This is an optimization exercise on Yosys and OpenROAD, whose aim is small area, a short achievable clock period and few clock cycles per item, not a production implementation.
RTL that was checked went through simulation tests only; none was proved equivalent to the original.
The series may have gaps, and a smaller design here may also do less where the tests do not look.
The RTL of runs 4, 5 and 7 was laid out without a check of its function.
Power figures rest on the tool's default switching activity, not on a simulated workload.

`config.mk`:
```
export PLATFORM = sky130hd
export DESIGN_NAME = header_parser
export DESIGN_NICKNAME = header_parser
export VERILOG_FILES = /design/flow/design.v
export SDC_FILE = /design/flow/constraint.sdc
export NUM_CORES = 4
export LEC_CHECK = 0
export CAP_MARGIN = 20
export CORE_MARGIN = 2
export CORE_UTILIZATION = 25
export PLACE_DENSITY = 0.5
export SLEW_MARGIN = 20
```
`constraint.sdc`:
```
create_clock -name core_clock -period 5.0 [get_ports {clk}]
set_input_delay 1.0000 -clock core_clock [delete_from_list [all_inputs] [get_ports {clk}]]
set_output_delay 1.0000 -clock core_clock [all_outputs]
set_load 0.01 [all_outputs]
```
`design.v`:
```
module cycle_counter (
    input  logic        clk,
    input  logic        load,
    input  logic        inc,
    output logic [31:0] cycle_count
);
    always_ff @(posedge clk) begin
        if (load)     cycle_count <= 32'd2;
        else if (inc) cycle_count <= cycle_count + 32'd1;
    end
endmodule
module filter_config (
    input  logic        clk,         
    input  logic        rst_n,       
    input  logic        cfg_we,      
    input  logic [3:0]  cfg_waddr,   
    input  logic [31:0] cfg_wdata,   
    input  logic [3:0]  cfg_raddr,   
    output logic [31:0] cfg_rdata,   
    output logic [47:0] local_mac,       
    output logic [15:0] ethertype,       
    output logic [7:0]  ip_protocol,     
    output logic [31:0] ip_base,         
    output logic [31:0] ip_mask,         
    output logic [15:0] udp_dst_port     
);
    logic [31:0] mac_lo;     
    logic [15:0] mac_hi;     
    always_ff @(posedge clk or negedge rst_n) begin
        if (!rst_n) begin
            mac_lo         <= 32'hDEADBEEF;   
            mac_hi         <= 16'hCAFE;       
            ethertype      <= 16'h0800;       
            ip_protocol    <= 8'h11;          
            ip_base        <= 32'h0A000100;   
            ip_mask        <= 32'hFFFFFFFC;   
            udp_dst_port   <= 16'd25565;      
        end else if (cfg_we) begin
            case (cfg_waddr)
                4'h0: mac_lo         <= cfg_wdata;            
                4'h1: mac_hi         <= cfg_wdata[15:0];      
                4'h2: ethertype      <= cfg_wdata[15:0];      
                4'h3: ip_protocol    <= cfg_wdata[7:0];       
                4'h4: ip_base        <= cfg_wdata;            
                4'h5: ip_mask        <= cfg_wdata;            
                4'h6: udp_dst_port   <= cfg_wdata[15:0];      
                default: ;                                    
            endcase
        end
    end
    always_comb begin
        case (cfg_raddr)
            4'h0: cfg_rdata = mac_lo;                         
            4'h1: cfg_rdata = {16'h0, mac_hi};               
            4'h2: cfg_rdata = {16'h0, ethertype};            
            4'h3: cfg_rdata = {24'h0, ip_protocol};          
            4'h4: cfg_rdata = ip_base;                       
            4'h5: cfg_rdata = ip_mask;                       
            4'h6: cfg_rdata = {16'h0, udp_dst_port};         
            default: cfg_rdata = 32'hDEADBEEF;               
        endcase
    end
    assign local_mac = {mac_hi, mac_lo};
endmodule
module filter_core(
    input  logic         clk,
    input  logic         rst_n,
    input  logic [255:0] data,
    input  logic         cfg_we,
    input  logic [3:0]   cfg_waddr,
    input  logic [31:0]  cfg_wdata,
    input  logic [3:0]   cfg_raddr,
    output logic [31:0]  cfg_rdata,
    output logic         beat0_ok,
    output logic         beat1_ok
);
    logic [47:0] cfg_local_mac;
    logic [15:0] cfg_ethertype;
    logic [7:0]  cfg_ip_protocol;
    logic [31:0] cfg_ip_base;
    logic [31:0] cfg_ip_mask;
    logic [15:0] cfg_dest_port;
    filter_config my_configuration (
        .clk,
        .rst_n,
        .cfg_we,
        .cfg_waddr,
        .cfg_wdata,
        .cfg_raddr,
        .cfg_rdata,
        .local_mac(cfg_local_mac),
        .ethertype(cfg_ethertype),
        .ip_protocol(cfg_ip_protocol),
        .ip_base(cfg_ip_base),
        .ip_mask(cfg_ip_mask),
        .udp_dst_port(cfg_dest_port)
    );
    assign beat0_ok = (data[47:0]    == cfg_local_mac) &&                     
                      (data[111:96]  == cfg_ethertype) &&                     
                      (data[119:112] == 8'h54) &&                             
                      (data[191:184] == cfg_ip_protocol) &&                   
                      ((data[255:240] & cfg_ip_mask[15:0]) == cfg_ip_base[15:0]);  
    assign beat1_ok = ((data[15:0] & cfg_ip_mask[31:16]) == cfg_ip_base[31:16]) &&  
                      (data[47:32] == cfg_dest_port);                              
endmodule
module header_parser (
    input  logic         clk,
    input  logic         rst_n,
    input  logic  [0:255]  in_data,
    input  logic  [31:0]   in_keep,
    input  logic           in_valid,
    input  logic           in_last,
    output logic  [0:255]  out_data,
    output logic  [0:31]   out_keep,
    output logic           out_valid,
    output logic           out_last,
    output logic           timestamp_valid,
    output logic  [31:0]   timestamp,
    input  logic           out_ready,
    output logic           in_ready,
    input  logic           cfg_we,
    input  logic  [3:0]    cfg_waddr,
    input  logic  [31:0]   cfg_wdata,
    input  logic  [3:0]    cfg_raddr,
    output logic  [31:0]   cfg_rdata
);
    localparam [31:0] HEADER_KEEP = 32'h0000_03FF;    
    typedef enum logic [1:0] {
        IDLE,     
        HDR1,     
        STREAM,   
        DROP      
    } parse_state;
    parse_state state;
    logic [255:0] d;
    assign d = in_data;
    logic beat0_ok, beat1_ok;
    filter_core my_filter_core (
        .clk,
        .rst_n,
        .data(d),
        .cfg_we,
        .cfg_waddr,
        .cfg_wdata,
        .cfg_raddr,
        .cfg_rdata,
        .beat0_ok,
        .beat1_ok
    );
    logic in_accept;
    assign in_accept = in_valid && in_ready;
    assign in_ready  = out_ready || (state == IDLE) || (state == DROP);
    assign out_valid = in_valid && ((state == STREAM) || (state == HDR1 && beat1_ok && !in_last));
    assign out_data  = in_data;
    assign out_keep  = (state == HDR1) ? (in_keep & ~HEADER_KEEP) : in_keep;
    assign out_last  = in_last;
    always_ff @(posedge clk or negedge rst_n) begin
        if (!rst_n) begin
            state           <= IDLE;
            timestamp_valid <= 1'b0;
        end else begin
            timestamp_valid <= in_accept && in_last && (state == STREAM);
            if (in_accept) begin
                if (in_last)
                    state <= IDLE;
                else case (state)
                    IDLE:    state <= beat0_ok ? HDR1 : DROP;
                    HDR1:    state <= beat1_ok ? STREAM : DROP;
                    default: ;
                endcase
            end
        end
    end
    cycle_counter timestamper (
        .clk,
        .load(in_accept && state == IDLE),
        .inc(state != IDLE && !(in_accept && in_last)),
        .cycle_count(timestamp)
    );
endmodule
```
`run.sh`:
```
#!/bin/bash
# synth_recipe.tcl (not shown) runs the flow's synth.tcl, then flattens the netlist and writes it again
# the make line also repeats each setting of config.mk as NAME=value (left out here)
make -C /OpenROAD-flow-scripts/flow DESIGN_CONFIG=/design/flow/config.mk WORK_HOME=/design/flow/orfs CLKGATE_MAP_FILE= SYNTH_SCRIPT=/design/flow/synth_recipe.tcl finish
```
==> results.cfg, run 1 <==
[power_and_ir_drop]
leakagePower_nw = 5.72

[finish]
antenna_cells = 0
layout.nets = 1582
fin_cells = 1875
syn_to_final_growth_pct = 23.8

[critical_path]
crit_required_ns = 4.00
crit_path_end_kind = primary output
reg2reg_setup_slack_ns = 2.39
arrival_ns = 3.73
cp_max_fo = 2

[timing]
clock_skew_ns = 0.00626
fin_crit_ns = 4.73
fmaxAchievable_ghz = 0.211
relSlewSlack_pct = 30.8
slew_violations = 0
setup_ws_ns = 0.267
rsz0062_at_grt = no
final_hold_viol_count = 0
setup_viol = 0
fin_tns_setup_ns = 0

[grt]
grt_pass1_wl_um = 84600
globalRouteTotalUtil_pct = 25.0
grt_max_degree = 106
grt_antenna_before_repair = 4
grt-ovfl-total = 0

[floorplan]
fp.dieH_um = 223
ios = 690
die-area_mm2 = 0.0497
dieWidth_um = 223

[clock_network]
clkLatencyLatePin_ns = 0.45
h-tree-depth = 4
clockRootBuffer = clkbuf_16
clock_sinks = 187
cts_tree = done
clk_pin_slew_ns = 0.07

[synthesis]
synth_edf_count = 0
netlist-cell-type-count = 60
async_flop_share_pct = 82.9
ys_ff_latch = 187
yosysTopAreaCellShare_pct = 17.8
synth_nets = 1512
netlist_instances = 1177
synthFlopType = dfstp_2
syn_area_mm2 = 0.0120
synth_area_leaders = dfstp_2 (18%), buf_4 (17%), dfrtp_1 (15%)
syn_area_per_cell_um2 = 10.2

[route]
num_vias = 9528
drtPass1Iterations = 5
wirelength_um = 64300
vias_per_cell = 5.08
drtAntennaViolNets = 0

[run]
maxCapViolCount = 0

[run_status]
outcome = no timing/DRC/antenna violations

[place]
gp_congestion = 0.908
dp_cells = 1843
portBuffers = 325
place_ws_ns = -0.137
Testbench counts for the RTL of run 1, summed over its fixed seeds: cycles 26,111, packets 2,400.
==> run 1: area by class of cell <==
| class | instances | share of cell area, % |
|---|---|---|
| Timing Repair Buffer | 365 | 24.3 |
| Tap cell | 615 | 5.19 |
| Clock inverter | 8 | 0.810 |
| Clock buffer | 24 | 3.74 |
| Sequential cell | 187 | 31.1 |
| Multi-Input combinational cell | 640 | 33.9 |
| Inverter | 36 | 0.911 |
==> run 1: report_power, final <==
group | internal, mW | total [mW] | switching [mW]
combinational | 0.731 | 1.40 | 0.668
clock | 0.932 | 1.56 | 0.632
sequential | 1.94 | 2.29 | 0.355
total | 3.60 | 5.25 | 1.65
==> run 1: registers in the layout, summed over array words and instances (netlist names) <==
register	cells
my_filter_core.my_configuration.ip_base	32
my_filter_core.my_configuration.mac_lo	32
timestamper.cycle_count	32
state	2
timestamp_valid	1
my_filter_core.my_configuration.ethertype	16
my_filter_core.my_configuration.mac_hi	16
my_filter_core.my_configuration.ip_protocol	8
my_filter_core.my_configuration.ip_mask	32
my_filter_core.my_configuration.udp_dst_port	16
==> run 1: kinds of logic after synthesis <==
logic type                 count (synthesis)  synth area share, %
buffers and inverters                    350                 19.9
and+or+nand+nor                          249                 11.3
DFF                                      187                 38.6
muxes                                    152                 14.3
AOI/OAI and AO/OA                        144                 9.04
xor gates and xnor gates                  94                 6.87
adders and majority gates                  1                0.104
==> run 1: critical path, cell delays in order <==
cell,delay [ns]
clkdlybuf4s50_1,0.48
xor2_1,0.20
nor4_2,0.39
buf_4,0.18
nand3_1,0.20
nor4_2,0.36
nand2_1,0.10
a21boi_1,0.23
clkdlybuf4s50_1,0.60
==> run 1: layout by cell type, fill, tap and decap left out, drive strengths merged, types with 6 or more instances in the layout <==
cell type / n
clkdlybuf4s50: 324
mux2: 150
dfstp: 81
dfrtp: 74
xor2: 58
nand2: 55
a22oi: 44
buf: 41
inv: 38
nand3: 37
xnor2: 36
nor2: 35
dfxtp: 32
nand4: 32
clkbuf: 24
nand2b: 18
nor4: 15
a21oi: 13
a221oi: 12
o21ai: 12
and3: 11
and2: 11
a22o: 10
o2111ai: 9
o22ai: 9
nor3: 7
a2111oi: 6
a222oi: 6
==> run 1: per-layer routing <==
| metal | track usage, % | vias up |
|---|---|---|
| li1 | - | 4012 |
| met1 | 26.4 | 4733 |
| met2 | 40.3 | 703 |
| met3 | 17.7 | 72 |
| met4 | 5.59 | 8 |
| met5 | 1.56 | - |
==> run 1: stage by stage <==
step | util (%) | power [mW]
after floorplan | - | 3.09
after global placement | 29.8 | 3.68
after detailed placement | 29.8 | 3.70
after CTS | 31.2 | 5.27
after global routing | 31.2 | 5.44
final | 31.2 | 5.25
==> run 1: worst paths after layout <==
check,end,start,cells past startpoint
worst max-delay path,out_valid,in_data[208],9
worst min-delay path,timestamper.cycle_count[28],timestamper.cycle_count[28],1
worst max register to register,state[1],my_filter_core.my_configuration.mac_lo[26],6
worst min register to register,timestamper.cycle_count[28],timestamper.cycle_count[28],1
max in group asynchronous,my_filter_core.my_configuration.ip_mask[18],rst_n,2
min in group asynchronous,my_filter_core.my_configuration.ip_base[9],rst_n,1
==> run 1: synthesized netlist by cell type, types with 12 or more instances <==
master    count
xnor2_1      36
nand4_1      31
nand3_1      36
dfstp_2      81
nor2_1       33
a21oi_1      12
inv_1        36
xor2_1       58
a221oi_1     12
mux2_2      142
dfxtp_1      32
a22oi_1      44
buf_4       279
dfrtp_1      74
nand2_1      55
nor4_1       14
nand2b_1     18
clkbuf_1     22
==> run 1: timing repair <==
action,4_1_cts,5_1_grt
setup endpoints to repair,1,1
buffers inserted,0,0
resized for setup,1,1
run_1/class_map.png
Drawn at 2 px/µm. Fill, decap, tap and diode cells in gray.
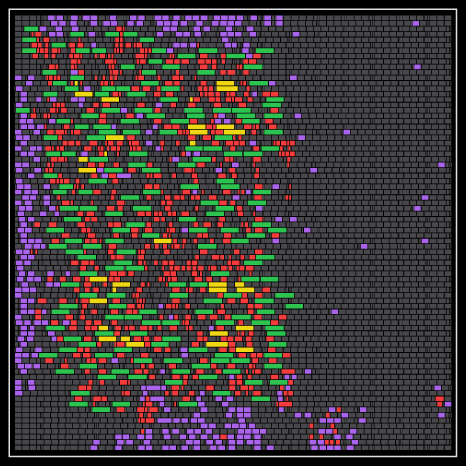
Green shows registers, cells 187. Purple shows remaining buffers and delay cells, cells 365. Red shows remaining logic cells, cells 676. Yellow shows clock drivers and dummy loads, cells 32.
Site Rows: 80
Final Util: 31.2%
sequential cell area share: 31.1%
Final Cell Area: 0.0148 mm²
CORE AREA: 0.0475 mm²

run_1/ir_map.png
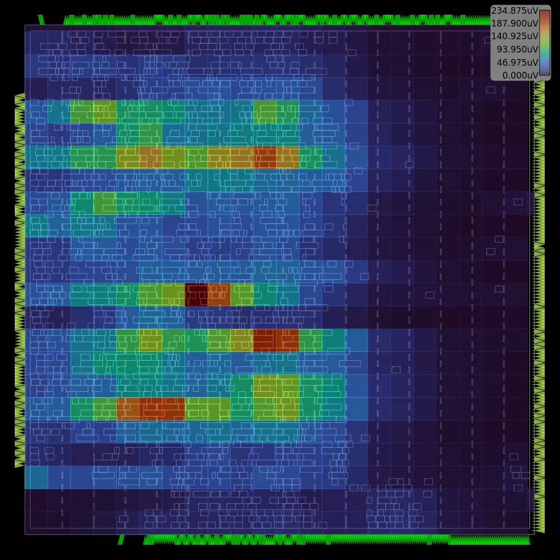
Pint: 3.60 mW
total design power: 5.25 mW
Net Switching: 1.65 mW
pwr dens: 354 mW/mm²

run_1/closeup.png
Window x 31 to 81, y 142 to 192 µm. Cells in gray, sequential cells in the stronger gray; small squares are vias.
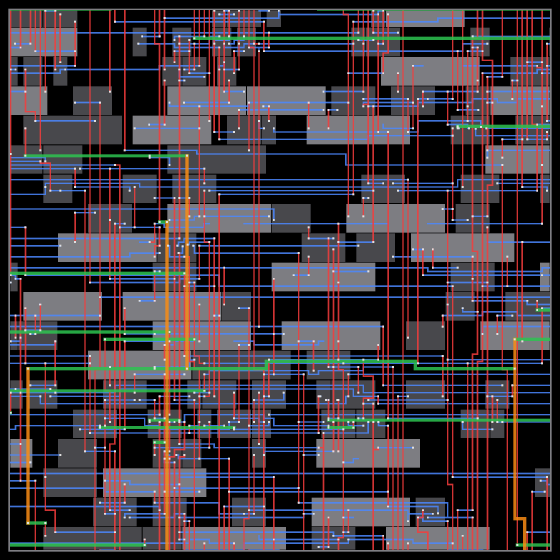
Blue shows M1. Red shows M2. Orange shows M4. Green shows M3.
Sequential cells in the window: 25. 112 logic cells have their middle in the window. Most frequent: mux2_2 (17), clkdlybuf4s50_1 (11), dfstp_2 (10). Netlist names of flops here include my_filter_core.my_configuration.mac_lo (8), my_filter_core.my_configuration.ip_mask (6), timestamper.cycle_count (6).

run_1/pinout.png
Drawn at 2 px/µm. Pins as bars across the die edge, other pins in gray.
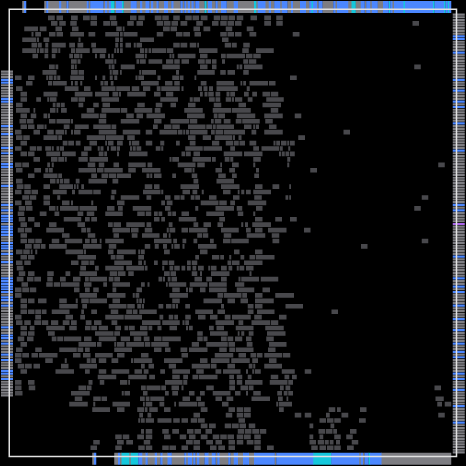

==> run 1 -> run 2 <==
--- a/config.mk
+++ b/config.mk
@@ -11,2 +11,3 @@
 export PLACE_DENSITY = 0.5
+export SETUP_SLACK_MARGIN = 2.0
 export SLEW_MARGIN = 20
run_2/pinout.png
Drawn at 2 px/µm. Pins as bars across the die edge, other pins in gray.
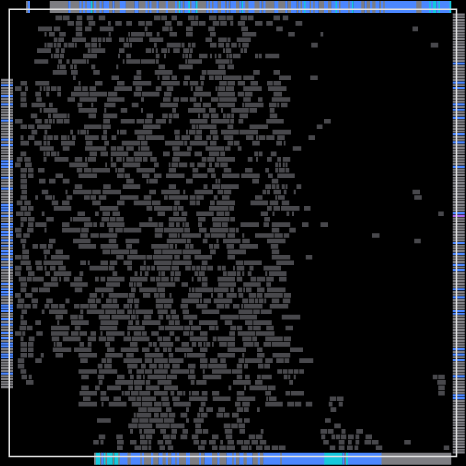
Cyan shows out_keep, pins 32, direction output, edge 19 south, 13 north. Purple shows in_last, pins 1, direction input, edge east. Blue shows out_data, pins 256, direction output, edge 104 north, 87 south, 41 west, 24 east.
Die Width: 223 µm
die height: 223 µm
IO Port Bufs: 325

run_2/closeup.png
Window x 31 to 81, y 142 to 192 µm. Cells in gray, sequential cells in the stronger gray; small squares are vias.
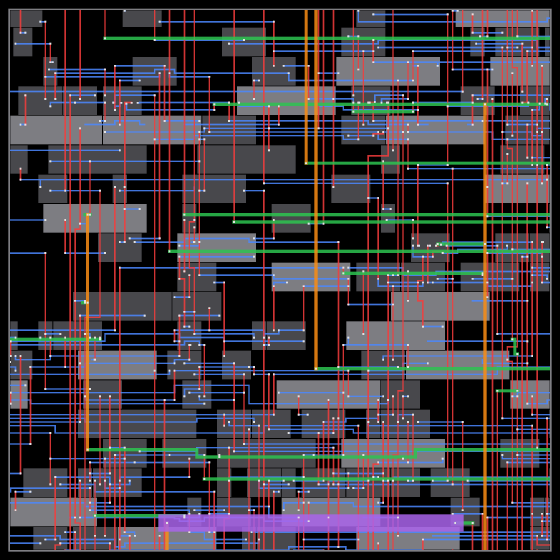
Blue shows M1. Purple shows M5. Red shows M2. Green shows M3. Orange shows M4.
Netlist names of flops here include my_filter_core.my_configuration.ip_base (6), my_filter_core.my_configuration.ip_mask (6), my_filter_core.my_configuration.mac_lo (6). Sequential cells in the window: 21. Most frequent: mux2_2 (18), dfrtp_1 (10), nand2_1 (9). 104 logic cells have their middle in the window.

==> results.cfg, run 2 <==
[synthesis]
synth.most_common_cell = buf_4
async_flop_share_pct = 82.9
synthFlopType = dfstp_2
syn_area_mm2 = 0.0120
synth_nets = 1512
netlist_instances = 1177
syn_area_per_cell_um2 = 10.2
synth_edf_count = 0

[route]
drtPass1Iterations = 5

[critical_path]
crit_path_end_kind = primary output
cp_top_family = simple AND/OR/NAND/NOR gates
path_buf_inv = 2
r2r-start = my_filter_core.my_configuration.mac_lo[9]
rr_worst_depth = 6
crit_chain = buf_2 -> xor2_1 -> nor4_4 -> nand3_2 -> nor4_4 -> nand2_1 -> a21boi_2 -> buf_2
reg2reg_setup_slack_ns = 2.61

[place]
gp_congestion = 0.980

[finish]
final_util_pct = 34.3
post-route-cell-area_mm2 = 0.0163

[floorplan]
ios = 690
fp-row-count = 80

[clock_network]
clock_sinks = 187
clkLatencyLatePin_ns = 0.44

[timing]
setup_viol = 0
clock_skew_ns = 0.00797
fin_crit_ns = 3.65
relSlewSlack_pct = 46.9

[hold_path]
hold_depth = 2
min_from = timestamper.cycle_count[6]

[run]
maxCapViolCount = 0

[grt]
grt_max_degree = 80
grt_antenna_before_repair = 5
globalRouteTotalUtil_pct = 27.1

[run_status]
outcome = no timing/DRC/antenna violations

[power_and_ir_drop]
p_per_area_mw_per_mm2 = 321
run_2/m1.png
Drawn at 2 px/µm.
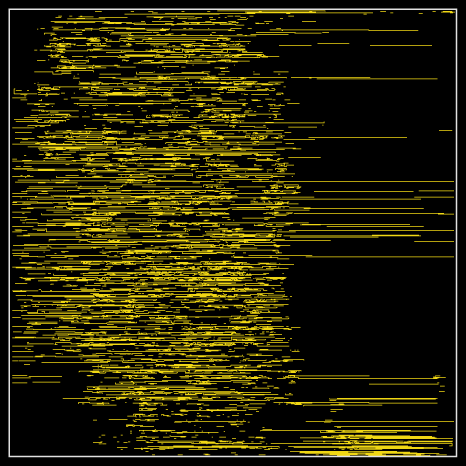
The layer carries 23.1 mm of wire. The layer holds 33% of the routed length. 1398 nets have wire on it. The wires run mostly horizontal.
DR vias: 10.1k
DRT Wirelength: 69900 µm
GR Util met1: 27.7%

run_2/ir_map.png
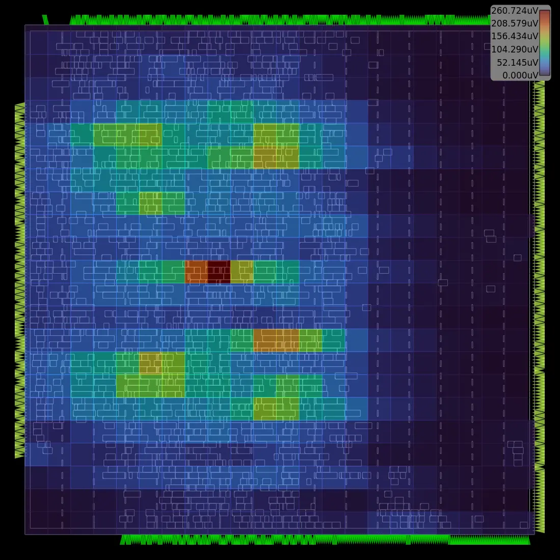
Net Switching: 1.74 mW
total design power: 5.23 mW
Pint: 3.49 mW

==> run 2: cell counts after synthesis <==
Identical to the previous run, type by type.
==> run 2: cells by family after synthesis <==
logic type                 after synthesis  share of synthesized area (%)
buffers and inverters                  350                           19.9
muxes                                  152                           14.3
AOI/OAI and AO/OA                      144                           9.04
adders and majority gates                1                          0.104
and+or+nand+nor                        249                           11.3
xor gates and xnor gates                94                           6.87
DFF                                    187                           38.6
==> run 2: power by group <==
part | switching, mW | leakage, nW | internal, mW | total [mW]
logic | 0.738 | 4.35 | 0.765 | 1.50
clock network | 0.614 | 0.292 | 0.788 | 1.40
registers | 0.390 | 2.02 | 1.94 | 2.33
==> run 2: cell type report <==
type | instances | area (µm²)
Tap cell | 615 | 769
Sequential cell | 187 | 4620
Clock buffer | 27 | 536
Fill cell | 4724 | 31200
Antenna cell | 3 | 7.51
Multi-Input combinational cell | 640 | 5620
Clock inverter | 5 | 55.1
Inverter | 36 | 135
Timing Repair Buffer | 453 | 4570
==> run 2: routing by layer <==
| layer | vias up | global-route usage [%] | wire length (µm) |
|---|---|---|---|
| met5 | - | 5.96 | 449 |
| met4 | 12 | 7.49 | 1920 |
| met3 | 111 | 20.9 | 12900 |
| met2 | 833 | 42.6 | 31400 |
| met1 | 4971 | 27.7 | 23100 |
| li1 | 4185 | - | - |
==> run 2: worst max path at each step <==
stage	from	to	slack, ns	cells after the start
floorplan	cfg_raddr[0]	cfg_rdata[10]	2.00	5
global placement	in_data[211]	out_valid	0.13	8
detailed placement	in_data[211]	out_valid	0.13	8
CTS	in_data[218]	out_valid	1.37	8
global route	in_data[217]	out_valid	1.23	8
finish	in_data[217]	out_valid	1.35	8
==> run 2: timing repair <==
action                     4_1_cts  5_1_grt
hold endpoints to repair         0        0
cloned                           9        1
pin swaps                       63       54
setup buffers                   65       23
setup endpoints to repair      143       38
gates resized for setup        502       55
==> run 2: worst min-delay path: cells and delay by family, from the launching register on <==
kind / cells / cell delay, ns
DFF: 1 / 0.33
AOI/OAI and AO/OA: 2 / 0.13
==> run 2 -> run 3 <==
--- a/config.mk
+++ b/config.mk
@@ -7,6 +7,7 @@
 export LEC_CHECK = 0
+export ABC_CLOCK_PERIOD_IN_PS = 2500
 export CAP_MARGIN = 20
 export CORE_MARGIN = 2
-export CORE_UTILIZATION = 25
-export PLACE_DENSITY = 0.5
+export CORE_UTILIZATION = 50
+export PLACE_DENSITY = 0.7
 export SETUP_SLACK_MARGIN = 2.0
==> results.cfg, run 3 <==
[run_status]
firstError = [ERROR PPL-0024] Number of IO pins (690) exceeds maximum number of available positions (568). Increase the die perimeter from 635.22um to 938.40um.
failing_step = 3_2_place_iop
outcome = stopped before the end

[floorplan]
fp-row-count = 56
start_util_pct = 51.1
fp.dieH_um = 159
dieWidth_um = 159

[synthesis]
syn_area_per_cell_um2 = 10.2
synth_common_cells = buf_4 (279), mux2_2 (142), dfstp_2 (81), dfrtp_1 (74), xor2_1 (58)
synth_area_leaders = dfstp_2 (18%), buf_4 (17%), dfrtp_1 (15%)
syn_area_mm2 = 0.0120
netlist-cell-type-count = 60
synth.most_common_cell = buf_4
synthFlopType = dfstp_2
ys_ff_latch = 187
ys_seq_area_share_pct = 38.6
netlist_instances = 1177
yosysWarnings = 3
synth_nets = 1512
async_flop_share_pct = 82.9
synth_top_cell_by_area = dfstp_2
yosysTopAreaCellShare_pct = 17.8
synth_edf_count = 0
-- run 3: cell counts after synthesis --
Identical to the previous run, type by type.
-- run 3: kinds of logic after synthesis --
family,after synthesis,synth area share (%)
buffers and inverters,350,19.9
AND/OR/NAND/NOR,249,11.3
flip-flops,187,38.6
multiplexers,152,14.3
AO/OA/AOI/OAI,144,9.04
XOR/XNOR,94,6.87
adder cells (fa/ha/maj),1,0.104
==> run 3 -> run 4 <==
--- a/design.v
+++ b/design.v
@@ -151,4 +151,7 @@
     assign in_accept = in_valid && in_ready;
-    assign in_ready  = out_ready || (state == IDLE) || (state == DROP);
-    assign out_valid = in_valid && ((state == STREAM) || (state == HDR1 && beat1_ok && !in_last));
+    logic b1_chk, b1_pass;
+    assign in_ready  = (state == IDLE) || (state == DROP) ||
+                       (state == STREAM && out_ready) ||
+                       (state == HDR1 && b1_chk && (out_ready || !b1_pass));
+    assign out_valid = in_valid && ((state == STREAM) || (state == HDR1 && b1_chk && b1_pass));
     assign out_data  = in_data;
@@ -160,4 +163,6 @@
             timestamp_valid <= 1'b0;
+            b1_chk          <= 1'b0;
         end else begin
             timestamp_valid <= in_accept && in_last && (state == STREAM);
+            b1_chk          <= (state == HDR1) && in_valid && !in_accept;
             if (in_accept) begin
@@ -167,3 +172,3 @@
                     IDLE:    state <= beat0_ok ? HDR1 : DROP;
-                    HDR1:    state <= beat1_ok ? STREAM : DROP;
+                    HDR1:    state <= b1_pass ? STREAM : DROP;
                     default: ;
@@ -172,2 +177,6 @@
         end
+    end
+    always_ff @(posedge clk) begin
+        if (state == HDR1 && in_valid)
+            b1_pass <= beat1_ok && !in_last;
     end
--- a/config.mk
+++ b/config.mk
@@ -7,8 +7,7 @@
 export LEC_CHECK = 0
-export ABC_CLOCK_PERIOD_IN_PS = 2500
 export CAP_MARGIN = 20
 export CORE_MARGIN = 2
-export CORE_UTILIZATION = 50
-export PLACE_DENSITY = 0.7
-export SETUP_SLACK_MARGIN = 2.0
+export CORE_UTILIZATION = 25
+export PLACE_DENSITY = 0.5
+export SETUP_SLACK_MARGIN = 2.5
 export SLEW_MARGIN = 20
run_4/m1.png
Drawn at 2 px/µm.
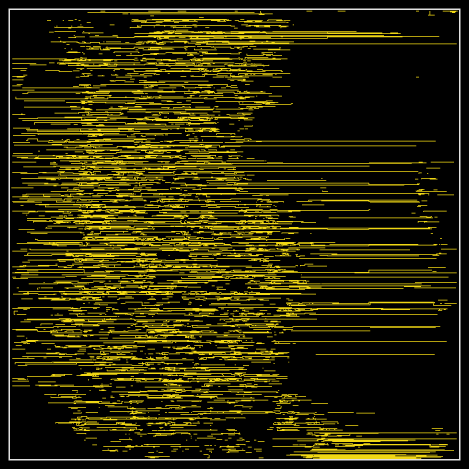
The layer holds 36% of the routed length. The layer carries 25.3 mm of wire. 1386 nets have wire on it. The wires run mostly horizontal. The longest straight run is 152 µm.
DR vias: 10.1k
DRT Wirelength: 70600 µm

run_4/closeup.png
Window x 31 to 81, y 143 to 193 µm. Cells in gray, sequential cells in the stronger gray; small squares are vias.
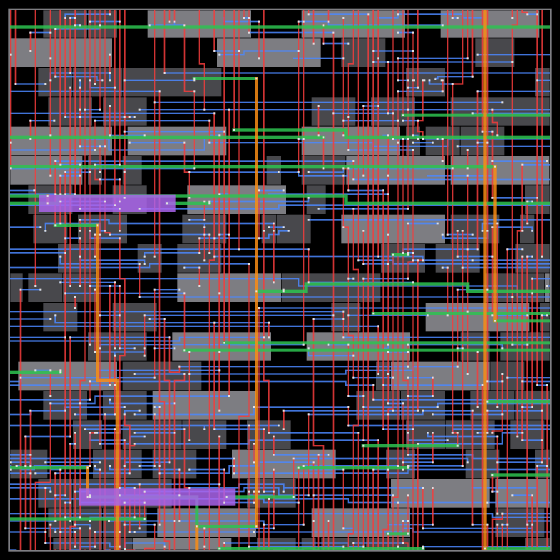
Purple shows M5. Green shows M3. Orange shows M4. Red shows M2. Blue shows M1.
Most frequent: mux2_2 (19), dfrtp_1 (13), dfstp_2 (12). Sequential cells in the window: 25. 100 logic cells have their middle in the window. Netlist names of flops here include my_filter_core.my_configuration.mac_lo (8), my_filter_core.my_configuration.ip_base (7), my_filter_core.my_configuration.ip_mask (7).

run_4/pinout.png
Drawn at 2 px/µm. Pins as bars across the die edge, other pins in gray.
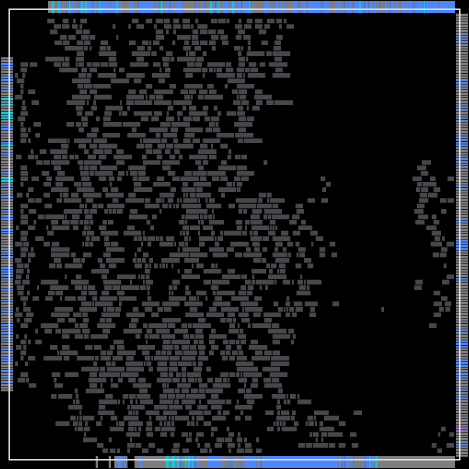
Cyan shows out_keep, pins 32, direction output, edge 14 north, 10 south, 8 west. Blue shows out_data, pins 256, direction output, edge 115 north, 75 south, 36 west, 30 east. Purple shows in_last, pins 1, direction input, edge east.
All pins by edge: 221 north, 183 south, 163 east, 123 west.
Die Width: 224 µm
die height: 224 µm

run_4/class_map.png
Drawn at 2 px/µm. Fill, decap, tap and diode cells in gray.
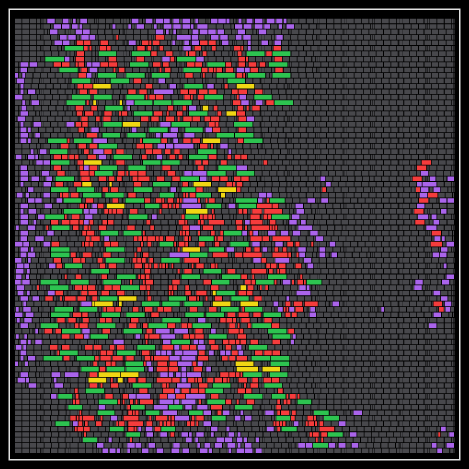
Yellow shows clock drivers and dummy loads, cells 32. Red shows remaining logic cells, cells 692. Purple shows remaining buffers and delay cells, cells 449. Green shows registers, cells 189.
sequential cell area share: 28.4%
Final Util: 34.6%

==> results.cfg, run 4 <==
[run_status]
outcome = no timing/DRC/antenna violations

[finish]
layout.nets = 1687
mostFrequentLayoutCell = mux2_2
layout_common_cells = mux2_2 (149), dfstp_2 (81), dfrtp_1 (74)

[synthesis]
synth_edf_count = 1
synth.most_common_cell = buf_4
synth_nets = 1530
netlist_instances = 1192
syn_area_mm2 = 0.0122
synth_area_leaders = dfstp_2 (18%), buf_4 (17%), dfrtp_1 (15%)
netlist-cell-type-count = 60
synthFlopType = dfstp_2
ys_seq_area_share_pct = 38.5
yosysTopAreaCellShare_pct = 17.5
async_flop_share_pct = 82.5
syn_area_per_cell_um2 = 10.2
ys_ff_latch = 189
synth_top_cell_by_area = dfstp_2
synth_common_cells = buf_4 (279), mux2_2 (149), dfstp_2 (81), dfrtp_1 (75), nand2_1 (73)

[power_and_ir_drop]
p_total_mw = 6.05
leakagePower_nw = 6.90

[floorplan]
core_mm2 = 0.0478
die-area_mm2 = 0.0504
start_util_pct = 25.4
ios = 690

[place]
gp_congestion = 0.895

[clock_network]
clockRootBuffer = clkbuf_16
cts_tree = done
clk_pin_slew_ns = 0.07
clkLatencyLatePin_ns = 0.46

[critical_path]
rr_worst_depth = 12
critPathSlowestCell = a221oi_2
r2r-start = state[0]
startpoint = cfg_raddr[1]
rr_endpoint = timestamper.cycle_count[31]
crit_path_end_kind = primary output
cp_max_fo = 5
cp.depth = 11
critPathMaxStageDelay_ns = 0.21

[timing]
clock_skew_ns = 0.00890
setup_viol = 0
fmaxAchievable_ghz = 0.292
fin_crit_ns = 3.42
relSlewSlack_pct = 35.3

[grt]
grt_max_degree = 96
grt-ovfl-total = 0

[route]
vias_per_cell = 5.11

[run]
maxCapViolCount = 0
[run 4: worst min-delay path by stage]
stage                                                   start                                             end  depth (start not counted)
2_1_floorplan  my_filter_core.my_configuration.ip_protocol[4]  my_filter_core.my_configuration.ip_protocol[4]                          2
3_5_place_dp                       timestamper.cycle_count[8]                      timestamper.cycle_count[8]                          2
3_3_place_gp                      timestamper.cycle_count[30]                     timestamper.cycle_count[30]                          2
5_1_grt                            timestamper.cycle_count[8]                      timestamper.cycle_count[8]                          2
4_1_cts                            timestamper.cycle_count[8]                      timestamper.cycle_count[8]                          2
6_report                           timestamper.cycle_count[0]                      timestamper.cycle_count[0]                          1
[run 4: worst reg2reg max path: cells and delay by family (launching register included)]
family	cells	cell delay (ns)
simple gates	3	0.77
compound gates	2	0.55
buf+inv	5	0.48
flops	1	0.41
fa+ha+maj	1	0.15
xor+xnor	1	0.14
[run 4: repair_timing]
item,4_1_cts,5_1_grt
endpoints found under the setup margin,270,128
buffers inserted,83,21
gates cloned,4,1
pin swaps,43,51
gates resized for setup,988,87
[run 4: kinds of logic after synthesis]
kind of cell | share of synthesized area (%)
compound gates | 7.58
xor+xnor | 8.36
fa+ha+maj | 0.412
buf+inv | 19.5
flops | 38.5
mux | 14.0
simple gates | 11.7
[run 4: layer usage]
metal  up-vias  GRT usage (%)  share of wire, %
met5         -           2.54              0.31
met2       770           40.7                44
met3        91           20.7                18
met4        10           6.62               2.4
met1      5028           29.4                36
li1       4210              -                 -
[run 4: stage by stage]
| step | hold slack, ns | cells | worst slack (ns) | utilization (%) |
|---|---|---|---|---|
| floorplan | 0.491 | 1192 | 2.15 | - |
| global placement | 0.483 | 1836 | 0.522 | 30.1 |
| detailed placement | 0.496 | 1836 | 0.473 | 30.1 |
| CTS | 0.506 | 1955 | 1.57 | 33.7 |
| global route | 0.527 | 1977 | 1.54 | 34.6 |
| finish | 0.506 | 1978 | 1.58 | 34.6 |
[run 4: power by group]
group	leakage, nW	switching (mW)	internal (mW)	total, mW
sequential	2.05	0.424	1.99	2.41
combinational	4.56	1.09	1.10	2.19
clock	0.295	0.636	0.814	1.45
total	6.90	2.15	3.90	6.05
[run 4: layout make-up]
cell class,instances,area [µm²]
Clock buffer,22,464
Sequential cell,189,4700
Fill cell,4860,31300
Clock inverter,10,136
Tap cell,615,769
Timing Repair Buffer,449,4480
Inverter,37,141
Antenna cell,1,2.50
Multi-Input combinational cell,655,5870
run_4/ir_map.png
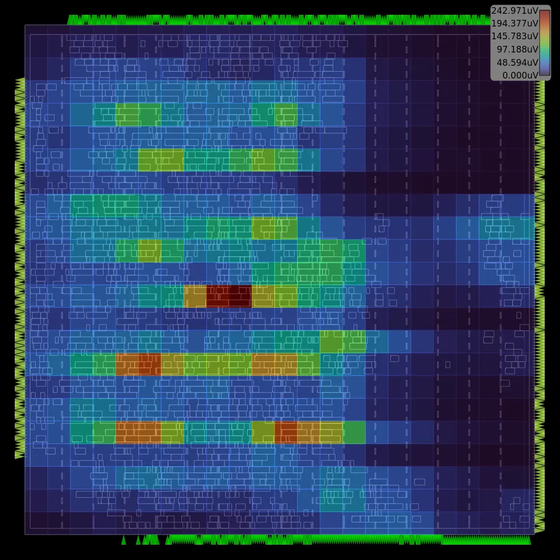

==> run 4 -> run 5 <==
--- a/config.mk
+++ b/config.mk
@@ -11,3 +11,3 @@
 export PLACE_DENSITY = 0.5
-export SETUP_SLACK_MARGIN = 2.5
+export SETUP_SLACK_MARGIN = 3.0
 export SLEW_MARGIN = 20
run_5/ir_map.png
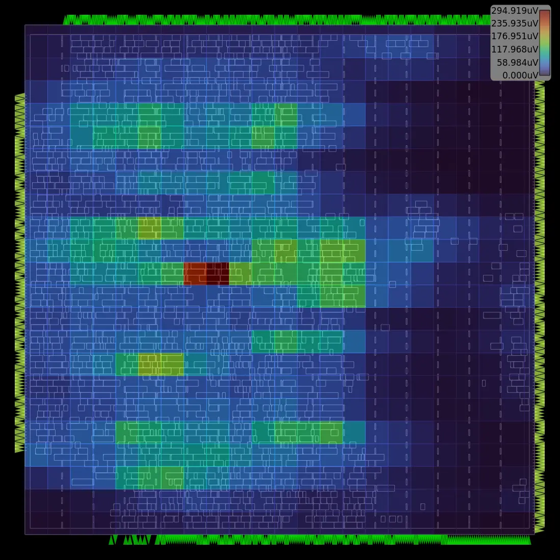
pwr dens: 344 mW/mm²
Net Switching: 2.26 mW
total design power: 6.54 mW
Pint: 4.28 mW

run_5/pinout.png
Drawn at 2 px/µm. Pins as bars across the die edge, other pins in gray.
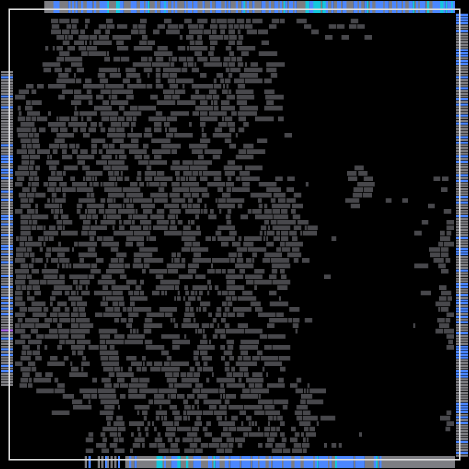
Blue shows out_data, pins 256, direction output, edge 93 north, 76 south, 56 east, 31 west. Cyan shows out_keep, pins 32, direction output, edge 22 north, 10 south. Purple shows in_last, pins 1, direction input, edge west.
All pins by edge: 223 north, 188 south, 163 east, 116 west.

run_5/class_map.png
Drawn at 2 px/µm. Fill, decap, tap and diode cells in gray.
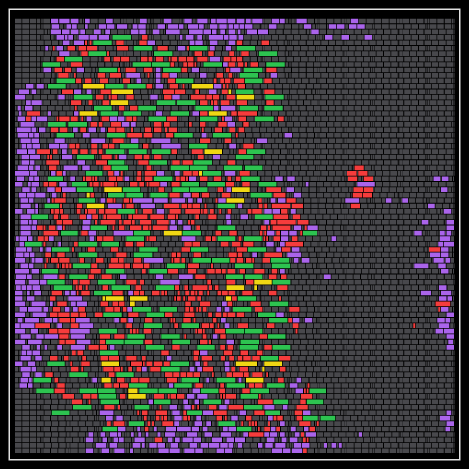
Yellow shows clock drivers and dummy loads, cells 32. Green shows registers, cells 189. Purple shows remaining buffers and delay cells, cells 558. Red shows remaining logic cells, cells 693.
Final Util: 39.7%
CORE AREA: 0.0478 mm²

run_5/m1.png
Drawn at 2 px/µm.
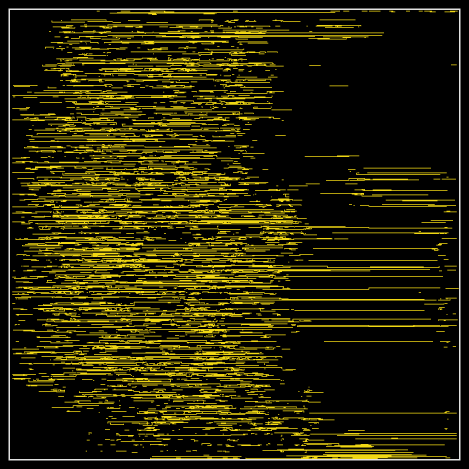
The wires run mostly horizontal. The layer holds 36% of the routed length. The longest straight run is 115 µm.
DR vias: 10.5k
GR Util met1: 28.0%

==> results.cfg, run 5 <==
[route]
wirelength_um = 65600
drtPass1Iterations = 5
vias_per_cell = 5.03

[timing]
fmaxAchievable_ghz = 0.309
setup_viol = 0
slew_violations = 0
clock_skew_ns = 0.00686
fin_crit_ns = 3.23
relSlewSlack_pct = 45.8
final_hold_viol_count = 0

[floorplan]
dieWidth_um = 224
fp.dieH_um = 224
ios = 690
start_util_pct = 25.4

[finish]
fill_cells = 4572
fin_cells = 2089

[run_status]
outcome = no timing/DRC/antenna violations

[synthesis]
synth.most_common_cell = buf_4
ys_seq_area_share_pct = 38.5
synth_top_cell_by_area = dfstp_2
synth_nets = 1530
netlist_instances = 1192
synth_edf_count = 1
netlist-cell-type-count = 60
syn_area_mm2 = 0.0122
async_flop_share_pct = 82.5

[clock_network]
clock_sinks = 189
h-tree-depth = 4
clk_pin_slew_ns = 0.07
cts_tree = done
clkLatencyLatePin_ns = 0.46

[hold_path]
min_from = timestamper.cycle_count[0]
hold_depth = 1

[run]
maxCapViolCount = 0

[place]
dp_cells = 1840
portBuffers = 325

[critical_path]
reg2reg_setup_slack_ns = 2.31
crit_path_end_kind = primary output
crit_required_ns = 4.00
## run 5: cell count changes in the layout (fill, tap and decap cells not counted), sizes merged, moves of 2 or more
| cell | change |
|---|---|
| buf | +267 |
| clkdlybuf4s15 | -75 |
| dlygate4sd2 | -44 |
| clkdlybuf4s50 | -28 |
| clkbuf | -6 |
| dlymetal6s2s | -5 |
| clkinv | +2 |
| inv | -2 |
## run 5: worst max path at each step
stage,start,to,cells past startpoint
final,cfg_raddr[2],cfg_rdata[10],8
after floorplan,cfg_raddr[3],cfg_rdata[13],5
after detailed placement,cfg_raddr[0],cfg_rdata[1],8
after global placement,cfg_raddr[2],cfg_rdata[10],6
after CTS,cfg_raddr[3],cfg_rdata[20],8
after global routing,cfg_raddr[3],cfg_rdata[20],8
## run 5: layout make-up
type	instances	area, µm²	share of cell area (%)
Multi-Input combinational cell	656	6560	34.5
Clock buffer	21	482	2.54
Inverter	37	141	0.744
Clock inverter	11	161	0.850
Sequential cell	189	4760	25.1
Timing Repair Buffer	558	6110	32.2
Tap cell	615	769	4.05
Antenna cell	2	5.00	0.0264
## run 5: metrics by stage
| stage | hold slack (ns) | worst slack [ns] | utilization, % | instance area (µm²) | power (mW) |
|---|---|---|---|---|---|
| floorplan | 0.489 | 2.15 | - | 14100 | 3.60 |
| global placement | 0.487 | 0.571 | 31.0 | 14800 | 4.29 |
| detailed placement | 0.493 | 0.522 | 31.0 | 14800 | 4.29 |
| CTS | 0.485 | 1.74 | 38.1 | 18200 | 6.34 |
| global route | 0.500 | 1.70 | 39.7 | 19000 | 6.78 |
| finish | 0.479 | 1.77 | 39.7 | 19000 | 6.54 |
## run 5: kinds of logic (layout without fill, tap and decap cells)
| family | count (synthesis) | in the layout | share of synthesized area, % |
|---|---|---|---|
| xor+xnor | 116 | 116 | 8.36 |
| compound gates | 120 | 120 | 7.58 |
| mux | 151 | 151 | 14.0 |
| buf+inv | 349 | 627 | 19.5 |
| flops | 189 | 189 | 38.5 |
| simple gates | 263 | 265 | 11.7 |
| fa+ha+maj | 4 | 4 | 0.412 |
| other cells | 0 | 2 | 0 |
## run 5: repair_timing
action                      CTS  global route
gates resized for setup    1807            64
setup endpoints to repair   544           407
setup buffers               146            60
gates cloned                  8             1
pin swaps                    90            56
## run 5: report_power, final
group	switching (mW)	internal, mW	total [mW]
Clock	0.640	0.891	1.53
Sequential	0.432	1.99	2.42
Combinational	1.19	1.39	2.58
Total	2.26	4.28	6.54
## run 5: worst reg2reg max path, stage by stage (launching register included)
cell	delay, ns
dfrtp_1	0.37
inv_2	0.07
buf_6	0.11
buf_6	0.11
ha_4	0.26
and3b_2	0.23
a311oi_4	0.42
buf_4	0.19
buf_6	0.10
nand4_4	0.18
or3_4	0.47
a21oi_2	0.12
## run 5: layer usage
metal	GRT usage, %	vias to the layer above	share of wire, %
met4	7.69	10	3.0
met2	40.1	691	46
met5	3.32	-	0.37
li1	-	4419	-
met3	14.6	117	14
met1	28.0	5264	36
run_5/closeup.png
Window x 31 to 81, y 143 to 193 µm. Cells in gray, sequential cells in the stronger gray; small squares are vias.
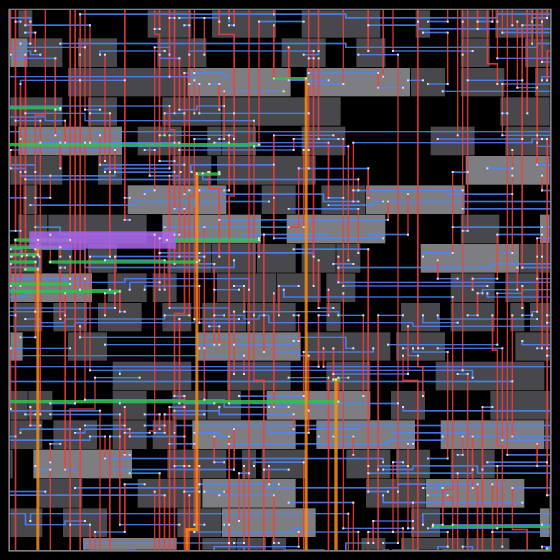

==> run 5 -> run 6 <==
--- a/design.v
+++ b/design.v
@@ -3,3 +3,2 @@
     input  logic        load,
-    input  logic        inc,
     output logic [31:0] cycle_count
@@ -7,4 +6,4 @@
     always_ff @(posedge clk) begin
-        if (load)     cycle_count <= 32'd2;
-        else if (inc) cycle_count <= cycle_count + 32'd1;
+        if (load) cycle_count <= 32'd1;
+        else      cycle_count <= cycle_count + 32'd1;
     end
@@ -127,5 +126,7 @@
     localparam [31:0] HEADER_KEEP = 32'h0000_03FF;    
-    typedef enum logic [1:0] {
+    typedef enum logic [2:0] {
         IDLE,     
         HDR1,     
+        HDR1_OK,  
+        HDR1_NG,  
         STREAM,   
@@ -133,3 +134,4 @@
     } parse_state;
-    parse_state state;
+    parse_state state, state_next;
+    logic free, pass, b1;
     logic [255:0] d;
@@ -151,10 +153,17 @@
     assign in_accept = in_valid && in_ready;
-    logic b1_chk, b1_pass;
-    assign in_ready  = (state == IDLE) || (state == DROP) ||
-                       (state == STREAM && out_ready) ||
-                       (state == HDR1 && b1_chk && (out_ready || !b1_pass));
-    assign out_valid = in_valid && ((state == STREAM) || (state == HDR1 && b1_chk && b1_pass));
+    assign in_ready  = free || (pass && out_ready);
+    assign out_valid = in_valid && pass;
     assign out_data  = in_data;
-    assign out_keep  = (state == HDR1) ? (in_keep & ~HEADER_KEEP) : in_keep;
+    assign out_keep  = b1 ? (in_keep & ~HEADER_KEEP) : in_keep;
     assign out_last  = in_last;
+    always_comb begin
+        state_next = state;
+        case (state)
+            IDLE:    if (in_accept) state_next = in_last ? IDLE : (beat0_ok ? HDR1 : DROP);
+            HDR1:    if (in_valid)  state_next = (beat1_ok && !in_last) ? HDR1_OK : HDR1_NG;
+            HDR1_OK: if (in_accept) state_next = STREAM;    
+            HDR1_NG: if (in_accept) state_next = in_last ? IDLE : DROP;
+            default: if (in_accept && in_last) state_next = IDLE;
+        endcase
+    end
     always_ff @(posedge clk or negedge rst_n) begin
@@ -162,21 +171,13 @@
             state           <= IDLE;
+            free            <= 1'b1;
+            pass            <= 1'b0;
+            b1              <= 1'b0;
             timestamp_valid <= 1'b0;
-            b1_chk          <= 1'b0;
         end else begin
+            state           <= state_next;
+            free            <= (state_next == IDLE) || (state_next == HDR1_NG) || (state_next == DROP);
+            pass            <= (state_next == HDR1_OK) || (state_next == STREAM);
+            b1              <= (state_next == HDR1_OK);
             timestamp_valid <= in_accept && in_last && (state == STREAM);
-            b1_chk          <= (state == HDR1) && in_valid && !in_accept;
-            if (in_accept) begin
-                if (in_last)
-                    state <= IDLE;
-                else case (state)
-                    IDLE:    state <= beat0_ok ? HDR1 : DROP;
-                    HDR1:    state <= b1_pass ? STREAM : DROP;
-                    default: ;
-                endcase
-            end
         end
-    end
-    always_ff @(posedge clk) begin
-        if (state == HDR1 && in_valid)
-            b1_pass <= beat1_ok && !in_last;
     end
@@ -185,3 +186,2 @@
         .load(in_accept && state == IDLE),
-        .inc(state != IDLE && !(in_accept && in_last)),
         .cycle_count(timestamp)
--- a/config.mk
+++ b/config.mk
@@ -11,3 +11,3 @@
 export PLACE_DENSITY = 0.5
-export SETUP_SLACK_MARGIN = 3.0
+export SETUP_SLACK_MARGIN = 2.5
 export SLEW_MARGIN = 20
run_6/closeup.png
Window x 31 to 81, y 142 to 192 µm. Cells in gray, sequential cells in the stronger gray; small squares are vias.
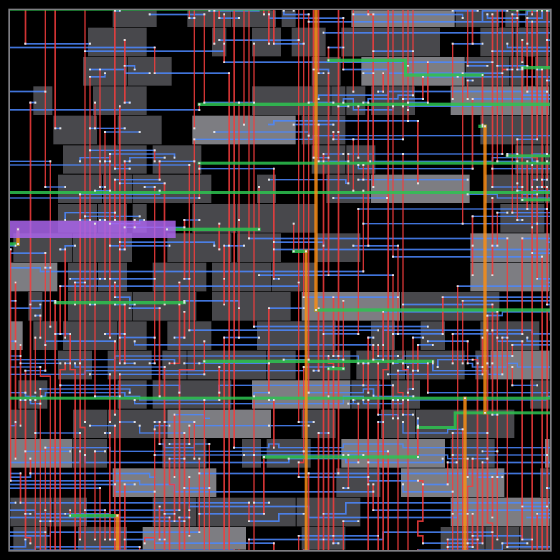
Blue shows M1. Red shows M2. Orange shows M4. Green shows M3. Purple shows M5.
126 logic cells have their middle in the window. Sequential cells in the window: 17. Most frequent: mux2_2 (18), dfstp_2 (12), buf_6 (11). Netlist names of flops here include my_filter_core.my_configuration.ip_mask (4), my_filter_core.my_configuration.ip_base (3), my_filter_core.my_configuration.mac_lo (3).

run_6/pinout.png
Drawn at 2 px/µm. Pins as bars across the die edge, other pins in gray.
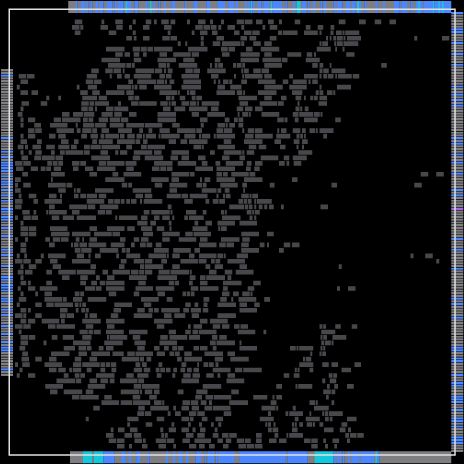
Cyan shows out_keep, pins 32, direction output, edge 21 south, 11 north. Blue shows out_data, pins 256, direction output, edge 92 north, 86 south, 40 east, 38 west. Purple shows in_last, pins 1, direction input, edge east.
die height: 222 µm
Die Width: 222 µm

==> results.cfg, run 6 <==
[route]
drtPass1Iterations = 5
drtAntennaViolNets = 0
vias_per_cell = 4.94

[synthesis]
netlist_instances = 1144
async_flop_share_pct = 83.2
synthFlopType = dfstp_2
yosysTopAreaCellShare_pct = 18.1
synth.most_common_cell = buf_4
synth_edf_count = 0

[timing]
fin_crit_ns = 3.34
slew_violations = 0
rsz0062_at_grt = yes
clock_skew_ns = 0.0150
fin_tns_setup_ns = 0
relSlewSlack_pct = 33.0
setup_viol = 0

[finish]
mostFrequentLayoutCell = mux2_2
syn_to_final_growth_pct = 28.6
layout.nets = 1572
multi_input_area_mm2 = 0.00566
fill_cells = 4779
fin_cells = 1859

[clock_network]
clkLatencyLatePin_ns = 0.46
h-tree-depth = 4
clockRootBuffer = clkbuf_16
clock_sinks = 191

[power_and_ir_drop]
p_per_area_mw_per_mm2 = 394
p_total_mw = 6.03
leakagePower_nw = 6.29

[critical_path]
reg2reg_setup_slack_ns = 2.64
rr_endpoint = timestamper.cycle_count[26]
rr_worst_depth = 6
r2r-start = timestamper.cycle_count[2]
startpoint = cfg_raddr[2]

[run_status]
outcome = no timing/DRC/antenna violations

[grt]
grt_max_degree = 104
grt_pass1_wl_um = 84300
grt-ovfl-total = 0
globalRouteTotalUtil_pct = 25.2

[place]
dp_cells = 1789

[floorplan]
ios = 690
Testbench counts for the RTL of run 6, summed over its fixed seeds: cycles 28,240, packets 2,400.
run_6/class_map.png
Drawn at 2 px/µm. Fill, decap, tap and diode cells in gray.
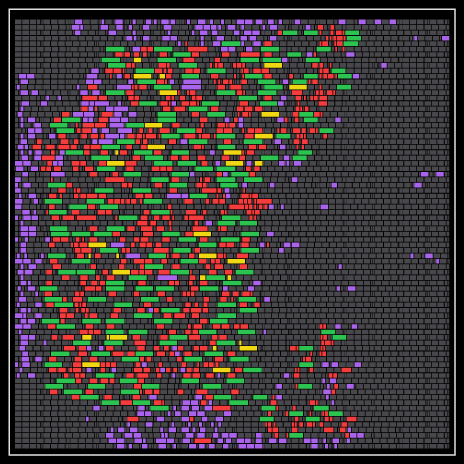
Yellow shows clock drivers and dummy loads, cells 32. Green shows registers, cells 191. Purple shows remaining buffers and delay cells, cells 385. Red shows remaining logic cells, cells 642.
Final Util: 32.7%
sequential cell area share: 30.9%
CORE AREA: 0.0468 mm²

run_6/m1.png
Drawn at 2 px/µm.
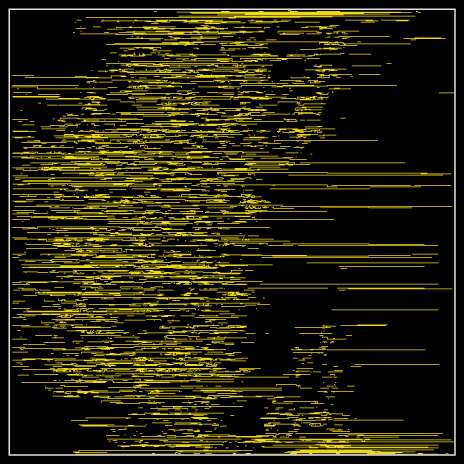
The layer holds 35% of the routed length. The wires run mostly horizontal. The longest straight run is 118 µm.
GR Util met1: 25.9%
DR vias: 9184
DRT Wirelength: 64100 µm

==> run 6: changes by cell type after synthesis, moves of 6 or more <==
cell / before / now
nand2_1: 73 / 64
o22ai_1: 11 / 5
inv_1: 37 / 7
and3_1: 4 / 11
xnor2_1: 64 / 52
nor2_1: 34 / 41
nor2b_1: 26 / 12
nand4_1: 28 / 35
xor2_1: 52 / 83
nor3_1: 16 / 8
==> run 6: area by class of cell <==
cell class / count / area share, %
diodes: 2 / 0.0327
clock buffers: 24 / 3.43
clock inverters: 8 / 0.409
inverters: 7 / 0.172
multi-input cells: 635 / 37.0
flip-flops and latches: 191 / 30.9
well taps: 607 / 4.96
repair buffers: 385 / 23.1
==> run 6: worst max-delay path, stage by stage <==
cell	delay [ns]
buf_8	0.10
buf_6	0.11
nor4_4	0.27
buf_6	0.21
buf_12	0.12
buf_16	0.12
a221oi_2	0.06
nand4_1	0.16
buf_2	0.17
==> run 6: logic make-up (layout without fill, tap and decap cells) <==
group	after synthesis	after routing	share of synthesized area, %
buffers and inverters	318	424	18.8
and+or+nand+nor	241	241	10.5
DFF	191	191	39.7
muxes	152	152	14.4
xor gates and xnor gates	135	135	9.93
AOI/OAI and AO/OA	106	106	6.60
adders and majority gates	1	1	0.105
other	0	2	0
==> run 6: worst min-delay path by stage <==
stage                                     startpoint                    endpoint  slack, ns  cells past startpoint
final                     timestamper.cycle_count[0]  timestamper.cycle_count[0]       0.46                      1
after floorplan           timestamper.cycle_count[0]  timestamper.cycle_count[0]       0.47                      1
after CTS                 timestamper.cycle_count[0]  timestamper.cycle_count[0]       0.47                      1
after global placement    timestamper.cycle_count[0]  timestamper.cycle_count[0]       0.48                      1
after detailed placement  timestamper.cycle_count[0]  timestamper.cycle_count[0]       0.49                      1
after global routing      timestamper.cycle_count[0]  timestamper.cycle_count[0]       0.48                      1
==> run 6: report_power, final <==
group          leakage [nW]  internal, mW  switching (mW)  total [mW]
registers              2.07          2.10           0.557        2.66
clock network         0.295         0.750           0.652        1.40
logic                  3.92         0.972           0.990        1.96
total                  6.29          3.83            2.20        6.03
==> run 6: through the flow <==
step	hold WS (ns)	worst slack, ns
2_1_floorplan	0.466	2.14
3_3_place_gp	0.477	0.674
3_5_place_dp	0.494	0.660
4_1_cts	0.467	1.68
5_1_grt	0.482	1.63
6_report	0.465	1.66
==> run 6: what timing repair did <==
| item | 4_1_cts | 5_1_grt |
|---|---|---|
| resized for setup | 934 | 88 |
| pin swaps | 75 | 34 |
| endpoints found under the setup margin | 225 | 81 |
| buffers inserted | 21 | 11 |
| gates cloned | 3 | 1 |
==> run 6: layer usage <==
metal,vias up,global-route usage (%),share of wire (%)
met2,610,39.5,45
met4,12,7.11,2.6
li1,3912,-,-
met3,93,19.4,17
met1,4557,25.9,35
met5,-,2.15,0.31
run_6/ir_map.png
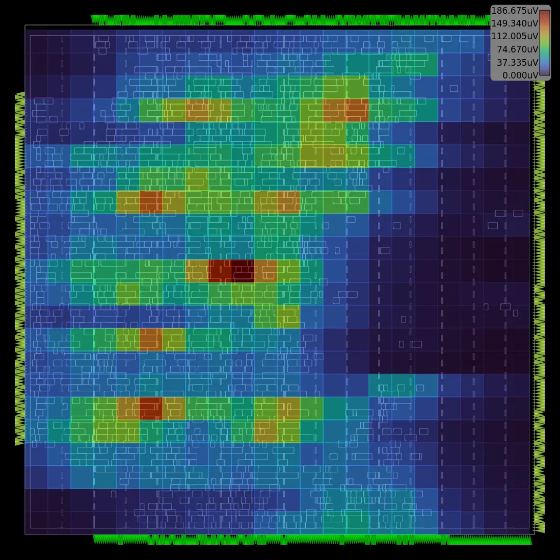

==> run 7: a larger rewrite; changed files in full <==
==> design.v <==
module cycle_counter ( 
    input logic clk, rst_n,
    output logic [31:0] cycle_count
);
    always_ff @(posedge clk or negedge rst_n) begin
        if(!rst_n) cycle_count <= 0;
        else cycle_count <= cycle_count + 1;
    end
endmodule
module filter_config (
    input  logic        clk,         
    input  logic        rst_n,       
    input  logic        cfg_we,      
    input  logic [3:0]  cfg_waddr,   
    input  logic [31:0] cfg_wdata,   
    input  logic [3:0]  cfg_raddr,   
    output logic [31:0] cfg_rdata,   
    output logic [47:0] local_mac,       
    output logic [15:0] ethertype,       
    output logic [7:0]  ip_protocol,     
    output logic [31:0] ip_base,         
    output logic [31:0] ip_mask,         
    output logic [15:0] udp_dst_port     
);
    logic [31:0] mac_lo;     
    logic [15:0] mac_hi;     
    always_ff @(posedge clk or negedge rst_n) begin
        if (!rst_n) begin
            mac_lo         <= 32'hDEADBEEF;   
            mac_hi         <= 16'hCAFE;       
            ethertype      <= 16'h0800;       
            ip_protocol    <= 8'h11;          
            ip_base        <= 32'h0A000100;   
            ip_mask        <= 32'hFFFFFFFC;   
            udp_dst_port   <= 16'd25565;      
        end else if (cfg_we) begin
            case (cfg_waddr)
                4'h0: mac_lo         <= cfg_wdata;            
                4'h1: mac_hi         <= cfg_wdata[15:0];      
                4'h2: ethertype      <= cfg_wdata[15:0];      
                4'h3: ip_protocol    <= cfg_wdata[7:0];       
                4'h4: ip_base        <= cfg_wdata;            
                4'h5: ip_mask        <= cfg_wdata;            
                4'h6: udp_dst_port   <= cfg_wdata[15:0];      
                default: ;                                    
            endcase
        end
    end
    always_comb begin
        case (cfg_raddr)
            4'h0: cfg_rdata = mac_lo;                         
            4'h1: cfg_rdata = {16'h0, mac_hi};               
            4'h2: cfg_rdata = {16'h0, ethertype};            
            4'h3: cfg_rdata = {24'h0, ip_protocol};          
            4'h4: cfg_rdata = ip_base;                       
            4'h5: cfg_rdata = ip_mask;                       
            4'h6: cfg_rdata = {16'h0, udp_dst_port};         
            default: cfg_rdata = 32'hDEADBEEF;               
        endcase
    end
    assign local_mac = {mac_hi, mac_lo};
endmodule
module filter_core(
    input  logic        clk,         
    input  logic        rst_n,       
    input  logic [0:511] data,       
    input  logic        cfg_we,      
    input  logic [3:0]  cfg_waddr,   
    input  logic [31:0] cfg_wdata,   
    input  logic [3:0]  cfg_raddr,   
    output logic [31:0] cfg_rdata,   
    output logic        filters_valid   
);
    localparam IP_VERSION = 4;       
    localparam HEADER_LENGTH = 5;    
    logic        eth_valid, ip_valid, udp_valid;
    logic [47:0] cfg_local_mac;      
    logic [15:0] cfg_ethertype;      
    logic [7:0]  cfg_ip_protocol;    
    logic [31:0] cfg_ip_base;        
    logic [31:0] cfg_ip_mask;        
    logic [15:0] cfg_dest_port;      
    filter_config my_configuration (
        .clk, 
        .rst_n, 
        .cfg_we, 
        .cfg_waddr, 
        .cfg_wdata, 
        .cfg_raddr, 
        .cfg_rdata, 
        .local_mac(cfg_local_mac), 
        .ethertype(cfg_ethertype), 
        .ip_protocol(cfg_ip_protocol), 
        .ip_base(cfg_ip_base), 
        .ip_mask(cfg_ip_mask), 
        .udp_dst_port(cfg_dest_port)
    );
    assign eth_valid = (data[464:511]  == cfg_local_mac &&  
                        data[400:415] == cfg_ethertype);         
    assign ip_valid = data[396:399] == IP_VERSION &&            
                      data[392:395] == HEADER_LENGTH &&         
                      data[320:327] == cfg_ip_protocol &&       
                      (data[240:271] & cfg_ip_mask) == cfg_ip_base;   
    assign udp_valid = (data[208:223] == cfg_dest_port);
    assign filters_valid = (eth_valid && ip_valid && udp_valid);
endmodule
module fifo #(
    parameter WIDTH = 256,           
    parameter DEPTH_LOG2 = 2         
)(
    input  logic              clk,       
    input  logic              rst_n,     
    input  logic              wr_en,     
    input  logic [WIDTH-1:0]  wr_data,   
    input  logic [31:0]       wr_keep,   
    input  logic              wr_last,   
    output logic              full,      
    input  logic              rd_en,     
    output logic [WIDTH-1:0]  rd_data,   
    output logic [31:0]       rd_keep,   
    output logic              rd_last,   
    output logic              empty,     
    output logic [DEPTH_LOG2:0] count    
);
    localparam DEPTH = 1 << DEPTH_LOG2;
    logic [WIDTH-1:0] data_mem [0:DEPTH-1];
    logic [31:0]      keep_mem [0:DEPTH-1];
    logic             last_mem [0:DEPTH-1];
    logic [DEPTH_LOG2-1:0] rd_ptr, wr_ptr;   
    assign empty = (count == 0);             
    assign full  = (count == DEPTH);         
    wire do_wr = wr_en && !full;
    wire do_rd = rd_en && !empty;
    always_ff @(posedge clk) begin
        if (do_wr) begin
            data_mem[wr_ptr] <= wr_data;
            keep_mem[wr_ptr] <= wr_keep;
            last_mem[wr_ptr] <= wr_last;
        end
    end
    assign rd_data = data_mem[rd_ptr];
    assign rd_keep = keep_mem[rd_ptr];
    assign rd_last = last_mem[rd_ptr];
    always_ff @(posedge clk or negedge rst_n) begin
        if (!rst_n) begin
            rd_ptr <= 0;
            wr_ptr <= 0;
            count  <= 0;
        end else begin
            if (do_wr) wr_ptr <= wr_ptr + 1'b1;
            if (do_rd) rd_ptr <= rd_ptr + 1'b1;
            if (do_wr && !do_rd) count <= count + 1'b1;
            if (do_rd && !do_wr) count <= count - 1'b1;
        end
    end
endmodule
module header_parser (
    input  logic         clk,         
    input  logic         rst_n,       
    input  logic  [0:255]  in_data,   
    input  logic  [31:0]   in_keep,   
    input  logic           in_valid,  
    input  logic           in_last,   
    output logic  [0:255]  out_data,  
    output logic  [0:31]   out_keep,  
    output logic           out_valid, 
    output logic           out_last,  
    output logic           timestamp_valid,   
    output logic  [31:0]   timestamp,        
    input  logic           out_ready,        
    output logic           in_ready,         
    input  logic           cfg_we,
    input  logic  [3:0]    cfg_waddr,
    input  logic  [31:0]   cfg_wdata,
    input  logic  [3:0]    cfg_raddr,
    output logic  [31:0]   cfg_rdata
);
    localparam [5:0]  HEADER_SIZE = 42-32;                  
    localparam [31:0] HEADER_KEEP = (32'd1 << HEADER_SIZE) - 1;
    localparam        FIFO_DEPTH  = 4;
    typedef enum logic[1:0] {
        IDLE,            
        PARSE_HEADER,    
        STREAM_PAYLOAD,  
        DROP             
    } parse_state;
    parse_state state;
    logic [31:0]  cycle_count;               
    logic [31:0]  packet_start_timestamp;    
    cycle_counter timestamper(.clk, .rst_n, .cycle_count);
    logic in_accept;
    assign in_accept = in_valid && in_ready;
    logic         in_valid_d1;
    logic [0:255] in_data_d1;
    logic [31:0]  in_keep_d1;
    logic         in_last_d1;
    always_ff @(posedge clk or negedge rst_n) begin
        if (~rst_n)
            in_valid_d1 <= 1'b0;
        else
            in_valid_d1 <= in_accept;
    end
    always_ff @(posedge clk) begin
        if (in_accept) begin
            in_data_d1 <= in_data;
            in_keep_d1 <= in_keep;
            in_last_d1 <= in_last;
        end
    end
    logic [0:255] header_beat;
    logic         header_full;      
    logic         filters_valid, header_valid;
    logic [0:511] packet_buffer;     
    assign packet_buffer[0:255]   = in_data_d1;
    assign packet_buffer[256:511] = header_beat;
    filter_core my_filter_core(
        .clk,
        .rst_n,
        .data(packet_buffer),
        .cfg_we,
        .cfg_waddr,
        .cfg_wdata,
        .cfg_raddr,
        .cfg_rdata,
        .filters_valid
    );
    assign header_valid = filters_valid && header_full && ~in_last_d1;
    logic         stream_valid;
    logic [0:255] stream_data;
    logic [31:0]  stream_keep;
    logic         stream_last;
    always_ff @(posedge clk or negedge rst_n) begin
        if(~rst_n) begin
            state                  <= IDLE;
            packet_start_timestamp <= 32'b0;
            timestamp_valid        <= 1'b0;
            stream_valid           <= 1'b0;
            header_full            <= 1'b0;
        end else begin
            timestamp_valid <= 1'b0;
            stream_valid    <= 1'b0;
            if (in_valid_d1) begin
                case (state)
                    IDLE: begin
                        packet_start_timestamp <= cycle_count;
                        header_full            <= &in_keep_d1;
                        if (~in_last_d1)
                            state <= PARSE_HEADER;
                    end
                    PARSE_HEADER: begin
                        if (in_last_d1) begin
                            state <= IDLE;
                        end else if (header_valid) begin
                            state        <= STREAM_PAYLOAD;
                            stream_valid <= 1'b1;
                        end else begin
                            state <= DROP;
                        end
                    end
                    STREAM_PAYLOAD: begin
                        stream_valid <= 1'b1;
                        if (in_last_d1) begin
                            state           <= IDLE;
                            timestamp_valid <= 1'b1;
                        end
                    end
                    default: begin
                        if (in_last_d1)
                            state <= IDLE;
                    end
                endcase
            end
        end
    end
    always_ff @(posedge clk) begin
        if (in_valid_d1 && state == IDLE)
            header_beat <= in_data_d1;
        if (in_valid_d1 && state == STREAM_PAYLOAD && in_last_d1)
            timestamp <= (cycle_count + 1) - packet_start_timestamp;
        if (in_valid_d1) begin
            stream_data <= in_data_d1;
            stream_keep <= (state == PARSE_HEADER) ? (in_keep_d1 & ~HEADER_KEEP) : in_keep_d1;
            stream_last <= in_last_d1;
        end
    end
    logic         fifo_full, fifo_empty;
    logic [2:0]   fifo_count;
    logic [0:255] fifo_data;
    logic [31:0]  fifo_keep;
    logic         fifo_last;
    fifo payload_fifo (
        .clk       (clk),
        .rst_n     (rst_n),
        .wr_en     (stream_valid),
        .wr_data   (stream_data),
        .wr_keep   (stream_keep),
        .wr_last   (stream_last),
        .full      (fifo_full),
        .rd_en     (out_ready),
        .rd_data   (fifo_data),
        .rd_keep   (fifo_keep),
        .rd_last   (fifo_last),
        .empty     (fifo_empty),
        .count     (fifo_count)
    );
    assign out_valid = ~fifo_empty;
    assign out_data  = fifo_data;
    assign out_keep  = fifo_keep;
    assign out_last  = fifo_last;
    assign in_ready = ({1'b0, fifo_count} + in_valid_d1 + stream_valid) < FIFO_DEPTH;
endmodule
==> config.mk <==
export PLATFORM = sky130hd
export DESIGN_NAME = header_parser
export DESIGN_NICKNAME = header_parser
export VERILOG_FILES = /design/flow/design.v
export SDC_FILE = /design/flow/constraint.sdc
export NUM_CORES = 4
export LEC_CHECK = 0
export CAP_MARGIN = 20
export CORE_MARGIN = 2
export CORE_UTILIZATION = 25
export PLACE_DENSITY = 0.5
export SLEW_MARGIN = 20
run_7/ir_map.png
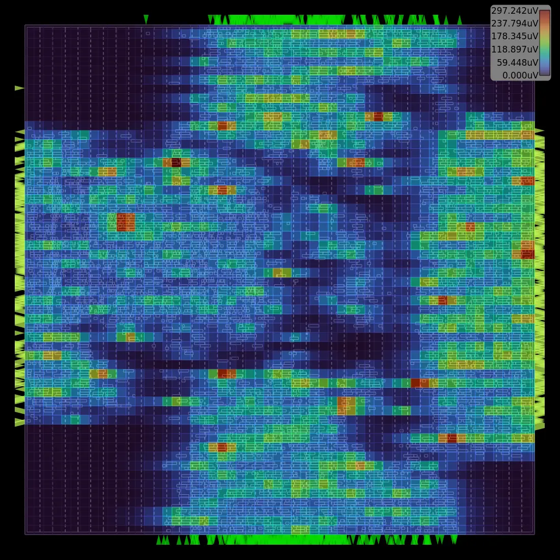
pwr dens: 539 mW/mm²
Net Switching: 14.6 mW
total design power: 51.9 mW
Pint: 37.2 mW

run_7/m1.png
Drawn at 1 px/µm.
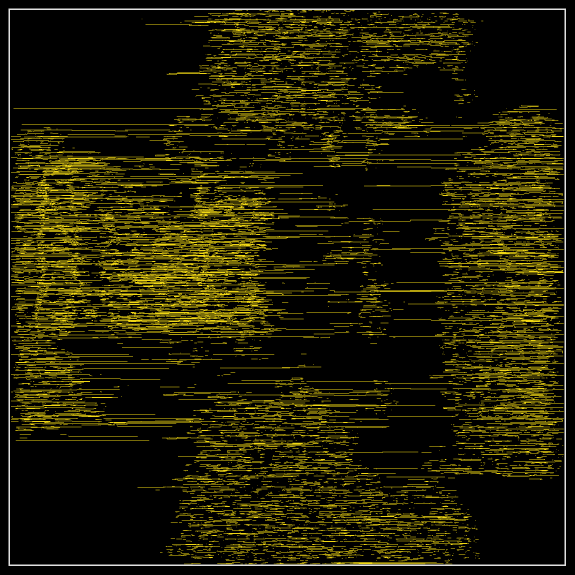
The wires run mostly horizontal. The longest straight run is 204 µm. The layer holds 41% of the routed length.
DRT Wirelength: 219000 µm
DR vias: 36.8k
GR Util met1: 17.3%

==> results.cfg, run 7 <==
[grt]
grt_antenna_before_repair = 84
globalRouteTotalUtil_pct = 13.9

[timing]
setup_viol = 0
relSlewSlack_pct = 33.1
clock_skew_ns = 0.0478
fin_hold_ws_ns = 0.197
rsz0062_at_grt = no
slew_violations = 0
final_hold_viol_count = 0
setup_ws_ns = 0.547

[synthesis]
synth_area_leaders = edfxtp_1 (74%), mux4_2 (8.6%), dfrtp_1 (4.9%)
synth.most_common_cell = edfxtp_1
yosysWarnings = 4
synth_top_cell_by_area = edfxtp_1
ys_seq_area_share_pct = 81.5
synth_top_family_by_area = multiplexers
netlist_instances = 3465
syn_area_mm2 = 0.0758
ys_ff_latch = 2091
synthMuxAreaShare_pct = 10.8
synthAdderAreaFrac_pct = 0.730
synth_edf_count = 1862
syn_area_per_cell_um2 = 21.9
yosys.area_share.simple_pct = 2.19
synth-compound-area-share_pct = 2.09
synth_nets = 3842

[clock_network]
clk_pin_slew_ns = 0.06
clockRootBuffer = clkbuf_16
cts-resized-gates = 0
clkLatencyLatePin_ns = 0.89
h-tree-depth = 4
clock_sinks = 2091

[critical_path]
r2r-start = timestamper.cycle_count[0]
rr_endpoint = timestamp[31]
crit_path_end_kind = primary output
arrival_ns = 3.45
crit_chain = buf_12 -> buf_12 -> mux4_2 -> clkdlybuf4s50_1
startpoint = payload_fifo.rd_ptr[0]
reg2reg_setup_slack_ns = 0.85
rr_worst_depth = 18
cp_common_cell = buf_12
critPathSlowestCell = dfrtp_4

[floorplan]
ios = 690
die-area_mm2 = 0.308
core_mm2 = 0.302

[finish]
reg_top3 = payload_fifo.data_mem x1024, in_data_d1 x256, stream_data x256
multi_input_area_mm2 = 0.0134
fin_cells = 8572
top_register = payload_fifo.data_mem
layout.nets = 4758
layout_common_cells = edfxtp_1 (1862), clkdlybuf4s50_1 (664), mux4_2 (289)
largest_reg_flops = 1024

[run]
maxCapViolCount = 0

[route]
drtAntennaViolNets = 0
drtPass1Iterations = 6

[place]
place_ws_ns = 0.571

[run_status]
outcome = no timing/DRC/antenna violations

[power_and_ir_drop]
leakagePower_nw = 31.6
run_7/pinout.png
Pins as bars across the die edge, other pins in gray.
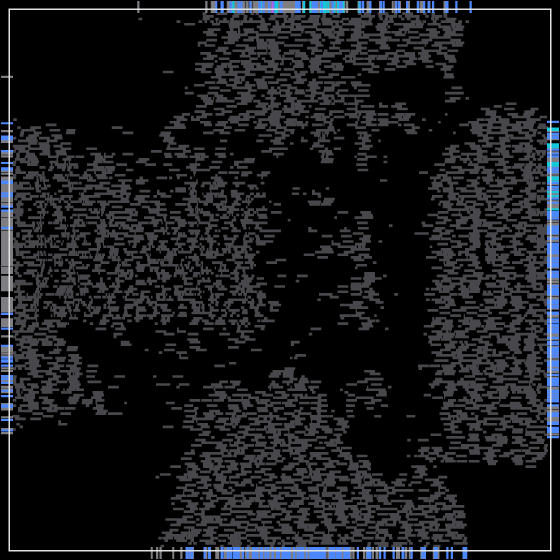
Cyan shows out_keep, pins 32, direction output, edge 18 north, 14 east. Purple shows in_last, pins 1, direction input, edge north. Blue shows out_data, pins 256, direction output, edge 98 east, 85 south, 42 north, 31 west.
Die Width: 555 µm
IO Port Bufs: 689
die height: 555 µm

run_7/closeup.png
Window x 114 to 164, y 391 to 441 µm. Cells in gray, sequential cells in the stronger gray; small squares are vias.
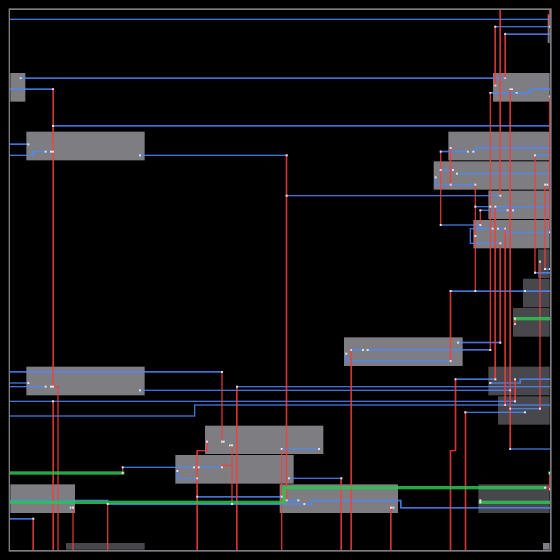
Red shows M2. Blue shows M1. Green shows M3.
Netlist names of flops here include header_beat (4), payload_fifo.data_mem (4), in_data_d1 (2). Most frequent: edfxtp_1 (11), buf_12 (2). Sequential cells in the window: 11. 15 logic cells have their middle in the window.

==> run 7: cell count changes after synthesis, sizes merged, moves of 40 or more <==
cell,before,now
o21ai,6,50
nand2,65,122
ha,1,41
edfxtp,0,1862
dfrtp,77,148
mux4,0,289
inv,7,80
buf,285,42
==> run 7: how the worst max path moves through the flow <==
stage                                       end  slack [ns]  cells after the start
floorplan           payload_fifo.data_mem[2][0]       -3.16                      3
global route                      out_data[147]        0.30                      4
CTS                               out_data[242]        0.32                      4
detailed placement                cfg_rdata[29]        0.57                      7
finish                            out_data[147]        0.55                      4
global placement                  cfg_rdata[23]        0.60                      8
==> run 7: kinds of logic (layout without fill, tap and decap cells) <==
logic type / after synthesis / after routing
DFF: 2091 / 2091
muxes: 438 / 438
and+or+nand+nor: 325 / 325
AOI/OAI and AO/OA: 229 / 229
buffers and inverters: 185 / 1298
xor gates and xnor gates: 154 / 154
adders and majority gates: 43 / 43
other: 0 / 16
==> run 7: final cells by class <==
| cell class | instances | area share [%] |
|---|---|---|
| Inverter | 82 | 0.326 |
| Tap cell | 3978 | 5.17 |
| Multi-Input combinational cell | 1189 | 13.9 |
| Antenna cell | 16 | 0.0416 |
| Timing Repair Buffer | 786 | 8.55 |
| Clock buffer | 289 | 6.32 |
| Clock inverter | 141 | 1.57 |
| Sequential cell | 2091 | 64.1 |
==> run 7: layer usage <==
metal	track usage, %	up-vias	wire (µm)
met5	0	-	353
met4	3.55	56	4780
met3	4.17	368	15900
met2	23.5	1088	108000
met1	17.3	19400	90100
li1	-	15900	-
==> run 7: report_power, final <==
group | switching [mW] | internal, mW | leakage, nW | total, mW
Combinational | 5.98 | 5.44 | 8.17 | 11.4
Clock | 7.20 | 9.83 | 3.67 | 17.0
Sequential | 1.47 | 22.0 | 19.7 | 23.4
Total | 14.6 | 37.2 | 31.6 | 51.9
==> run 7: through the flow <==
step	total power, mW	utilization, %	instance area [µm²]
after global placement	35.5	29.3	88700
after global routing	54.0	31.9	96300
after detailed placement	35.6	29.3	88700
final	51.9	31.9	96300
after CTS	52.9	31.9	96300
after floorplan	28.9	-	75800

[afterwards: timing with drivers on the ports]
The flow's constraints put no driver on any port. The routed layouts listed below were extracted and timed again, unchanged, in two steps.
Step 1: set_driving_cell puts a clkbuf_16 on clk and a buf_2 on each other input, an assumption about the parent block.
Step 2 times the ports against the registers' clock, not the clock port: input delays grow and output delays shrink by t, the midpoint of the rising clock arrivals with the driver on.
Three values: ideal ports, drivers, drivers and shift; two values: the first two.
run	shift t [ns]	setup WS [ns]	hold slack, ns
run 1	0.493	0.267 / 0.218 / 0.218	0.516 / 0.516 / 0.516
run 2	0.491	1.352 / 1.329 / 1.329	0.509 / 0.509 / 0.509
run 4	0.508	1.578 / 1.497 / 1.497	0.506 / 0.506 / 0.506
run 5	0.505	1.767 / 1.707 / 1.707	0.479 / 0.479 / 0.479
run 6	0.506	1.662 / 1.604 / 1.604	0.465 / 0.465 / 0.465
run 7	0.954	0.547 / 0.451 / 0.476	0.197 / 0.150 / 0.414
After both steps setup and hold are still met in every run listed. For run 4, which loses most, drivers alone change the setup slack by -0.081 ns; drivers and shift together by -0.081 ns.
